From an optimization exercise on the open Yosys and OpenROAD flow, aimed at a short achievable clock period and few clock cycles; shortcuts taken in it are not production practice. The RTL was checked by simulation tests, not by an equivalence proof against the original design. Power and IR drop assume default switching activity.

==> flow/design.v <==
module pc_reg(
    input wire clk,
    input wire rst,
    input wire jump_flag_i,                  
    input wire[31:0] jump_addr_i,    
    input wire[2:0] hold_flag_i,  
    input wire jtag_reset_flag_i,            
    output reg[31:0] pc_o            
    );
    always @ (posedge clk) begin
        if (rst == 1'b0 || jtag_reset_flag_i == 1'b1) begin
            pc_o <= 32'h0;
        end else if (jump_flag_i == 1'b1) begin
            pc_o <= jump_addr_i;
        end else if (hold_flag_i >= 3'b001) begin
            pc_o <= pc_o;
        end else begin
            pc_o <= pc_o + 4'h4;
        end
    end
endmodule
module ctrl(
    input wire rst,
    input wire jump_flag_i,
    input wire[31:0] jump_addr_i,
    input wire hold_flag_ex_i,
    input wire hold_flag_rib_i,
    input wire jtag_halt_flag_i,
    input wire hold_flag_clint_i,
    output reg[2:0] hold_flag_o,
    output reg jump_flag_o,
    output reg[31:0] jump_addr_o
    );
    always @ (*) begin
        if (rst == 1'b0) begin
            hold_flag_o = 3'b000;
            jump_flag_o = 1'b0;
            jump_addr_o = 32'h0;
        end else begin
            jump_addr_o = jump_addr_i;
            jump_flag_o = jump_flag_i;
            hold_flag_o = 3'b000;
            if (jump_flag_i == 1'b1 || hold_flag_ex_i == 1'b1 || hold_flag_clint_i == 1'b1) begin
                hold_flag_o = 3'b011;
            end else if (hold_flag_rib_i == 1'b1) begin
                hold_flag_o = 3'b001;
            end else if (jtag_halt_flag_i == 1'b1) begin
                hold_flag_o = 3'b011;
            end else begin
                hold_flag_o = 3'b000;
            end
        end
    end
endmodule
module regs(
    input wire clk,
    input wire rst,
    input wire we_i,                       
    input wire[4:0] waddr_i,       
    input wire[31:0] wdata_i,           
    input wire jtag_we_i,                  
    input wire[4:0] jtag_addr_i,   
    input wire[31:0] jtag_data_i,       
    input wire[4:0] raddr1_i,      
    output reg[31:0] rdata1_o,          
    input wire[4:0] raddr2_i,      
    output reg[31:0] rdata2_o,          
    output reg[31:0] jtag_data_o        
    );
    reg[31:0] regs[0:32 - 1];
    always @ (posedge clk) begin
        if (rst == 1'b1) begin
            if ((we_i == 1'b1) && (waddr_i != 5'h0)) begin
                regs[waddr_i] <= wdata_i;
            end else if ((jtag_we_i == 1'b1) && (jtag_addr_i != 5'h0)) begin
                regs[jtag_addr_i] <= jtag_data_i;
            end
        end
    end
    always @ (*) begin
        if (rst == 1'b0) begin
            rdata1_o = 32'h0;
        end else if (raddr1_i == 5'h0) begin
            rdata1_o = 32'h0;
        end else if (raddr1_i == waddr_i && we_i == 1'b1) begin
            rdata1_o = wdata_i;
        end else begin
            rdata1_o = regs[raddr1_i];
        end
    end
    always @ (*) begin
        if (rst == 1'b0) begin
            rdata2_o = 32'h0;
        end else if (raddr2_i == 5'h0) begin
            rdata2_o = 32'h0;
        end else if (raddr2_i == waddr_i && we_i == 1'b1) begin
            rdata2_o = wdata_i;
        end else begin
            rdata2_o = regs[raddr2_i];
        end
    end
    always @ (*) begin
        if (rst == 1'b0) begin
            jtag_data_o = 32'h0;
        end else if (jtag_addr_i == 5'h0) begin
            jtag_data_o = 32'h0;
        end else begin
            jtag_data_o = regs[jtag_addr_i];
        end
    end
endmodule
module csr_reg(
    input wire clk,
    input wire rst,
    input wire we_i,                         
    input wire[31:0] raddr_i,         
    input wire[31:0] waddr_i,         
    input wire[31:0] data_i,              
    input wire clint_we_i,                   
    input wire[31:0] clint_raddr_i,   
    input wire[31:0] clint_waddr_i,   
    input wire[31:0] clint_data_i,        
    output wire global_int_en_o,             
    output reg[31:0] clint_data_o,        
    output wire[31:0] clint_csr_mtvec,    
    output wire[31:0] clint_csr_mepc,     
    output wire[31:0] clint_csr_mstatus,  
    output reg[31:0] data_o               
    );
    reg[63:0] cycle;
    reg[31:0] mtvec;
    reg[31:0] mcause;
    reg[31:0] mepc;
    reg[31:0] mie;
    reg[31:0] mstatus;
    reg[31:0] mscratch;
    assign global_int_en_o = (mstatus[3] == 1'b1)? 1'b1: 1'b0;
    assign clint_csr_mtvec = mtvec;
    assign clint_csr_mepc = mepc;
    assign clint_csr_mstatus = mstatus;
    always @ (posedge clk) begin
        if (rst == 1'b0) begin
            cycle <= {32'h0, 32'h0};
        end else begin
            cycle <= cycle + 1'b1;
        end
    end
    always @ (posedge clk) begin
        if (rst == 1'b0) begin
            mtvec <= 32'h0;
            mcause <= 32'h0;
            mepc <= 32'h0;
            mie <= 32'h0;
            mstatus <= 32'h0;
            mscratch <= 32'h0;
        end else begin
            if (we_i == 1'b1) begin
                case (waddr_i[11:0])
                    12'h305: begin
                        mtvec <= data_i;
                    end
                    12'h342: begin
                        mcause <= data_i;
                    end
                    12'h341: begin
                        mepc <= data_i;
                    end
                    12'h304: begin
                        mie <= data_i;
                    end
                    12'h300: begin
                        mstatus <= data_i;
                    end
                    12'h340: begin
                        mscratch <= data_i;
                    end
                    default: begin
                    end
                endcase
            end else if (clint_we_i == 1'b1) begin
                case (clint_waddr_i[11:0])
                    12'h305: begin
                        mtvec <= clint_data_i;
                    end
                    12'h342: begin
                        mcause <= clint_data_i;
                    end
                    12'h341: begin
                        mepc <= clint_data_i;
                    end
                    12'h304: begin
                        mie <= clint_data_i;
                    end
                    12'h300: begin
                        mstatus <= clint_data_i;
                    end
                    12'h340: begin
                        mscratch <= clint_data_i;
                    end
                    default: begin
                    end
                endcase
            end
        end
    end
    always @ (*) begin
        if (rst == 1'b0) begin
            data_o = 32'h0;
        end else begin
            if ((waddr_i[11:0] == raddr_i[11:0]) && (we_i == 1'b1)) begin
                data_o = data_i;
            end else begin
                case (raddr_i[11:0])
                    12'hc00: begin
                        data_o = cycle[31:0];
                    end
                    12'hc80: begin
                        data_o = cycle[63:32];
                    end
                    12'h305: begin
                        data_o = mtvec;
                    end
                    12'h342: begin
                        data_o = mcause;
                    end
                    12'h341: begin
                        data_o = mepc;
                    end
                    12'h304: begin
                        data_o = mie;
                    end
                    12'h300: begin
                        data_o = mstatus;
                    end
                    12'h340: begin
                        data_o = mscratch;
                    end
                    default: begin
                        data_o = 32'h0;
                    end
                endcase
            end
        end
    end
    always @ (*) begin
        if (rst == 1'b0) begin
            clint_data_o = 32'h0;
        end else begin
            if ((clint_waddr_i[11:0] == clint_raddr_i[11:0]) && (clint_we_i == 1'b1)) begin
                clint_data_o = clint_data_i;
            end else begin
                case (clint_raddr_i[11:0])
                    12'hc00: begin
                        clint_data_o = cycle[31:0];
                    end
                    12'hc80: begin
                        clint_data_o = cycle[63:32];
                    end
                    12'h305: begin
                        clint_data_o = mtvec;
                    end
                    12'h342: begin
                        clint_data_o = mcause;
                    end
                    12'h341: begin
                        clint_data_o = mepc;
                    end
                    12'h304: begin
                        clint_data_o = mie;
                    end
                    12'h300: begin
                        clint_data_o = mstatus;
                    end
                    12'h340: begin
                        clint_data_o = mscratch;
                    end
                    default: begin
                        clint_data_o = 32'h0;
                    end
                endcase
            end
        end
    end
endmodule
module if_id(
    input wire clk,
    input wire rst,
    input wire[31:0] inst_i,             
    input wire[31:0] inst_addr_i,    
    input wire[2:0] hold_flag_i,  
    input wire[7:0] int_flag_i,         
    output reg[7:0] int_flag_o,
    output reg[31:0] inst_o,             
    output reg[31:0] inst_addr_o     
    );
    always @ (posedge clk) begin
        if (rst == 1'b0) begin
            inst_o <= 32'h00000001;
            inst_addr_o <= 32'h0;
            int_flag_o <= 8'h0;
        end else if (hold_flag_i >= 3'b010) begin
            inst_o <= 32'h00000001;
            inst_addr_o <= inst_addr_i;
            int_flag_o <= 8'h0;
        end else begin
            inst_o <= inst_i;
            inst_addr_o <= inst_addr_i;
            int_flag_o <= int_flag_i;
        end
    end
endmodule
module id(
	input wire rst,
    input wire[31:0] inst_i,              
    input wire[31:0] inst_addr_i,     
    input wire[31:0] reg1_rdata_i,         
    input wire[31:0] reg2_rdata_i,         
    input wire[31:0] csr_rdata_i,          
    input wire ex_jump_flag_i,                
    output reg[4:0] reg1_raddr_o,     
    output reg[4:0] reg2_raddr_o,     
    output reg[31:0] csr_raddr_o,      
    output wire mem_req_o,                    
    output reg[31:0] inst_o,              
    output reg[31:0] inst_addr_o,     
    output reg[31:0] reg1_rdata_o,         
    output reg[31:0] reg2_rdata_o,         
    output reg reg_we_o,                      
    output reg[4:0] reg_waddr_o,      
    output reg csr_we_o,                      
    output reg[31:0] csr_rdata_o,          
    output reg[31:0] csr_waddr_o       
    );
    wire[6:0] opcode = inst_i[6:0];
    wire[2:0] funct3 = inst_i[14:12];
    wire[6:0] funct7 = inst_i[31:25];
    wire[4:0] rd = inst_i[11:7];
    wire[4:0] rs1 = inst_i[19:15];
    wire[4:0] rs2 = inst_i[24:20];
    reg mem_req;
    assign mem_req_o = ((mem_req == 1'b1) && (ex_jump_flag_i == 1'b0));
    always @ (*) begin
        if (rst == 1'b0) begin
            reg1_raddr_o = 5'h0;
            reg2_raddr_o = 5'h0;
            csr_raddr_o = 32'h0;
            inst_o = 32'h00000001;
            inst_addr_o = 32'h0;
            reg1_rdata_o = 32'h0;
            reg2_rdata_o = 32'h0;
            csr_rdata_o = 32'h0;
            reg_we_o = 1'b0;
            csr_we_o = 1'b0;
            reg_waddr_o = 5'h0;
            csr_waddr_o = 32'h0;
            mem_req = 1'b0;
        end else begin
            inst_o = inst_i;
            inst_addr_o = inst_addr_i;
            reg1_rdata_o = reg1_rdata_i;
            reg2_rdata_o = reg2_rdata_i;
            csr_rdata_o = csr_rdata_i;
            mem_req = 1'b0;
            csr_raddr_o = 32'h0;
            csr_waddr_o = 32'h0;
            csr_we_o = 1'b0;
            case (opcode)
                7'b0010011: begin
                    case (funct3)
                        3'b000, 3'b010, 3'b011, 3'b100, 3'b110, 3'b111, 3'b001, 3'b101: begin
                            reg_we_o = 1'b1;
                            reg_waddr_o = rd;
                            reg1_raddr_o = rs1;
                            reg2_raddr_o = 5'h0;
                        end
                        default: begin
                            reg_we_o = 1'b0;
                            reg_waddr_o = 5'h0;
                            reg1_raddr_o = 5'h0;
                            reg2_raddr_o = 5'h0;
                        end
                    endcase
                end
                7'b0110011: begin
                    if ((funct7 == 7'b0000000) || (funct7 == 7'b0100000)) begin
                        case (funct3)
                            3'b000, 3'b001, 3'b010, 3'b011, 3'b100, 3'b101, 3'b110, 3'b111: begin
                                reg_we_o = 1'b1;
                                reg_waddr_o = rd;
                                reg1_raddr_o = rs1;
                                reg2_raddr_o = rs2;
                            end
                            default: begin
                                reg_we_o = 1'b0;
                                reg_waddr_o = 5'h0;
                                reg1_raddr_o = 5'h0;
                                reg2_raddr_o = 5'h0;
                            end
                        endcase
                    end else if (funct7 == 7'b0000001) begin
                        case (funct3)
                            3'b000, 3'b011, 3'b001, 3'b010: begin
                                reg_we_o = 1'b1;
                                reg_waddr_o = rd;
                                reg1_raddr_o = rs1;
                                reg2_raddr_o = rs2;
                            end
                            3'b100, 3'b101, 3'b110, 3'b111: begin
                                reg_we_o = 1'b0;
                                reg_waddr_o = rd;
                                reg1_raddr_o = rs1;
                                reg2_raddr_o = rs2;
                            end
                            default: begin
                                reg_we_o = 1'b0;
                                reg_waddr_o = 5'h0;
                                reg1_raddr_o = 5'h0;
                                reg2_raddr_o = 5'h0;
                            end
                        endcase
                    end else begin
                        reg_we_o = 1'b0;
                        reg_waddr_o = 5'h0;
                        reg1_raddr_o = 5'h0;
                        reg2_raddr_o = 5'h0;
                    end
                end
                7'b0000011: begin
                    case (funct3)
                        3'b000, 3'b001, 3'b010, 3'b100, 3'b101: begin
                            reg1_raddr_o = rs1;
                            reg2_raddr_o = 5'h0;
                            reg_we_o = 1'b1;
                            reg_waddr_o = rd;
                            mem_req = 1'b1;
                        end
                        default: begin
                            reg1_raddr_o = 5'h0;
                            reg2_raddr_o = 5'h0;
                            reg_we_o = 1'b0;
                            reg_waddr_o = 5'h0;
                        end
                    endcase
                end
                7'b0100011: begin
                    case (funct3)
                        3'b000, 3'b010, 3'b001: begin
                            reg1_raddr_o = rs1;
                            reg2_raddr_o = rs2;
                            reg_we_o = 1'b0;
                            reg_waddr_o = 5'h0;
                            mem_req = 1'b1;
                        end
                        default: begin
                            reg1_raddr_o = 5'h0;
                            reg2_raddr_o = 5'h0;
                            reg_we_o = 1'b0;
                            reg_waddr_o = 5'h0;
                        end
                    endcase
                end
                7'b1100011: begin
                    case (funct3)
                        3'b000, 3'b001, 3'b100, 3'b101, 3'b110, 3'b111: begin
                            reg1_raddr_o = rs1;
                            reg2_raddr_o = rs2;
                            reg_we_o = 1'b0;
                            reg_waddr_o = 5'h0;
                        end
                        default: begin
                            reg1_raddr_o = 5'h0;
                            reg2_raddr_o = 5'h0;
                            reg_we_o = 1'b0;
                            reg_waddr_o = 5'h0;
                        end
                    endcase
                end
                7'b1101111: begin
                    reg_we_o = 1'b1;
                    reg_waddr_o = rd;
                    reg1_raddr_o = 5'h0;
                    reg2_raddr_o = 5'h0;
                end
                7'b1100111: begin
                    reg_we_o = 1'b1;
					reg1_raddr_o = rs1;
                    reg2_raddr_o = 5'h0;
                    reg_waddr_o = rd;
                end
                7'b0110111: begin
                    reg_we_o = 1'b1;
                    reg_waddr_o = rd;
                    reg1_raddr_o = 5'h0;
                    reg2_raddr_o = 5'h0;
                end
                7'b0010111: begin
                    reg_we_o = 1'b1;
                    reg_waddr_o = rd;
                    reg1_raddr_o = 5'h0;
                    reg2_raddr_o = 5'h0;
                end
                7'b0000001: begin
                    reg_we_o = 1'b0;
                    reg_waddr_o = 5'h0;
                    reg1_raddr_o = 5'h0;
                    reg2_raddr_o = 5'h0;
                end
                7'b0001111: begin
                    reg_we_o = 1'b0;
                    reg_waddr_o = 5'h0;
                    reg1_raddr_o = 5'h0;
                    reg2_raddr_o = 5'h0;
                end
                7'b1110011: begin
                    reg_we_o = 1'b0;
                    reg_waddr_o = 5'h0;
                    reg1_raddr_o = 5'h0;
                    reg2_raddr_o = 5'h0;
                    csr_raddr_o = {20'h0, inst_i[31:20]};
                    csr_waddr_o = {20'h0, inst_i[31:20]};
                    case (funct3)
                        3'b001, 3'b010, 3'b011: begin
                            reg1_raddr_o = rs1;
                            reg2_raddr_o = 5'h0;
                            reg_we_o = 1'b1;
                            reg_waddr_o = rd;
                            csr_we_o = 1'b1;
                        end
                        3'b101, 3'b110, 3'b111: begin
                            reg1_raddr_o = 5'h0;
                            reg2_raddr_o = 5'h0;
                            reg_we_o = 1'b1;
                            reg_waddr_o = rd;
                            csr_we_o = 1'b1;
                        end
                        default: begin
                            reg_we_o = 1'b0;
                            reg_waddr_o = 5'h0;
                            reg1_raddr_o = 5'h0;
                            reg2_raddr_o = 5'h0;
                            csr_we_o = 1'b0;
                        end
                    endcase
                end
                default: begin
                    reg_we_o = 1'b0;
                    reg_waddr_o = 5'h0;
                    reg1_raddr_o = 5'h0;
                    reg2_raddr_o = 5'h0;
                end
            endcase
        end
    end
endmodule
module id_ex(
    input wire clk,
    input wire rst,
    input wire[31:0] inst_i,             
    input wire[31:0] inst_addr_i,    
    input wire reg_we_i,                     
    input wire[4:0] reg_waddr_i,     
    input wire[31:0] reg1_rdata_i,        
    input wire[31:0] reg2_rdata_i,        
    input wire csr_we_i,                     
    input wire[31:0] csr_waddr_i,     
    input wire[31:0] csr_rdata_i,         
    input wire[2:0] hold_flag_i,  
    output reg[31:0] inst_o,             
    output reg[31:0] inst_addr_o,    
    output reg reg_we_o,                     
    output reg[4:0] reg_waddr_o,     
    output reg[31:0] reg1_rdata_o,        
    output reg[31:0] reg2_rdata_o,        
    output reg csr_we_o,                     
    output reg[31:0] csr_waddr_o,     
    output reg[31:0] csr_rdata_o          
    );
    always @ (posedge clk) begin
        if (rst == 1'b0) begin
            inst_o <= 32'h00000001;
            inst_addr_o <= 32'h0;
            reg_we_o <= 1'b0;
            reg_waddr_o <= 32'h0;
            reg1_rdata_o <= 32'h0;
            reg2_rdata_o <= 32'h0;
            csr_we_o <= 1'b0;
            csr_waddr_o <= 32'h0;
            csr_rdata_o <= 32'h0;
        end else begin
            if (hold_flag_i >= 3'b011) begin
                inst_o <= 32'h00000001;
                inst_addr_o <= inst_addr_i;
                reg_we_o <= 1'b0;
                reg_waddr_o <= 32'h0;
                reg1_rdata_o <= 32'h0;
                reg2_rdata_o <= 32'h0;
                csr_we_o <= 1'b0;
                csr_waddr_o <= 32'h0;
                csr_rdata_o <= 32'h0;
            end else begin
                inst_o <= inst_i;
                inst_addr_o <= inst_addr_i;
                reg_we_o <= reg_we_i;
                reg_waddr_o <= reg_waddr_i;
                reg1_rdata_o <= reg1_rdata_i;
                reg2_rdata_o <= reg2_rdata_i;
                csr_we_o <= csr_we_i;
                csr_waddr_o <= csr_waddr_i;
                csr_rdata_o <= csr_rdata_i;
            end
        end
    end
endmodule
module ex(
    input wire rst,
    input wire[31:0] inst_i,             
    input wire[31:0] inst_addr_i,    
    input wire reg_we_i,                     
    input wire[4:0] reg_waddr_i,     
    input wire[31:0] reg1_rdata_i,        
    input wire[31:0] reg2_rdata_i,        
    input wire csr_we_i,                     
    input wire[31:0] csr_waddr_i,     
    input wire[31:0] csr_rdata_i,         
    input wire int_assert_i,                 
    input wire[31:0] int_addr_i,     
    input wire[31:0] mem_rdata_i,         
    input wire div_ready_i,                  
    input wire[63:0] div_result_i,  
    input wire div_busy_i,                   
    input wire[2:0] div_op_i,                
    input wire[4:0] div_reg_waddr_i, 
    output reg[31:0] mem_wdata_o,         
    output reg[31:0] mem_raddr_o,     
    output reg[31:0] mem_waddr_o,     
    output wire mem_we_o,                    
    output wire mem_req_o,                   
    output wire[31:0] reg_wdata_o,        
    output wire reg_we_o,                    
    output wire[4:0] reg_waddr_o,    
    output reg[31:0] csr_wdata_o,         
    output wire csr_we_o,                    
    output wire[31:0] csr_waddr_o,    
    output wire div_start_o,                  
    output reg[31:0] div_dividend_o,      
    output reg[31:0] div_divisor_o,       
    output reg[2:0] div_op_o,                
    output reg[4:0] div_reg_waddr_o, 
    output wire hold_flag_o,                 
    output wire jump_flag_o,                 
    output wire[31:0] jump_addr_o    
    );
    wire[31:0] sign_extend_tmp;
    wire[4:0] shift_bits;
    wire[1:0] mem_raddr_index;
    wire[1:0] mem_waddr_index;
    wire[63:0] mul_temp;
    wire[63:0] mul_temp_invert;
    reg[31:0] mul_op1;
    reg[31:0] mul_op2;
    wire[6:0] opcode;
    wire[2:0] funct3;
    wire[6:0] funct7;
    wire[4:0] rd;
    wire[4:0] uimm;
    reg[31:0] reg_wdata;
    reg reg_we;
    reg[4:0] reg_waddr;
    reg[31:0] div_wdata;
    reg div_we;
    reg[4:0] div_waddr;
    reg div_hold_flag;
    reg div_jump_flag;
    reg[31:0] div_jump_addr;
    reg hold_flag;
    reg jump_flag;
    reg[31:0] jump_addr;
    reg mem_we;
    reg mem_req;
    reg div_start;
    assign opcode = inst_i[6:0];
    assign funct3 = inst_i[14:12];
    assign funct7 = inst_i[31:25];
    assign rd = inst_i[11:7];
    assign uimm = inst_i[19:15];
    assign sign_extend_tmp = {{20{inst_i[31]}}, inst_i[31:20]};
    assign shift_bits = inst_i[24:20];
    assign mul_temp = mul_op1 * mul_op2;
    assign mul_temp_invert = ~mul_temp + 1;
    assign mem_raddr_index = ((reg1_rdata_i + {{20{inst_i[31]}}, inst_i[31:20]}) - ((reg1_rdata_i + {{20{inst_i[31]}}, inst_i[31:20]}) & 32'hfffffffc)) & 2'b11;
    assign mem_waddr_index = ((reg1_rdata_i + {{20{inst_i[31]}}, inst_i[31:25], inst_i[11:7]}) - (reg1_rdata_i + {{20{inst_i[31]}}, inst_i[31:25], inst_i[11:7]} & 32'hfffffffc)) & 2'b11;
    assign div_start_o = (int_assert_i == 1'b1)? 1'b0: div_start;
    assign reg_wdata_o = reg_wdata | div_wdata;
    assign reg_we_o = (int_assert_i == 1'b1)? 1'b0: (reg_we || div_we);
    assign reg_waddr_o = reg_waddr | div_waddr;
    assign mem_we_o = (int_assert_i == 1'b1)? 1'b0: mem_we;
    assign mem_req_o = (int_assert_i == 1'b1)? 1'b0: mem_req;
    assign hold_flag_o = hold_flag || div_hold_flag;
    assign jump_flag_o = jump_flag || div_jump_flag || ((int_assert_i == 1'b1)? 1'b1: 1'b0);
    assign jump_addr_o = (int_assert_i == 1'b1)? int_addr_i: (jump_addr | div_jump_addr);
    assign csr_we_o = (int_assert_i == 1'b1)? 1'b0: csr_we_i;
    assign csr_waddr_o = csr_waddr_i;
    always @ (*) begin
        if (rst == 1'b0) begin
            mul_op1 = 32'h0;
            mul_op2 = 32'h0;
        end else begin
            if ((opcode == 7'b0110011) && (funct7 == 7'b0000001)) begin
                case (funct3)
                    3'b000, 3'b011: begin
                        mul_op1 = reg1_rdata_i;
                        mul_op2 = reg2_rdata_i;
                    end
                    3'b010: begin
                        mul_op1 = (reg1_rdata_i[31] == 1'b1)? (~reg1_rdata_i + 1): reg1_rdata_i;
                        mul_op2 = reg2_rdata_i;
                    end
                    3'b001: begin
                        mul_op1 = (reg1_rdata_i[31] == 1'b1)? (~reg1_rdata_i + 1): reg1_rdata_i;
                        mul_op2 = (reg2_rdata_i[31] == 1'b1)? (~reg2_rdata_i + 1): reg2_rdata_i;
                    end
                    default: begin
                        mul_op1 = reg1_rdata_i;
                        mul_op2 = reg2_rdata_i;
                    end
                endcase
            end else begin
                mul_op1 = reg1_rdata_i;
                mul_op2 = reg2_rdata_i;
            end
        end
    end
    always @ (*) begin
        if (rst == 1'b0) begin
            div_dividend_o = 32'h0;
            div_divisor_o = 32'h0;
            div_op_o = 3'b0;
            div_reg_waddr_o = 32'h0;
            div_waddr = 32'h0;
            div_hold_flag = 1'b0;
            div_we = 1'b0;
            div_wdata = 32'h0;
            div_start = 1'b0;
            div_jump_flag = 1'b0;
            div_jump_addr = 32'h0;
        end else begin
            div_dividend_o = reg1_rdata_i;
            div_divisor_o = reg2_rdata_i;
            div_op_o = funct3;
            div_reg_waddr_o = reg_waddr_i;
            if ((opcode == 7'b0110011) && (funct7 == 7'b0000001)) begin
                div_we = 1'b0;
                div_wdata = 32'h0;
                div_waddr = 32'h0;
                case (funct3)
                    3'b100, 3'b101, 3'b110, 3'b111: begin
                        div_start = 1'b1;
                        div_jump_flag = 1'b1;
                        div_hold_flag = 1'b1;
                        div_jump_addr = inst_addr_i + 4'h4;
                    end
                    default: begin
                        div_start = 1'b0;
                        div_jump_flag = 1'b0;
                        div_hold_flag = 1'b0;
                        div_jump_addr = 32'h0;
                    end
                endcase
            end else begin
                div_jump_flag = 1'b0;
                div_jump_addr = 32'h0;
                if (div_busy_i == 1'b1) begin
                    div_start = 1'b1;
                    div_we = 1'b0;
                    div_wdata = 32'h0;
                    div_waddr = 32'h0;
                    div_hold_flag = 1'b1;
                end else begin
                    div_start = 1'b0;
                    div_hold_flag = 1'b0;
                    if (div_ready_i == 1'b1) begin
                        case (div_op_i)
                            3'b100, 3'b101: begin
                                div_wdata = div_result_i[31:0];
                                div_waddr = div_reg_waddr_i;
                                div_we = 1'b1;
                            end
                            3'b110, 3'b111: begin
                                div_wdata = div_result_i[63:32];
                                div_waddr = div_reg_waddr_i;
                                div_we = 1'b1;
                            end
                            default: begin
                                div_wdata = 32'h0;
                                div_waddr = 32'h0;
                                div_we = 1'b0;
                            end
                        endcase
                    end else begin
                        div_we = 1'b0;
                        div_wdata = 32'h0;
                        div_waddr = 32'h0;
                    end
                end
            end
        end
    end
    always @ (*) begin
        if (rst == 1'b0) begin
            jump_flag = 1'b0;
            hold_flag = 1'b0;
            jump_addr = 32'h0;
            mem_wdata_o = 32'h0;
            mem_raddr_o = 32'h0;
            mem_waddr_o = 32'h0;
            mem_we = 1'b0;
            mem_req = 1'b0;
            reg_wdata = 32'h0;
            reg_we = 1'b0;
            reg_waddr = 5'h0;
            csr_wdata_o = 32'h0;
        end else begin
            reg_we = reg_we_i;
            reg_waddr = reg_waddr_i;
            mem_req = 1'b0;
            csr_wdata_o = 32'h0;
            case (opcode)
                7'b0010011: begin
                    case (funct3)
                        3'b000: begin
                            jump_flag = 1'b0;
                            hold_flag = 1'b0;
                            jump_addr = 32'h0;
                            mem_wdata_o = 32'h0;
                            mem_raddr_o = 32'h0;
                            mem_waddr_o = 32'h0;
                            mem_we = 1'b0;
                            reg_wdata = reg1_rdata_i + {{20{inst_i[31]}}, inst_i[31:20]};
                        end
                        3'b010: begin
                            jump_flag = 1'b0;
                            hold_flag = 1'b0;
                            jump_addr = 32'h0;
                            mem_wdata_o = 32'h0;
                            mem_raddr_o = 32'h0;
                            mem_waddr_o = 32'h0;
                            mem_we = 1'b0;
                            case ({reg1_rdata_i[31], sign_extend_tmp[31]})
                                2'b11: begin
                                    if (reg1_rdata_i < sign_extend_tmp) begin
                                        reg_wdata = 32'h00000001;
                                    end else begin
                                        reg_wdata = 32'h00000000;
                                    end
                                end
                                2'b10: begin
                                    reg_wdata = 32'h00000001;
                                end
                                2'b01: begin
                                    reg_wdata = 32'h00000000;
                                end
                                default: begin
                                    if (reg1_rdata_i < sign_extend_tmp) begin
                                        reg_wdata = 32'h00000001;
                                    end else begin
                                        reg_wdata = 32'h00000000;
                                    end
                                end
                            endcase
                        end
                        3'b011: begin
                            jump_flag = 1'b0;
                            hold_flag = 1'b0;
                            jump_addr = 32'h0;
                            mem_wdata_o = 32'h0;
                            mem_raddr_o = 32'h0;
                            mem_waddr_o = 32'h0;
                            mem_we = 1'b0;
                            case ({reg1_rdata_i[31], sign_extend_tmp[31]})
                                2'b11: begin
                                    if (reg1_rdata_i < sign_extend_tmp) begin
                                        reg_wdata = 32'h00000001;
                                    end else begin
                                        reg_wdata = 32'h00000000;
                                    end
                                end
                                2'b10: begin
                                    reg_wdata = 32'h00000000;
                                end
                                2'b01: begin
                                    reg_wdata = 32'h00000001;
                                end
                                default: begin
                                    if (reg1_rdata_i < sign_extend_tmp) begin
                                        reg_wdata = 32'h00000001;
                                    end else begin
                                        reg_wdata = 32'h00000000;
                                    end
                                end
                            endcase
                        end
                        3'b100: begin
                            jump_flag = 1'b0;
                            hold_flag = 1'b0;
                            jump_addr = 32'h0;
                            mem_wdata_o = 32'h0;
                            mem_raddr_o = 32'h0;
                            mem_waddr_o = 32'h0;
                            mem_we = 1'b0;
                            reg_wdata = reg1_rdata_i ^ {{20{inst_i[31]}}, inst_i[31:20]};
                        end
                        3'b110: begin
                            jump_flag = 1'b0;
                            hold_flag = 1'b0;
                            jump_addr = 32'h0;
                            mem_wdata_o = 32'h0;
                            mem_raddr_o = 32'h0;
                            mem_waddr_o = 32'h0;
                            mem_we = 1'b0;
                            reg_wdata = reg1_rdata_i | {{20{inst_i[31]}}, inst_i[31:20]};
                        end
                        3'b111: begin
                            jump_flag = 1'b0;
                            hold_flag = 1'b0;
                            jump_addr = 32'h0;
                            mem_wdata_o = 32'h0;
                            mem_raddr_o = 32'h0;
                            mem_waddr_o = 32'h0;
                            mem_we = 1'b0;
                            reg_wdata = reg1_rdata_i & {{20{inst_i[31]}}, inst_i[31:20]};
                        end
                        3'b001: begin
                            jump_flag = 1'b0;
                            hold_flag = 1'b0;
                            jump_addr = 32'h0;
                            mem_wdata_o = 32'h0;
                            mem_raddr_o = 32'h0;
                            mem_waddr_o = 32'h0;
                            mem_we = 1'b0;
                            reg_wdata = reg1_rdata_i << shift_bits;
                        end
                        3'b101: begin
                            jump_flag = 1'b0;
                            hold_flag = 1'b0;
                            jump_addr = 32'h0;
                            mem_wdata_o = 32'h0;
                            mem_raddr_o = 32'h0;
                            mem_waddr_o = 32'h0;
                            mem_we = 1'b0;
                            if (inst_i[30] == 1'b1) begin
                                reg_wdata = ({32{reg1_rdata_i[31]}} << (6'd32 - {1'b0, shift_bits})) | (reg1_rdata_i >> shift_bits);
                            end else begin
                                reg_wdata = reg1_rdata_i >> shift_bits;
                            end
                        end
                        default: begin
                            jump_flag = 1'b0;
                            hold_flag = 1'b0;
                            jump_addr = 32'h0;
                            mem_wdata_o = 32'h0;
                            mem_raddr_o = 32'h0;
                            mem_waddr_o = 32'h0;
                            mem_we = 1'b0;
                            reg_wdata = 32'h0;
                        end
                    endcase
                end
                7'b0110011: begin
                    if ((funct7 == 7'b0000000) || (funct7 == 7'b0100000)) begin
                        case (funct3)
                            3'b000: begin
                                jump_flag = 1'b0;
                                hold_flag = 1'b0;
                                jump_addr = 32'h0;
                                mem_wdata_o = 32'h0;
                                mem_raddr_o = 32'h0;
                                mem_waddr_o = 32'h0;
                                mem_we = 1'b0;
                                if (inst_i[30] == 1'b0) begin
                                    reg_wdata = reg1_rdata_i + reg2_rdata_i;
                                end else begin
                                    reg_wdata = reg1_rdata_i - reg2_rdata_i;
                                end
                            end
                            3'b001: begin
                                jump_flag = 1'b0;
                                hold_flag = 1'b0;
                                jump_addr = 32'h0;
                                mem_wdata_o = 32'h0;
                                mem_raddr_o = 32'h0;
                                mem_waddr_o = 32'h0;
                                mem_we = 1'b0;
                                reg_wdata = reg1_rdata_i << reg2_rdata_i[4:0];
                            end
                            3'b010: begin
                                jump_flag = 1'b0;
                                hold_flag = 1'b0;
                                jump_addr = 32'h0;
                                mem_wdata_o = 32'h0;
                                mem_raddr_o = 32'h0;
                                mem_waddr_o = 32'h0;
                                mem_we = 1'b0;
                                case ({reg1_rdata_i[31], reg2_rdata_i[31]})
                                    2'b11: begin
                                        if (reg1_rdata_i < reg2_rdata_i) begin
                                            reg_wdata = 32'h00000001;
                                        end else begin
                                            reg_wdata = 32'h00000000;
                                        end
                                    end
                                    2'b10: begin
                                        reg_wdata = 32'h00000001;
                                    end
                                    2'b01: begin
                                        reg_wdata = 32'h00000000;
                                    end
                                    default: begin
                                        if (reg1_rdata_i < reg2_rdata_i) begin
                                            reg_wdata = 32'h00000001;
                                        end else begin
                                            reg_wdata = 32'h00000000;
                                        end
                                    end
                                endcase
                            end
                            3'b011: begin
                                jump_flag = 1'b0;
                                hold_flag = 1'b0;
                                jump_addr = 32'h0;
                                mem_wdata_o = 32'h0;
                                mem_raddr_o = 32'h0;
                                mem_waddr_o = 32'h0;
                                mem_we = 1'b0;
                                case ({reg1_rdata_i[31], reg2_rdata_i[31]})
                                    2'b11: begin
                                        if (reg1_rdata_i < reg2_rdata_i) begin
                                            reg_wdata = 32'h00000001;
                                        end else begin
                                            reg_wdata = 32'h00000000;
                                        end
                                    end
                                    2'b10: begin
                                        reg_wdata = 32'h00000000;
                                    end
                                    2'b01: begin
                                        reg_wdata = 32'h00000001;
                                    end
                                    default: begin
                                        if (reg1_rdata_i < reg2_rdata_i) begin
                                            reg_wdata = 32'h00000001;
                                        end else begin
                                            reg_wdata = 32'h00000000;
                                        end
                                    end
                                endcase
                            end
                            3'b100: begin
                                jump_flag = 1'b0;
                                hold_flag = 1'b0;
                                jump_addr = 32'h0;
                                mem_wdata_o = 32'h0;
                                mem_raddr_o = 32'h0;
                                mem_waddr_o = 32'h0;
                                mem_we = 1'b0;
                                reg_wdata = reg1_rdata_i ^ reg2_rdata_i;
                            end
                            3'b101: begin
                                jump_flag = 1'b0;
                                hold_flag = 1'b0;
                                jump_addr = 32'h0;
                                mem_wdata_o = 32'h0;
                                mem_raddr_o = 32'h0;
                                mem_waddr_o = 32'h0;
                                mem_we = 1'b0;
                                if (inst_i[30] == 1'b1) begin
                                    reg_wdata = ({32{reg1_rdata_i[31]}} << (6'd32 - {1'b0, reg2_rdata_i[4:0]})) | (reg1_rdata_i >> reg2_rdata_i[4:0]);
                                end else begin
                                    reg_wdata = reg1_rdata_i >> reg2_rdata_i[4:0];
                                end
                            end
                            3'b110: begin
                                jump_flag = 1'b0;
                                hold_flag = 1'b0;
                                jump_addr = 32'h0;
                                mem_wdata_o = 32'h0;
                                mem_raddr_o = 32'h0;
                                mem_waddr_o = 32'h0;
                                mem_we = 1'b0;
                                reg_wdata = reg1_rdata_i | reg2_rdata_i;
                            end
                            3'b111: begin
                                jump_flag = 1'b0;
                                hold_flag = 1'b0;
                                jump_addr = 32'h0;
                                mem_wdata_o = 32'h0;
                                mem_raddr_o = 32'h0;
                                mem_waddr_o = 32'h0;
                                mem_we = 1'b0;
                                reg_wdata = reg1_rdata_i & reg2_rdata_i;
                            end
                            default: begin
                                jump_flag = 1'b0;
                                hold_flag = 1'b0;
                                jump_addr = 32'h0;
                                mem_wdata_o = 32'h0;
                                mem_raddr_o = 32'h0;
                                mem_waddr_o = 32'h0;
                                mem_we = 1'b0;
                                reg_wdata = 32'h0;
                            end
                        endcase
                    end else if (funct7 == 7'b0000001) begin
                        case (funct3)
                            3'b000: begin
                                jump_flag = 1'b0;
                                hold_flag = 1'b0;
                                jump_addr = 32'h0;
                                mem_wdata_o = 32'h0;
                                mem_raddr_o = 32'h0;
                                mem_waddr_o = 32'h0;
                                mem_we = 1'b0;
                                reg_wdata = mul_temp[31:0];
                            end
                            3'b011: begin
                                jump_flag = 1'b0;
                                hold_flag = 1'b0;
                                jump_addr = 32'h0;
                                mem_wdata_o = 32'h0;
                                mem_raddr_o = 32'h0;
                                mem_waddr_o = 32'h0;
                                mem_we = 1'b0;
                                reg_wdata = mul_temp[63:32];
                            end
                            3'b001: begin
                                jump_flag = 1'b0;
                                hold_flag = 1'b0;
                                jump_addr = 32'h0;
                                mem_wdata_o = 32'h0;
                                mem_raddr_o = 32'h0;
                                mem_waddr_o = 32'h0;
                                mem_we = 1'b0;
                                case ({reg1_rdata_i[31], reg2_rdata_i[31]})
                                    2'b00: begin
                                        reg_wdata = mul_temp[63:32];
                                    end
                                    2'b11: begin
                                        reg_wdata = mul_temp[63:32];
                                    end
                                    2'b10: begin
                                        reg_wdata = mul_temp_invert[63:32];
                                    end
                                    default: begin
                                        reg_wdata = mul_temp_invert[63:32];
                                    end
                                endcase
                            end
                            3'b010: begin
                                jump_flag = 1'b0;
                                hold_flag = 1'b0;
                                jump_addr = 32'h0;
                                mem_wdata_o = 32'h0;
                                mem_raddr_o = 32'h0;
                                mem_waddr_o = 32'h0;
                                mem_we = 1'b0;
                                if (reg1_rdata_i[31] == 1'b1) begin
                                    reg_wdata = mul_temp_invert[63:32];
                                end else begin
                                    reg_wdata = mul_temp[63:32];
                                end
                            end
                            default: begin
                                jump_flag = 1'b0;
                                hold_flag = 1'b0;
                                jump_addr = 32'h0;
                                mem_wdata_o = 32'h0;
                                mem_raddr_o = 32'h0;
                                mem_waddr_o = 32'h0;
                                mem_we = 1'b0;
                                reg_wdata = 32'h0;
                            end
                        endcase
                    end else begin
                        jump_flag = 1'b0;
                        hold_flag = 1'b0;
                        jump_addr = 32'h0;
                        mem_wdata_o = 32'h0;
                        mem_raddr_o = 32'h0;
                        mem_waddr_o = 32'h0;
                        mem_we = 1'b0;
                        reg_wdata = 32'h0;
                    end
                end
                7'b0000011: begin
                    case (funct3)
                        3'b000: begin
                            jump_flag = 1'b0;
                            hold_flag = 1'b0;
                            jump_addr = 32'h0;
                            mem_wdata_o = 32'h0;
                            mem_waddr_o = 32'h0;
                            mem_we = 1'b0;
                            mem_raddr_o = reg1_rdata_i + {{20{inst_i[31]}}, inst_i[31:20]};
                            case (mem_raddr_index)
                                2'b00: begin
                                    reg_wdata = {{24{mem_rdata_i[7]}}, mem_rdata_i[7:0]};
                                end
                                2'b01: begin
                                    reg_wdata = {{24{mem_rdata_i[15]}}, mem_rdata_i[15:8]};
                                end
                                2'b10: begin
                                    reg_wdata = {{24{mem_rdata_i[23]}}, mem_rdata_i[23:16]};
                                end
                                default: begin
                                    reg_wdata = {{24{mem_rdata_i[31]}}, mem_rdata_i[31:24]};
                                end
                            endcase
                        end
                        3'b001: begin
                            jump_flag = 1'b0;
                            hold_flag = 1'b0;
                            jump_addr = 32'h0;
                            mem_wdata_o = 32'h0;
                            mem_waddr_o = 32'h0;
                            mem_we = 1'b0;
                            mem_raddr_o = reg1_rdata_i + {{20{inst_i[31]}}, inst_i[31:20]};
                            if (mem_raddr_index == 2'b0) begin
                                reg_wdata = {{16{mem_rdata_i[15]}}, mem_rdata_i[15:0]};
                            end else begin
                                reg_wdata = {{16{mem_rdata_i[31]}}, mem_rdata_i[31:16]};
                            end
                        end
                        3'b010: begin
                            jump_flag = 1'b0;
                            hold_flag = 1'b0;
                            jump_addr = 32'h0;
                            mem_wdata_o = 32'h0;
                            mem_waddr_o = 32'h0;
                            mem_we = 1'b0;
                            mem_raddr_o = reg1_rdata_i + {{20{inst_i[31]}}, inst_i[31:20]};
                            reg_wdata = mem_rdata_i;
                        end
                        3'b100: begin
                            jump_flag = 1'b0;
                            hold_flag = 1'b0;
                            jump_addr = 32'h0;
                            mem_wdata_o = 32'h0;
                            mem_waddr_o = 32'h0;
                            mem_we = 1'b0;
                            mem_raddr_o = reg1_rdata_i + {{20{inst_i[31]}}, inst_i[31:20]};
                            case (mem_raddr_index)
                                2'b00: begin
                                    reg_wdata = {24'h0, mem_rdata_i[7:0]};
                                end
                                2'b01: begin
                                    reg_wdata = {24'h0, mem_rdata_i[15:8]};
                                end
                                2'b10: begin
                                    reg_wdata = {24'h0, mem_rdata_i[23:16]};
                                end
                                default: begin
                                    reg_wdata = {24'h0, mem_rdata_i[31:24]};
                                end
                            endcase
                        end
                        3'b101: begin
                            jump_flag = 1'b0;
                            hold_flag = 1'b0;
                            jump_addr = 32'h0;
                            mem_wdata_o = 32'h0;
                            mem_waddr_o = 32'h0;
                            mem_we = 1'b0;
                            mem_raddr_o = reg1_rdata_i + {{20{inst_i[31]}}, inst_i[31:20]};
                            if (mem_raddr_index == 2'b0) begin
                                reg_wdata = {16'h0, mem_rdata_i[15:0]};
                            end else begin
                                reg_wdata = {16'h0, mem_rdata_i[31:16]};
                            end
                        end
                        default: begin
                            jump_flag = 1'b0;
                            hold_flag = 1'b0;
                            jump_addr = 32'h0;
                            mem_wdata_o = 32'h0;
                            mem_raddr_o = 32'h0;
                            mem_waddr_o = 32'h0;
                            mem_we = 1'b0;
                            reg_wdata = 32'h0;
                        end
                    endcase
                end
                7'b0100011: begin
                    case (funct3)
                        3'b000: begin
                            jump_flag = 1'b0;
                            hold_flag = 1'b0;
                            jump_addr = 32'h0;
                            reg_wdata = 32'h0;
                            mem_we = 1'b1;
                            mem_req = 1'b1;
                            mem_waddr_o = reg1_rdata_i + {{20{inst_i[31]}}, inst_i[31:25], inst_i[11:7]};
                            mem_raddr_o = reg1_rdata_i + {{20{inst_i[31]}}, inst_i[31:25], inst_i[11:7]};
                            case (mem_waddr_index)
                                2'b00: begin
                                    mem_wdata_o = {mem_rdata_i[31:8], reg2_rdata_i[7:0]};
                                end
                                2'b01: begin
                                    mem_wdata_o = {mem_rdata_i[31:16], reg2_rdata_i[7:0], mem_rdata_i[7:0]};
                                end
                                2'b10: begin
                                    mem_wdata_o = {mem_rdata_i[31:24], reg2_rdata_i[7:0], mem_rdata_i[15:0]};
                                end
                                default: begin
                                    mem_wdata_o = {reg2_rdata_i[7:0], mem_rdata_i[23:0]};
                                end
                            endcase
                        end
                        3'b001: begin
                            jump_flag = 1'b0;
                            hold_flag = 1'b0;
                            jump_addr = 32'h0;
                            reg_wdata = 32'h0;
                            mem_we = 1'b1;
                            mem_req = 1'b1;
                            mem_waddr_o = reg1_rdata_i + {{20{inst_i[31]}}, inst_i[31:25], inst_i[11:7]};
                            mem_raddr_o = reg1_rdata_i + {{20{inst_i[31]}}, inst_i[31:25], inst_i[11:7]};
                            if (mem_waddr_index == 2'b00) begin
                                mem_wdata_o = {mem_rdata_i[31:16], reg2_rdata_i[15:0]};
                            end else begin
                                mem_wdata_o = {reg2_rdata_i[15:0], mem_rdata_i[15:0]};
                            end
                        end
                        3'b010: begin
                            jump_flag = 1'b0;
                            hold_flag = 1'b0;
                            jump_addr = 32'h0;
                            reg_wdata = 32'h0;
                            mem_we = 1'b1;
                            mem_req = 1'b1;
                            mem_waddr_o = reg1_rdata_i + {{20{inst_i[31]}}, inst_i[31:25], inst_i[11:7]};
                            mem_raddr_o = reg1_rdata_i + {{20{inst_i[31]}}, inst_i[31:25], inst_i[11:7]};
                            mem_wdata_o = reg2_rdata_i;
                        end
                        default: begin
                            jump_flag = 1'b0;
                            hold_flag = 1'b0;
                            jump_addr = 32'h0;
                            mem_wdata_o = 32'h0;
                            mem_raddr_o = 32'h0;
                            mem_waddr_o = 32'h0;
                            mem_we = 1'b0;
                            reg_wdata = 32'h0;
                        end
                    endcase
                end
                7'b1100011: begin
                    case (funct3)
                        3'b000: begin
                            hold_flag = 1'b0;
                            mem_wdata_o = 32'h0;
                            mem_raddr_o = 32'h0;
                            mem_waddr_o = 32'h0;
                            mem_we = 1'b0;
                            reg_wdata = 32'h0;
                            if (reg1_rdata_i == reg2_rdata_i) begin
                                jump_flag = 1'b1;
                                jump_addr = inst_addr_i + {{20{inst_i[31]}}, inst_i[7], inst_i[30:25], inst_i[11:8], 1'b0};
                            end else begin
                                jump_flag = 1'b0;
                                jump_addr = 32'h0;
                            end
                        end
                        3'b001: begin
                            hold_flag = 1'b0;
                            mem_wdata_o = 32'h0;
                            mem_raddr_o = 32'h0;
                            mem_waddr_o = 32'h0;
                            mem_we = 1'b0;
                            reg_wdata = 32'h0;
                            if (reg1_rdata_i != reg2_rdata_i) begin
                                jump_flag = 1'b1;
                                jump_addr = inst_addr_i + {{20{inst_i[31]}}, inst_i[7], inst_i[30:25], inst_i[11:8], 1'b0};
                            end else begin
                                jump_flag = 1'b0;
                                jump_addr = 32'h0;
                            end
                        end
                        3'b100: begin
                            hold_flag = 1'b0;
                            mem_wdata_o = 32'h0;
                            mem_raddr_o = 32'h0;
                            mem_waddr_o = 32'h0;
                            mem_we = 1'b0;
                            reg_wdata = 32'h0;
                            case ({reg1_rdata_i[31], reg2_rdata_i[31]})
                                2'b10: begin
                                    jump_flag = 1'b1;
                                    jump_addr = inst_addr_i + {{20{inst_i[31]}}, inst_i[7], inst_i[30:25], inst_i[11:8], 1'b0};
                                end
                                2'b11: begin
                                    if (reg1_rdata_i >= reg2_rdata_i) begin
                                        jump_flag = 1'b0;
                                        jump_addr = 32'h0;
                                    end else begin
                                        jump_flag = 1'b1;
                                        jump_addr = inst_addr_i + {{20{inst_i[31]}}, inst_i[7], inst_i[30:25], inst_i[11:8], 1'b0};
                                    end
                                end
                                2'b00: begin
                                    if (reg1_rdata_i >= reg2_rdata_i) begin
                                        jump_flag = 1'b0;
                                        jump_addr = 32'h0;
                                    end else begin
                                        jump_flag = 1'b1;
                                        jump_addr = inst_addr_i + {{20{inst_i[31]}}, inst_i[7], inst_i[30:25], inst_i[11:8], 1'b0};
                                    end
                                end
                                default: begin
                                    jump_flag = 1'b0;
                                    jump_addr = 32'h0;
                                end
                            endcase
                        end
                        3'b101: begin
                            hold_flag = 1'b0;
                            mem_wdata_o = 32'h0;
                            mem_raddr_o = 32'h0;
                            mem_waddr_o = 32'h0;
                            mem_we = 1'b0;
                            reg_wdata = 32'h0;
                            case ({reg1_rdata_i[31], reg2_rdata_i[31]})
                                2'b01: begin
                                    jump_flag = 1'b1;
                                    jump_addr = inst_addr_i + {{20{inst_i[31]}}, inst_i[7], inst_i[30:25], inst_i[11:8], 1'b0};
                                end
                                2'b11: begin
                                    if (reg1_rdata_i < reg2_rdata_i) begin
                                        jump_flag = 1'b0;
                                        jump_addr = 32'h0;
                                    end else begin
                                        jump_flag = 1'b1;
                                        jump_addr = inst_addr_i + {{20{inst_i[31]}}, inst_i[7], inst_i[30:25], inst_i[11:8], 1'b0};
                                    end
                                end
                                2'b00: begin
                                    if (reg1_rdata_i < reg2_rdata_i) begin
                                        jump_flag = 1'b0;
                                        jump_addr = 32'h0;
                                    end else begin
                                        jump_flag = 1'b1;
                                        jump_addr = inst_addr_i + {{20{inst_i[31]}}, inst_i[7], inst_i[30:25], inst_i[11:8], 1'b0};
                                    end
                                end
                                default: begin
                                    jump_flag = 1'b0;
                                    jump_addr = 32'h0;
                                end
                            endcase
                        end
                        3'b110: begin
                            hold_flag = 1'b0;
                            mem_wdata_o = 32'h0;
                            mem_raddr_o = 32'h0;
                            mem_waddr_o = 32'h0;
                            mem_we = 1'b0;
                            reg_wdata = 32'h0;
                            case ({reg1_rdata_i[31], reg2_rdata_i[31]})
                                2'b10: begin
                                    jump_flag = 1'b0;
                                    jump_addr = 32'h0;
                                end
                                2'b11: begin
                                    if (reg1_rdata_i >= reg2_rdata_i) begin
                                        jump_flag = 1'b0;
                                        jump_addr = 32'h0;
                                    end else begin
                                        jump_flag = 1'b1;
                                        jump_addr = inst_addr_i + {{20{inst_i[31]}}, inst_i[7], inst_i[30:25], inst_i[11:8], 1'b0};
                                    end
                                end
                                2'b00: begin
                                    if (reg1_rdata_i >= reg2_rdata_i) begin
                                        jump_flag = 1'b0;
                                        jump_addr = 32'h0;
                                    end else begin
                                        jump_flag = 1'b1;
                                        jump_addr = inst_addr_i + {{20{inst_i[31]}}, inst_i[7], inst_i[30:25], inst_i[11:8], 1'b0};
                                    end
                                end
                                default: begin
                                    jump_flag = 1'b1;
                                    jump_addr = inst_addr_i + {{20{inst_i[31]}}, inst_i[7], inst_i[30:25], inst_i[11:8], 1'b0};
                                end
                            endcase
                        end
                        3'b111: begin
                            hold_flag = 1'b0;
                            mem_wdata_o = 32'h0;
                            mem_raddr_o = 32'h0;
                            mem_waddr_o = 32'h0;
                            mem_we = 1'b0;
                            reg_wdata = 32'h0;
                            case ({reg1_rdata_i[31], reg2_rdata_i[31]})
                                2'b01: begin
                                    jump_flag = 1'b0;
                                    jump_addr = 32'h0;
                                end
                                2'b11: begin
                                    if (reg1_rdata_i < reg2_rdata_i) begin
                                        jump_flag = 1'b0;
                                        jump_addr = 32'h0;
                                    end else begin
                                        jump_flag = 1'b1;
                                        jump_addr = inst_addr_i + {{20{inst_i[31]}}, inst_i[7], inst_i[30:25], inst_i[11:8], 1'b0};
                                    end
                                end
                                2'b00: begin
                                    if (reg1_rdata_i < reg2_rdata_i) begin
                                        jump_flag = 1'b0;
                                        jump_addr = 32'h0;
                                    end else begin
                                        jump_flag = 1'b1;
                                        jump_addr = inst_addr_i + {{20{inst_i[31]}}, inst_i[7], inst_i[30:25], inst_i[11:8], 1'b0};
                                    end
                                end
                                default: begin
                                    jump_flag = 1'b1;
                                    jump_addr = inst_addr_i + {{20{inst_i[31]}}, inst_i[7], inst_i[30:25], inst_i[11:8], 1'b0};
                                end
                            endcase
                        end
                        default: begin
                            jump_flag = 1'b0;
                            hold_flag = 1'b0;
                            jump_addr = 32'h0;
                            mem_wdata_o = 32'h0;
                            mem_raddr_o = 32'h0;
                            mem_waddr_o = 32'h0;
                            mem_we = 1'b0;
                            reg_wdata = 32'h0;
                        end
                    endcase
                end
                7'b1101111: begin
                    hold_flag = 1'b0;
                    mem_wdata_o = 32'h0;
                    mem_raddr_o = 32'h0;
                    mem_waddr_o = 32'h0;
                    mem_we = 1'b0;
                    jump_flag = 1'b1;
                    jump_addr = inst_addr_i + {{12{inst_i[31]}}, inst_i[19:12], inst_i[20], inst_i[30:21], 1'b0};
                    reg_wdata = inst_addr_i + 4'h4;
                end
                7'b1100111: begin
                    hold_flag = 1'b0;
                    mem_wdata_o = 32'h0;
                    mem_raddr_o = 32'h0;
                    mem_waddr_o = 32'h0;
                    mem_we = 1'b0;
                    jump_flag = 1'b1;
                    jump_addr = (reg1_rdata_i + {{20{inst_i[31]}}, inst_i[31:20]}) & (32'hfffffffe);
                    reg_wdata = inst_addr_i + 4'h4;
                end
                7'b0110111: begin
                    hold_flag = 1'b0;
                    mem_wdata_o = 32'h0;
                    mem_raddr_o = 32'h0;
                    mem_waddr_o = 32'h0;
                    mem_we = 1'b0;
                    jump_addr = 32'h0;
                    jump_flag = 1'b0;
                    reg_wdata = {inst_i[31:12], 12'b0};
                end
                7'b0010111: begin
                    hold_flag = 1'b0;
                    mem_wdata_o = 32'h0;
                    mem_raddr_o = 32'h0;
                    mem_waddr_o = 32'h0;
                    mem_we = 1'b0;
                    jump_addr = 32'h0;
                    jump_flag = 1'b0;
                    reg_wdata = {inst_i[31:12], 12'b0} + inst_addr_i;
                end
                7'b0000001: begin
                    jump_flag = 1'b0;
                    hold_flag = 1'b0;
                    jump_addr = 32'h0;
                    mem_wdata_o = 32'h0;
                    mem_raddr_o = 32'h0;
                    mem_waddr_o = 32'h0;
                    mem_we = 1'b0;
                    reg_wdata = 32'h0;
                end
                7'b0001111: begin
                    hold_flag = 1'b0;
                    mem_wdata_o = 32'h0;
                    mem_raddr_o = 32'h0;
                    mem_waddr_o = 32'h0;
                    mem_we = 1'b0;
                    reg_wdata = 32'h0;
                    jump_flag = 1'b1;
                    jump_addr = inst_addr_i + 4'h4;
                end
                7'b1110011: begin
                    jump_flag = 1'b0;
                    hold_flag = 1'b0;
                    jump_addr = 32'h0;
                    mem_wdata_o = 32'h0;
                    mem_raddr_o = 32'h0;
                    mem_waddr_o = 32'h0;
                    mem_we = 1'b0;
                    case (funct3)
                        3'b001: begin
                            csr_wdata_o = reg1_rdata_i;
                            reg_wdata = csr_rdata_i;
                        end
                        3'b010: begin
                            csr_wdata_o = reg1_rdata_i | csr_rdata_i;
                            reg_wdata = csr_rdata_i;
                        end
                        3'b011: begin
                            csr_wdata_o = csr_rdata_i & (~reg1_rdata_i);
                            reg_wdata = csr_rdata_i;
                        end
                        3'b101: begin
                            csr_wdata_o = {27'h0, uimm};
                            reg_wdata = csr_rdata_i;
                        end
                        3'b110: begin
                            csr_wdata_o = {27'h0, uimm} | csr_rdata_i;
                            reg_wdata = csr_rdata_i;
                        end
                        3'b111: begin
                            csr_wdata_o = (~{27'h0, uimm}) & csr_rdata_i;
                            reg_wdata = csr_rdata_i;
                        end
                        default: begin
                            jump_flag = 1'b0;
                            hold_flag = 1'b0;
                            jump_addr = 32'h0;
                            mem_wdata_o = 32'h0;
                            mem_raddr_o = 32'h0;
                            mem_waddr_o = 32'h0;
                            mem_we = 1'b0;
                            reg_wdata = 32'h0;
                        end
                    endcase
                end
                default: begin
                    jump_flag = 1'b0;
                    hold_flag = 1'b0;
                    jump_addr = 32'h0;
                    mem_wdata_o = 32'h0;
                    mem_raddr_o = 32'h0;
                    mem_waddr_o = 32'h0;
                    mem_we = 1'b0;
                    reg_wdata = 32'h0;
                end
            endcase
        end
    end
endmodule
module div(
    input wire clk,
    input wire rst,
    input wire[31:0] dividend_i,       
    input wire[31:0] divisor_i,        
    input wire start_i,                   
    input wire[2:0] op_i,                 
    input wire[4:0] reg_waddr_i,  
    output reg[63:0] result_o,   
    output reg ready_o,                   
    output wire busy_o,                   
    output reg[2:0] op_o,                 
    output reg[4:0] reg_waddr_o   
    );
    localparam STATE_IDLE = 0;
    localparam STATE_START = 1;
    localparam STATE_INVERT = 2;
    localparam STATE_END = 3;
    reg[31:0] dividend_temp;
    reg[31:0] divisor_temp;
    reg[1:0] state;
    reg[6:0] count;
    reg[31:0] div_result;
    reg[31:0] div_remain;
    reg[31:0] minuend;
    reg[31:0] divisor_zero_result;
    reg invert_result;
    assign busy_o = (state != STATE_IDLE)? 1'b1 : 1'b0;
    always @ (posedge clk) begin
        if (rst == 1'b0) begin
            state <= STATE_IDLE;
            ready_o <= 1'b0;
            result_o <= {32'h0, 32'h0};
            div_result <= 32'h0;
            div_remain <= 32'h0;
            divisor_zero_result <= ~32'b00000001 + 1'b1;
            op_o <= 3'h0;
            reg_waddr_o <= 32'h0;
            dividend_temp <= 32'h0;
            divisor_temp <= 32'h0;
            invert_result <= 1'b0;
        end else begin
            case (state)
                STATE_IDLE: begin
                    if (start_i == 1'b1) begin
                        op_o <= op_i;
                        reg_waddr_o <= reg_waddr_i;
                        if (divisor_i == 32'h0) begin
                            ready_o <= 1'b1;
                            result_o <= {dividend_i, divisor_zero_result};
                        end else begin
                            count <= 7'd31;
                            state <= STATE_START;
                            div_result <= 32'h0;
                            div_remain <= 32'h0;
                            if ((op_i == 3'b100) || (op_i == 3'b110)) begin
                                if (dividend_i[31] == 1'b1) begin
                                    dividend_temp <= ~dividend_i + 1;
                                    minuend <= ((~dividend_i + 1) >> 7'd31) & 1'b1;
                                end else begin
                                    dividend_temp <= dividend_i;
                                    minuend <= (dividend_i >> 7'd31) & 1'b1;
                                end
                                if (divisor_i[31] == 1'b1) begin
                                    divisor_temp <= ~divisor_i + 1;
                                end else begin
                                    divisor_temp <= divisor_i;
                                end
                            end else begin
                                dividend_temp <= dividend_i;
                                minuend <= (dividend_i >> 7'd31) & 1'b1;
                                divisor_temp <= divisor_i;
                            end
                            if (((op_i == 3'b100) && (dividend_i[31] ^ divisor_i[31] == 1'b1))
                                || ((op_i == 3'b110) && (dividend_i[31] == 1'b1))) begin
                                invert_result <= 1'b1;
                            end else begin
                                invert_result <= 1'b0;
                            end
                        end
                    end else begin
                        ready_o <= 1'b0;
                        result_o <= {32'h0, 32'h0};
                    end
                end
                STATE_START: begin
                    if (start_i == 1'b1) begin
                        if (count >= 7'd1) begin
                            if (minuend >= divisor_temp) begin
                                div_result <= (div_result << 1'b1) | 1'b1;
                                minuend <= ((minuend - divisor_temp) << 1'b1) | ((dividend_temp >> (count - 1'b1)) & 1'b1);
                            end else begin
                                div_result <= (div_result << 1'b1) | 1'b0;
                                minuend <= (minuend << 1'b1) | ((dividend_temp >> (count - 1'b1)) & 1'b1);
                            end
                            count <= count - 1'b1;
                        end else begin
                            state <= STATE_INVERT;
                            if (minuend >= divisor_temp) begin
                                div_result <= (div_result << 1'b1) | 1'b1;
                                div_remain <= minuend - divisor_temp;
                            end else begin
                                div_result <= (div_result << 1'b1) | 1'b0;
                                div_remain <= minuend;
                            end
                        end
                    end else begin
                        ready_o <= 1'b0;
                        result_o <= {32'h0, 32'h0};
                        state <= STATE_IDLE;
                    end
                end
                STATE_INVERT: begin
                    if (start_i == 1'b1) begin
                        if (invert_result == 1'b1) begin
                            div_result <= ~div_result + 1'b1;
                            div_remain <= ~div_remain + 1'b1;
                        end
                        state <= STATE_END;
                    end else begin
                        ready_o <= 1'b0;
                        result_o <= {32'h0, 32'h0};
                        state <= STATE_IDLE;
                    end
                end
                STATE_END: begin
                    if (start_i == 1'b1) begin
                        ready_o <= 1'b1;
                        result_o <= {div_remain, div_result};
                        state <= STATE_IDLE;
                    end else begin
                        state <= STATE_IDLE;
                        result_o <= {32'h0, 32'h0};
                        ready_o <= 1'b0;
                    end
                end
            endcase
        end
    end
endmodule
module clint(
    input wire clk,
    input wire rst,
    input wire[7:0] int_flag_i,          
    input wire[31:0] inst_i,              
    input wire[31:0] inst_addr_i,     
    input wire jump_flag_i,
    input wire[31:0] jump_addr_i,
    input wire[2:0] hold_flag_i,   
    input wire[31:0] data_i,               
    input wire[31:0] csr_mtvec,            
    input wire[31:0] csr_mepc,             
    input wire[31:0] csr_mstatus,          
    input wire global_int_en_i,               
    output wire hold_flag_o,                  
    output reg we_o,                          
    output reg[31:0] waddr_o,          
    output reg[31:0] raddr_o,          
    output reg[31:0] data_o,               
    output reg[31:0] int_addr_o,      
    output reg int_assert_o                   
    );
    localparam S_INT_IDLE         = 4'b0001;
    localparam S_INT_SYNC_ASSERT  = 4'b0010;
    localparam S_INT_ASYNC_ASSERT = 4'b0100;
    localparam S_INT_MRET         = 4'b1000;
    localparam S_CSR_IDLE            = 5'b00001;
    localparam S_CSR_MSTATUS         = 5'b00010;
    localparam S_CSR_MEPC            = 5'b00100;
    localparam S_CSR_MSTATUS_MRET    = 5'b01000;
    localparam S_CSR_MCAUSE          = 5'b10000;
    reg[3:0] int_state;
    reg[4:0] csr_state;
    reg[31:0] inst_addr;
    reg[31:0] cause;
    assign hold_flag_o = ((int_state != S_INT_IDLE) || (csr_state != S_CSR_IDLE))? 1'b1: 1'b0;
    always @ (*) begin
        if (rst == 1'b0) begin
            int_state = S_INT_IDLE;
        end else begin
            if (inst_i == 32'h73 || inst_i == 32'h00100073) begin
                int_state = S_INT_SYNC_ASSERT;
            end else if (int_flag_i != 8'h0 && global_int_en_i == 1'b1) begin
                int_state = S_INT_ASYNC_ASSERT;
            end else if (inst_i == 32'h30200073) begin
                int_state = S_INT_MRET;
            end else begin
                int_state = S_INT_IDLE;
            end
        end
    end
    always @ (posedge clk) begin
        if (rst == 1'b0) begin
            csr_state <= S_CSR_IDLE;
            cause <= 32'h0;
            inst_addr <= 32'h0;
        end else begin
            case (csr_state)
                S_CSR_IDLE: begin
                    if (int_state == S_INT_SYNC_ASSERT) begin
                        csr_state <= S_CSR_MEPC;
                        if (jump_flag_i == 1'b1) begin
                            inst_addr <= jump_addr_i - 4'h4;
                        end else begin
                            inst_addr <= inst_addr_i;
                        end
                        case (inst_i)
                            32'h73: begin
                                cause <= 32'd11;
                            end
                            32'h00100073: begin
                                cause <= 32'd3;
                            end
                            default: begin
                                cause <= 32'd10;
                            end
                        endcase
                    end else if (int_state == S_INT_ASYNC_ASSERT) begin
                        cause <= 32'h80000004;
                        csr_state <= S_CSR_MEPC;
                        if (jump_flag_i == 1'b1) begin
                            inst_addr <= jump_addr_i;
                        end else begin
                            inst_addr <= inst_addr_i;
                        end
                    end else if (int_state == S_INT_MRET) begin
                        csr_state <= S_CSR_MSTATUS_MRET;
                    end
                end
                S_CSR_MEPC: begin
                    csr_state <= S_CSR_MSTATUS;
                end
                S_CSR_MSTATUS: begin
                    csr_state <= S_CSR_MCAUSE;
                end
                S_CSR_MCAUSE: begin
                    csr_state <= S_CSR_IDLE;
                end
                S_CSR_MSTATUS_MRET: begin
                    csr_state <= S_CSR_IDLE;
                end
                default: begin
                    csr_state <= S_CSR_IDLE;
                end
            endcase
        end
    end
    always @ (posedge clk) begin
        if (rst == 1'b0) begin
            we_o <= 1'b0;
            waddr_o <= 32'h0;
            data_o <= 32'h0;
        end else begin
            case (csr_state)
                S_CSR_MEPC: begin
                    we_o <= 1'b1;
                    waddr_o <= {20'h0, 12'h341};
                    data_o <= inst_addr;
                end
                S_CSR_MCAUSE: begin
                    we_o <= 1'b1;
                    waddr_o <= {20'h0, 12'h342};
                    data_o <= cause;
                end
                S_CSR_MSTATUS: begin
                    we_o <= 1'b1;
                    waddr_o <= {20'h0, 12'h300};
                    data_o <= {csr_mstatus[31:4], 1'b0, csr_mstatus[2:0]};
                end
                S_CSR_MSTATUS_MRET: begin
                    we_o <= 1'b1;
                    waddr_o <= {20'h0, 12'h300};
                    data_o <= {csr_mstatus[31:4], csr_mstatus[7], csr_mstatus[2:0]};
                end
                default: begin
                    we_o <= 1'b0;
                    waddr_o <= 32'h0;
                    data_o <= 32'h0;
                end
            endcase
        end
    end
    always @ (posedge clk) begin
        if (rst == 1'b0) begin
            int_assert_o <= 1'b0;
            int_addr_o <= 32'h0;
        end else begin
            case (csr_state)
                S_CSR_MCAUSE: begin
                    int_assert_o <= 1'b1;
                    int_addr_o <= csr_mtvec;
                end
                S_CSR_MSTATUS_MRET: begin
                    int_assert_o <= 1'b1;
                    int_addr_o <= csr_mepc;
                end
                default: begin
                    int_assert_o <= 1'b0;
                    int_addr_o <= 32'h0;
                end
            endcase
        end
    end
endmodule
module tinyriscv(
    input wire clk,
    input wire rst,
    output wire[31:0] rib_ex_addr_o,     
    input wire[31:0] rib_ex_data_i,          
    output wire[31:0] rib_ex_data_o,         
    output wire rib_ex_req_o,                   
    output wire rib_ex_we_o,                    
    output wire[31:0] rib_pc_addr_o,     
    input wire[31:0] rib_pc_data_i,          
    input wire[4:0] jtag_reg_addr_i,    
    input wire[31:0] jtag_reg_data_i,        
    input wire jtag_reg_we_i,                   
    output wire[31:0] jtag_reg_data_o,       
    input wire rib_hold_flag_i,                 
    input wire jtag_halt_flag_i,                
    input wire jtag_reset_flag_i,               
    input wire[7:0] int_i                  
    );
	wire[31:0] pc_pc_o;
	wire[31:0] if_inst_o;
    wire[31:0] if_inst_addr_o;
    wire[7:0] if_int_flag_o;
    wire[4:0] id_reg1_raddr_o;
    wire[4:0] id_reg2_raddr_o;
    wire id_mem_req_o;
    wire[31:0] id_inst_o;
    wire[31:0] id_inst_addr_o;
    wire[31:0] id_reg1_rdata_o;
    wire[31:0] id_reg2_rdata_o;
    wire id_reg_we_o;
    wire[4:0] id_reg_waddr_o;
    wire[31:0] id_csr_raddr_o;
    wire id_csr_we_o;
    wire[31:0] id_csr_rdata_o;
    wire[31:0] id_csr_waddr_o;
    wire[31:0] ie_inst_o;
    wire[31:0] ie_inst_addr_o;
    wire ie_reg_we_o;
    wire[4:0] ie_reg_waddr_o;
    wire[31:0] ie_reg1_rdata_o;
    wire[31:0] ie_reg2_rdata_o;
    wire ie_csr_we_o;
    wire[31:0] ie_csr_waddr_o;
    wire[31:0] ie_csr_rdata_o;
    wire[31:0] ex_mem_wdata_o;
    wire[31:0] ex_mem_raddr_o;
    wire[31:0] ex_mem_waddr_o;
    wire ex_mem_we_o;
    wire ex_mem_req_o;
    wire[31:0] ex_reg_wdata_o;
    wire ex_reg_we_o;
    wire[4:0] ex_reg_waddr_o;
    wire ex_hold_flag_o;
    wire ex_jump_flag_o;
    wire[31:0] ex_jump_addr_o;
    wire ex_div_start_o;
    wire[31:0] ex_div_dividend_o;
    wire[31:0] ex_div_divisor_o;
    wire[2:0] ex_div_op_o;
    wire[4:0] ex_div_reg_waddr_o;
    wire[31:0] ex_csr_wdata_o;
    wire ex_csr_we_o;
    wire[31:0] ex_csr_waddr_o;
    wire[31:0] regs_rdata1_o;
    wire[31:0] regs_rdata2_o;
    wire[31:0] csr_data_o;
    wire[31:0] csr_clint_data_o;
    wire csr_global_int_en_o;
    wire[31:0] csr_clint_csr_mtvec;
    wire[31:0] csr_clint_csr_mepc;
    wire[31:0] csr_clint_csr_mstatus;
    wire[2:0] ctrl_hold_flag_o;
    wire ctrl_jump_flag_o;
    wire[31:0] ctrl_jump_addr_o;
    wire[63:0] div_result_o;
	wire div_ready_o;
    wire div_busy_o;
    wire[2:0] div_op_o;
    wire[4:0] div_reg_waddr_o;
    wire clint_we_o;
    wire[31:0] clint_waddr_o;
    wire[31:0] clint_raddr_o;
    wire[31:0] clint_data_o;
    wire[31:0] clint_int_addr_o;
    wire clint_int_assert_o;
    wire clint_hold_flag_o;
    assign rib_ex_addr_o = (ex_mem_we_o == 1'b1)? ex_mem_waddr_o: ex_mem_raddr_o;
    assign rib_ex_data_o = ex_mem_wdata_o;
    assign rib_ex_req_o = ex_mem_req_o | id_mem_req_o;
    assign rib_ex_we_o = ex_mem_we_o;
    assign rib_pc_addr_o = pc_pc_o;
    pc_reg u_pc_reg(
        .clk(clk),
        .rst(rst),
        .jtag_reset_flag_i(jtag_reset_flag_i),
        .pc_o(pc_pc_o),
        .hold_flag_i(ctrl_hold_flag_o),
        .jump_flag_i(ctrl_jump_flag_o),
        .jump_addr_i(ctrl_jump_addr_o)
    );
    ctrl u_ctrl(
        .rst(rst),
        .jump_flag_i(ex_jump_flag_o),
        .jump_addr_i(ex_jump_addr_o),
        .hold_flag_ex_i(ex_hold_flag_o),
        .hold_flag_rib_i(rib_hold_flag_i),
        .hold_flag_o(ctrl_hold_flag_o),
        .hold_flag_clint_i(clint_hold_flag_o),
        .jump_flag_o(ctrl_jump_flag_o),
        .jump_addr_o(ctrl_jump_addr_o),
        .jtag_halt_flag_i(jtag_halt_flag_i)
    );
    regs u_regs(
        .clk(clk),
        .rst(rst),
        .we_i(ex_reg_we_o),
        .waddr_i(ex_reg_waddr_o),
        .wdata_i(ex_reg_wdata_o),
        .raddr1_i(id_reg1_raddr_o),
        .rdata1_o(regs_rdata1_o),
        .raddr2_i(id_reg2_raddr_o),
        .rdata2_o(regs_rdata2_o),
        .jtag_we_i(jtag_reg_we_i),
        .jtag_addr_i(jtag_reg_addr_i),
        .jtag_data_i(jtag_reg_data_i),
        .jtag_data_o(jtag_reg_data_o)
    );
    csr_reg u_csr_reg(
        .clk(clk),
        .rst(rst),
        .we_i(ex_csr_we_o),
        .raddr_i(id_csr_raddr_o),
        .waddr_i(ex_csr_waddr_o),
        .data_i(ex_csr_wdata_o),
        .data_o(csr_data_o),
        .global_int_en_o(csr_global_int_en_o),
        .clint_we_i(clint_we_o),
        .clint_raddr_i(clint_raddr_o),
        .clint_waddr_i(clint_waddr_o),
        .clint_data_i(clint_data_o),
        .clint_data_o(csr_clint_data_o),
        .clint_csr_mtvec(csr_clint_csr_mtvec),
        .clint_csr_mepc(csr_clint_csr_mepc),
        .clint_csr_mstatus(csr_clint_csr_mstatus)
    );
    if_id u_if_id(
        .clk(clk),
        .rst(rst),
        .inst_i(rib_pc_data_i),
        .inst_addr_i(pc_pc_o),
        .int_flag_i(int_i),
        .int_flag_o(if_int_flag_o),
        .hold_flag_i(ctrl_hold_flag_o),
        .inst_o(if_inst_o),
        .inst_addr_o(if_inst_addr_o)
    );
    id u_id(
        .rst(rst),
        .inst_i(if_inst_o),
        .inst_addr_i(if_inst_addr_o),
        .reg1_rdata_i(regs_rdata1_o),
        .reg2_rdata_i(regs_rdata2_o),
        .ex_jump_flag_i(ex_jump_flag_o),
        .reg1_raddr_o(id_reg1_raddr_o),
        .reg2_raddr_o(id_reg2_raddr_o),
        .mem_req_o(id_mem_req_o),
        .inst_o(id_inst_o),
        .inst_addr_o(id_inst_addr_o),
        .reg1_rdata_o(id_reg1_rdata_o),
        .reg2_rdata_o(id_reg2_rdata_o),
        .reg_we_o(id_reg_we_o),
        .reg_waddr_o(id_reg_waddr_o),
        .csr_rdata_i(csr_data_o),
        .csr_raddr_o(id_csr_raddr_o),
        .csr_we_o(id_csr_we_o),
        .csr_rdata_o(id_csr_rdata_o),
        .csr_waddr_o(id_csr_waddr_o)
    );
    id_ex u_id_ex(
        .clk(clk),
        .rst(rst),
        .inst_i(id_inst_o),
        .inst_addr_i(id_inst_addr_o),
        .reg_we_i(id_reg_we_o),
        .reg_waddr_i(id_reg_waddr_o),
        .reg1_rdata_i(id_reg1_rdata_o),
        .reg2_rdata_i(id_reg2_rdata_o),
        .hold_flag_i(ctrl_hold_flag_o),
        .inst_o(ie_inst_o),
        .inst_addr_o(ie_inst_addr_o),
        .reg_we_o(ie_reg_we_o),
        .reg_waddr_o(ie_reg_waddr_o),
        .reg1_rdata_o(ie_reg1_rdata_o),
        .reg2_rdata_o(ie_reg2_rdata_o),
        .csr_we_i(id_csr_we_o),
        .csr_waddr_i(id_csr_waddr_o),
        .csr_rdata_i(id_csr_rdata_o),
        .csr_we_o(ie_csr_we_o),
        .csr_waddr_o(ie_csr_waddr_o),
        .csr_rdata_o(ie_csr_rdata_o)
    );
    ex u_ex(
        .rst(rst),
        .inst_i(ie_inst_o),
        .inst_addr_i(ie_inst_addr_o),
        .reg_we_i(ie_reg_we_o),
        .reg_waddr_i(ie_reg_waddr_o),
        .reg1_rdata_i(ie_reg1_rdata_o),
        .reg2_rdata_i(ie_reg2_rdata_o),
        .mem_rdata_i(rib_ex_data_i),
        .mem_wdata_o(ex_mem_wdata_o),
        .mem_raddr_o(ex_mem_raddr_o),
        .mem_waddr_o(ex_mem_waddr_o),
        .mem_we_o(ex_mem_we_o),
        .mem_req_o(ex_mem_req_o),
        .reg_wdata_o(ex_reg_wdata_o),
        .reg_we_o(ex_reg_we_o),
        .reg_waddr_o(ex_reg_waddr_o),
        .hold_flag_o(ex_hold_flag_o),
        .jump_flag_o(ex_jump_flag_o),
        .jump_addr_o(ex_jump_addr_o),
        .int_assert_i(clint_int_assert_o),
        .int_addr_i(clint_int_addr_o),
        .div_ready_i(div_ready_o),
        .div_result_i(div_result_o),
        .div_busy_i(div_busy_o),
        .div_op_i(div_op_o),
        .div_reg_waddr_i(div_reg_waddr_o),
        .div_start_o(ex_div_start_o),
        .div_dividend_o(ex_div_dividend_o),
        .div_divisor_o(ex_div_divisor_o),
        .div_op_o(ex_div_op_o),
        .div_reg_waddr_o(ex_div_reg_waddr_o),
        .csr_we_i(ie_csr_we_o),
        .csr_waddr_i(ie_csr_waddr_o),
        .csr_rdata_i(ie_csr_rdata_o),
        .csr_wdata_o(ex_csr_wdata_o),
        .csr_we_o(ex_csr_we_o),
        .csr_waddr_o(ex_csr_waddr_o)
    );
    div u_div(
        .clk(clk),
        .rst(rst),
        .dividend_i(ex_div_dividend_o),
        .divisor_i(ex_div_divisor_o),
        .start_i(ex_div_start_o),
        .op_i(ex_div_op_o),
        .reg_waddr_i(ex_div_reg_waddr_o),
        .result_o(div_result_o),
        .ready_o(div_ready_o),
        .busy_o(div_busy_o),
        .op_o(div_op_o),
        .reg_waddr_o(div_reg_waddr_o)
    );
    clint u_clint(
        .clk(clk),
        .rst(rst),
        .int_flag_i(if_int_flag_o),
        .inst_i(id_inst_o),
        .inst_addr_i(id_inst_addr_o),
        .jump_flag_i(ex_jump_flag_o),
        .jump_addr_i(ex_jump_addr_o),
        .hold_flag_i(ctrl_hold_flag_o),
        .data_i(csr_clint_data_o),
        .csr_mtvec(csr_clint_csr_mtvec),
        .csr_mepc(csr_clint_csr_mepc),
        .csr_mstatus(csr_clint_csr_mstatus),
        .we_o(clint_we_o),
        .waddr_o(clint_waddr_o),
        .raddr_o(clint_raddr_o),
        .data_o(clint_data_o),
        .hold_flag_o(clint_hold_flag_o),
        .global_int_en_i(csr_global_int_en_o),
        .int_addr_o(clint_int_addr_o),
        .int_assert_o(clint_int_assert_o)
    );
endmodule
==> flow/run.sh <==
#!/bin/bash
# synth_recipe.tcl (not shown) runs the flow's synth.tcl, then flattens the netlist and writes it again
# the make line also repeats each setting of config.mk as NAME=value (left out here)
make -C /OpenROAD-flow-scripts/flow DESIGN_CONFIG=/design/flow/config.mk WORK_HOME=/design/flow/orfs CLKGATE_MAP_FILE= SYNTH_SCRIPT=/design/flow/synth_recipe.tcl finish
==> flow/config.mk <==
export PLATFORM = sky130hd
export DESIGN_NAME = tinyriscv
export DESIGN_NICKNAME = tinyriscv
export VERILOG_FILES = /design/flow/design.v
export SDC_FILE = /design/flow/constraint.sdc
export NUM_CORES = 4
export LEC_CHECK = 0
export CAP_MARGIN = 20
export CELL_PAD_IN_SITES_DETAIL_PLACEMENT = 1
export CORE_MARGIN = 2
export CORE_UTILIZATION = 25
export GPL_ROUTABILITY_DRIVEN = 1
export PLACE_DENSITY = 0.3
export SLEW_MARGIN = 20
==> flow/constraint.sdc <==
create_clock -name core_clock -period 16.0 [get_ports {clk}]
set_input_delay 3.2000 -clock core_clock [delete_from_list [all_inputs] [get_ports {clk}]]
set_output_delay 3.2000 -clock core_clock [all_outputs]
set_load 0.01 [all_outputs]
Figure 1. Power grid.
Pins as bars on the die edge.
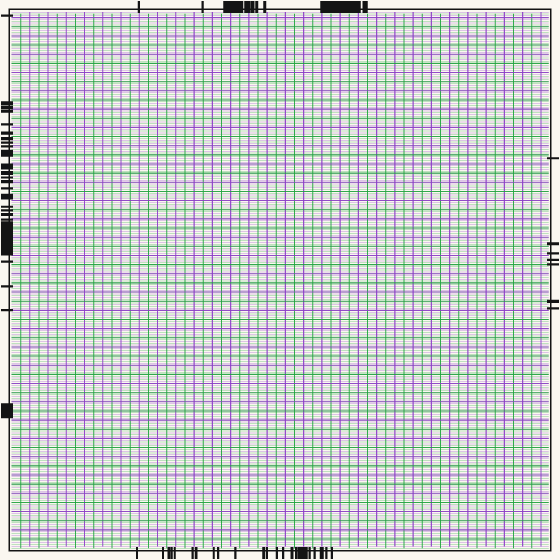
| color | net |
|---|---|
| green | VSS |
| purple | VDD |
rows: 293
met4 straps: 58
met5 straps: 58
signal pins: 245
met1 rails: 294

Figure 2. Signal wires on met4.
Supply wires on this layer in gray.
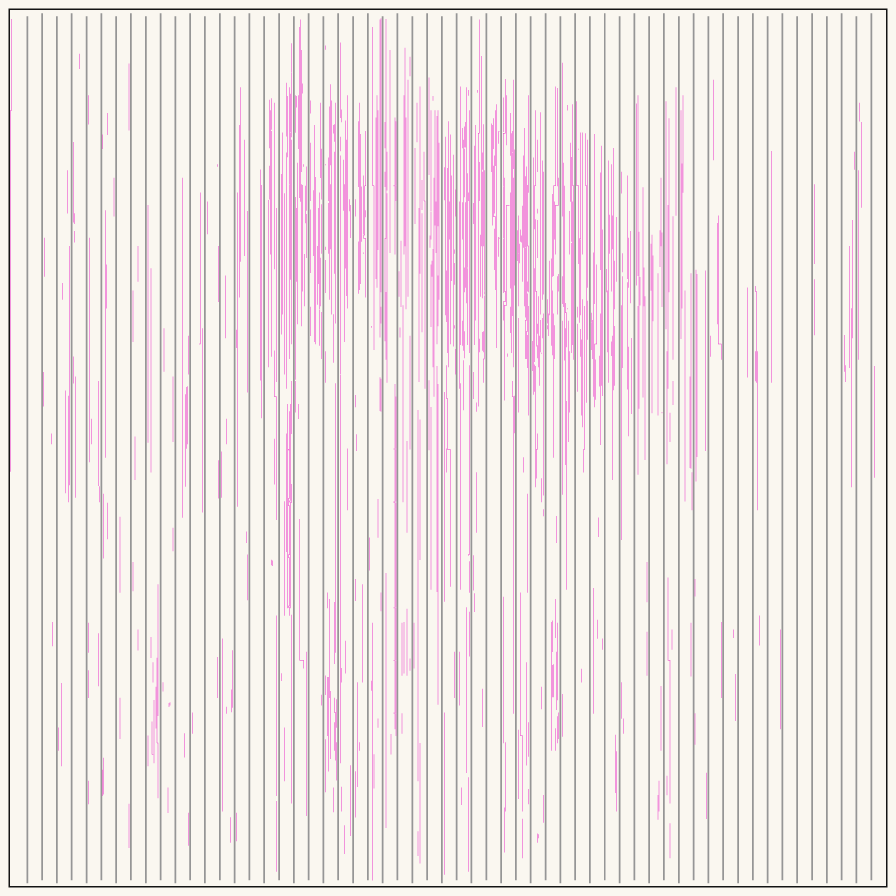
share of all routed wire: 5.2%
main direction: vertical
nets with wire on the layer: 452
via count: 147000
routed wire length: 1000000 um

==> summary.log <==
[power] logic gate share of total power 7.9%
[logic_synthesis] mean post-synth cell area 9.12 sq um
[power] highest ir drop seen on vdd 0.0749 mV
[hold_path] worst hold start u_div.reg_waddr_o[0]$_SDFFE_PN0P_
[clock_network] number of buffers added for setup after CTS 0
[floorplan] die span in y 803 um
[placed_design] HPWL after DPL 731000 um
[finish] number of nets in the final layout 19100
[detailed_routing] number of violations reported at the end of detailed-routing iteration 0 14300
[finish] number of flip-flops in the largest register 1024
[power] net switching fraction of the power 26.7%
[finish] Biggest register u_regs.regs
[sta] time the worst path needs with I/O delays and setup 15580 ps
[floorplan] x dimension of the die 803 um
[hold_path] classification of the worst-slack hold path flop to flop
[power] Net Switching 3310 uW
[worst_setup_path] CP required 16510 ps
[detailed_routing] router iterations before antenna repair 9
[worst_setup_path] category of the worst setup path capture point flop
[hold_path] hold-critical path depth 2
[power] Internal Pwr Total 9100 uW
[global_route] vias in the first global route 149000
[worst_setup_path] number of cells on the worst reg-to-reg path 37
[finish] final design utilization 28.9%
[sta] final setup fails 0
[sta] Pins Over Slew Limit 0
[clock_network] worst-case clock buffer depth 4
[worst_setup_path] flop-to-flop setup slack 420 ps
[global_route] largest net degree at the start of global routing 147
[finish] most common library cell in the layout ignoring fill and taps sky130_fd_sc_hd__nand2_1
[finish] most frequent cells in the layout 2500 x sky130_fd_sc_hd__nand2_1, 1911 x sky130_fd_sc_hd__nor2_1, 1063 x sky130_fd_sc_hd__edfxtp_1
[global_route] global route overflow 0
[clock_network] Worst-Skew Late Latency 1000 ps
[worst_setup_path] worst endpoint data arrival time 16090 ps
[power] Final Power 12400 uW
[finish] number of filler cells placed in the layout 72500
[finish] largest registers in the final layout u_regs.regs: 1024 flops, u_csr_reg.cycle: 64 flops, u_div.result_o: 64 flops
[worst_setup_path] critical path class flop to flop
[sta] setup repair after global routing missed its margin no
[finish] Layout area overhead 15.2%
[logic_synthesis] Syn Std Cell Area 160000 sq um
[logic_synthesis] Post-synth EDFFs 1063
[logic_synthesis] part of the Yosys area used for sequential elements 31.1%
[power] proportion of power drawn by the clock network 49.3%
[finish] area taken by multi-input logic gates 102000 sq um
[sta] final-layout worst hold slack 452 ps
[logic_synthesis] share of async-settable or async-resettable flops after synthesis 0%
[worst_setup_path] Critical R2R Launch u_id_ex.inst_o[4]$_SDFF_PP0_
[clock_network] Clk pin slew, worst setup/hold paths 50 ps
[placed_design] quantity of I/O buffers inserted on ports 244
[power] portion of total power attributed to sequential cells 42.9%
[sta] Slew @ Worst Pin 1320 ps
[logic_synthesis] top-area cell type share of the netlist area 20.0%
[sta] maximum achievable frequency 64.2 MHz
[finish] proportion of layout cells with a drive suffix above 1 12.2%
[detailed_routing] drt wl/cell 38.3 um
[status] result of the run finished clean
[power] Cell Pwr Density 67.5 nW/um^2
[detailed_routing] drc violations 0
[worst_setup_path] worst stage delay on the critical path 930 ps
[finish] area taken by flip-flops and latches 49700 sq um
[sta] setup skew after layout 134 ps
[floorplan] top-level I/O count 245
[floorplan] number of core rows 293
[power] standby leakage power 0.0685 uW
[run] Max Cap Violations 0
[global_route] antenna violations before repair 113
[worst_setup_path] Most common cell on crit path sky130_fd_sc_hd__fa_1
[placed_design] Final GP Congestion 0.984
[detailed_routing] antenna-violating nets left 0
[hold_path] Min-Delay Endpoint u_div.reg_waddr_o[0]$_SDFFE_PN0P_
[floorplan] Die Area 645000 sq um
[logic_synthesis] post-synthesis cell type with the largest combined area sky130_fd_sc_hd__edfxtp_1
[clock_network] total clock sinks 1950
[global_route] All-Layer GR Usage 30.1%
[logic_synthesis] number of cells produced by synthesis 17500
[floorplan] area of the core region 636000 sq um
[logic_synthesis] post-synth cell types 125
[worst_setup_path] Setup crit start kind flop
[sta] final clock period utilization by the worst path 97.4%
[sta] final hold viol count 0
[logic_synthesis] Synth Register Bits 1950
[worst_setup_path] Critical R2R Capture u_regs.regs[9][7]$_DFFE_PP_
[detailed_routing] vias per std cell 5.63
[sta] relative slew slack 12.3%
[logic_synthesis] top post-synthesis cells by area sky130_fd_sc_hd__edfxtp_1 20%, sky130_fd_sc_hd__fa_1 11%, sky130_fd_sc_hd__dfxtp_1 11%, sky130_fd_sc_hd__mux4_2 8.6%, sky130_fd_sc_hd__nand2_1 5.9%
[logic_synthesis] Synth warnings 10
[clock_network] CTS H-tree lvls 5
[logic_synthesis] Main synth FF type sky130_fd_sc_hd__edfxtp_1
[clock_network] Post-CTS Hold Buffers 0
[worst_setup_path] slowest stage cell on the critical path sky130_fd_sc_hd__or3_1
[clock_network] clock tree root driver cell sky130_fd_sc_hd__clkbuf_16
[clock_network] CTS tree built
[global_route] global-route wire length before repair 1350000 um
[sta] final sum of negative setup slack 0 ps
[worst_setup_path] worst-path fanout max 32
[clock_network] Inserted Clock Buffers 265
[floorplan] initial standard-cell utilization of the core 25.1%
==> critical path, delay by kind of cell, from the launching register on <==
| family | cells | cell delay, ps |
|---|---|---|
| xor+xnor | 3 | 690 |
| flops | 1 | 750 |
| fa+ha+maj | 9 | 3950 |
| buf+inv | 6 | 890 |
| simple gates | 14 | 5510 |
| mux | 1 | 620 |
| compound gates | 4 | 2560 |
==> area by class of cell <==
| cell class | count | share of cell area (%) |
|---|---|---|
| Clock inverter | 116 | 0.732 |
| Inverter | 1102 | 2.25 |
| Timing Repair Buffer | 979 | 4.54 |
| Antenna cell | 73 | 0.0994 |
| Clock buffer | 354 | 3.97 |
| Tap cell | 8407 | 5.72 |
| Sequential cell | 1950 | 27.0 |
| Multi-Input combinational cell | 13200 | 55.7 |
==> metrics by stage <==
stage	setup WS, ps	cells	cell area, sq um
after floorplan	1150	17500	160000
after global placement	175	25600	175000
after detailed placement	392	25600	175000
after CTS	393	26100	184000
after global routing	43.5	26100	184000
final	418	26100	184000
==> Yosys cell counts (221+ instances only) <==
master and instances:
sky130_fd_sc_hd__nor3_1 221, sky130_fd_sc_hd__nand2_1 2515, sky130_fd_sc_hd__fa_1 904, sky130_fd_sc_hd__mux4_2 606
sky130_fd_sc_hd__nand3_1 436, sky130_fd_sc_hd__and3_1 271, sky130_fd_sc_hd__xnor2_1 338, sky130_fd_sc_hd__edfxtp_1 1063
sky130_fd_sc_hd__a22oi_1 264, sky130_fd_sc_hd__nor2_1 1961, sky130_fd_sc_hd__ha_1 597, sky130_fd_sc_hd__inv_1 1071
sky130_fd_sc_hd__dfxtp_1 887, sky130_fd_sc_hd__a211oi_1 296, sky130_fd_sc_hd__o21ai_0 889, sky130_fd_sc_hd__a21oi_1 930
sky130_fd_sc_hd__mux2i_1 319, sky130_fd_sc_hd__and2_1 261, sky130_fd_sc_hd__clkbuf_1 1129
==> worst max-delay path by stage <==
stage,slack [ps],start,cells after the start,to
global placement,170,rst,31,u_regs.regs[12][16]$_DFFE_PP_
CTS,390,u_id_ex.inst_o[27]$_SDFF_PP0_,37,u_regs.regs[6][12]$_DFFE_PP_
finish,420,u_id_ex.inst_o[4]$_SDFF_PP0_,37,u_regs.regs[9][7]$_DFFE_PP_
global route,40,flop,40,u_regs.regs[9][7]$_DFFE_PP_
detailed placement,390,flop,45,u_regs.regs[13][16]$_DFFE_PP_
floorplan,1150,rst,36,u_regs.regs[0][27]$_DFFE_PP_
==> timing repair <==
| action | in CTS | in global routing |
|---|---|---|
| endpoints found under the setup margin | 0 | 160 |
| endpoints found under the hold margin | 0 | 0 |
| resized for setup | 0 | 5 |
==> metal layers <==
metal,global-route usage (%),up-vias,share of wire (%)
met1,40.1,78000,44
met4,13.1,34,5.2
met3,4.11,1438,5.2
li1,-,62600,-
met2,48.7,5139,46
met5,0,-,0.030
==> logic make-up (layout without fill, tap and decap cells) <==
group / count (synthesis) / count (layout) / synth area share [%]
AOI/OAI and AO/OA: 3930 / 3930 / 16.3
xor gates and xnor gates: 469 / 469 / 2.57
adders and majority gates: 1501 / 1501 / 16.0
buffers and inverters: 2420 / 2551 / 5.76
DFF: 1950 / 1950 / 31.1
muxes: 987 / 987 / 11.0
other: 1 / 105 / 0.00235
and+or+nand+nor: 6245 / 6245 / 17.2
==> power by group through the flow <==
stage	sequential, uW	combinational, uW	clock, uW
2_1_floorplan	5400	461	0
5_1_grt	5320	1000	6450
6_report	5320	975	6110
3_5_place_dp	5420	958	0
3_3_place_gp	5420	960	0
4_1_cts	5320	962	6270

-- port drivers added, routing unchanged --
How much do the figures lean on ideal ports? The routed layout below was timed once more, with nothing changed but the port constraints. Step 1: set_driving_cell puts a clkbuf_16 on clk and a buf_2 on each other input, an assumption about the parent block. Step 2 adds t to the input delays and takes it off the output delays; t is the mean of the earliest and latest rising clock arrival at the registers after step 1. Input paths then give back, and output paths get back, about the clock's delay inside the block. a / b / c = ideal ports / drivers / drivers and shift; a / b = the first two.
t (ns): 1.073
setup slack, ns: 0.418 / 0.418 / 0.268
hold WS [ns]: 0.452 / 0.452 / 0.452
worst slew at a driven data input, ns: 0.11
pins driven straight from the clock port: 1
After both steps setup and hold are still met in this run. The setup slack of this run moves by 0.000 ns with the drivers and by -0.150 ns with both steps.
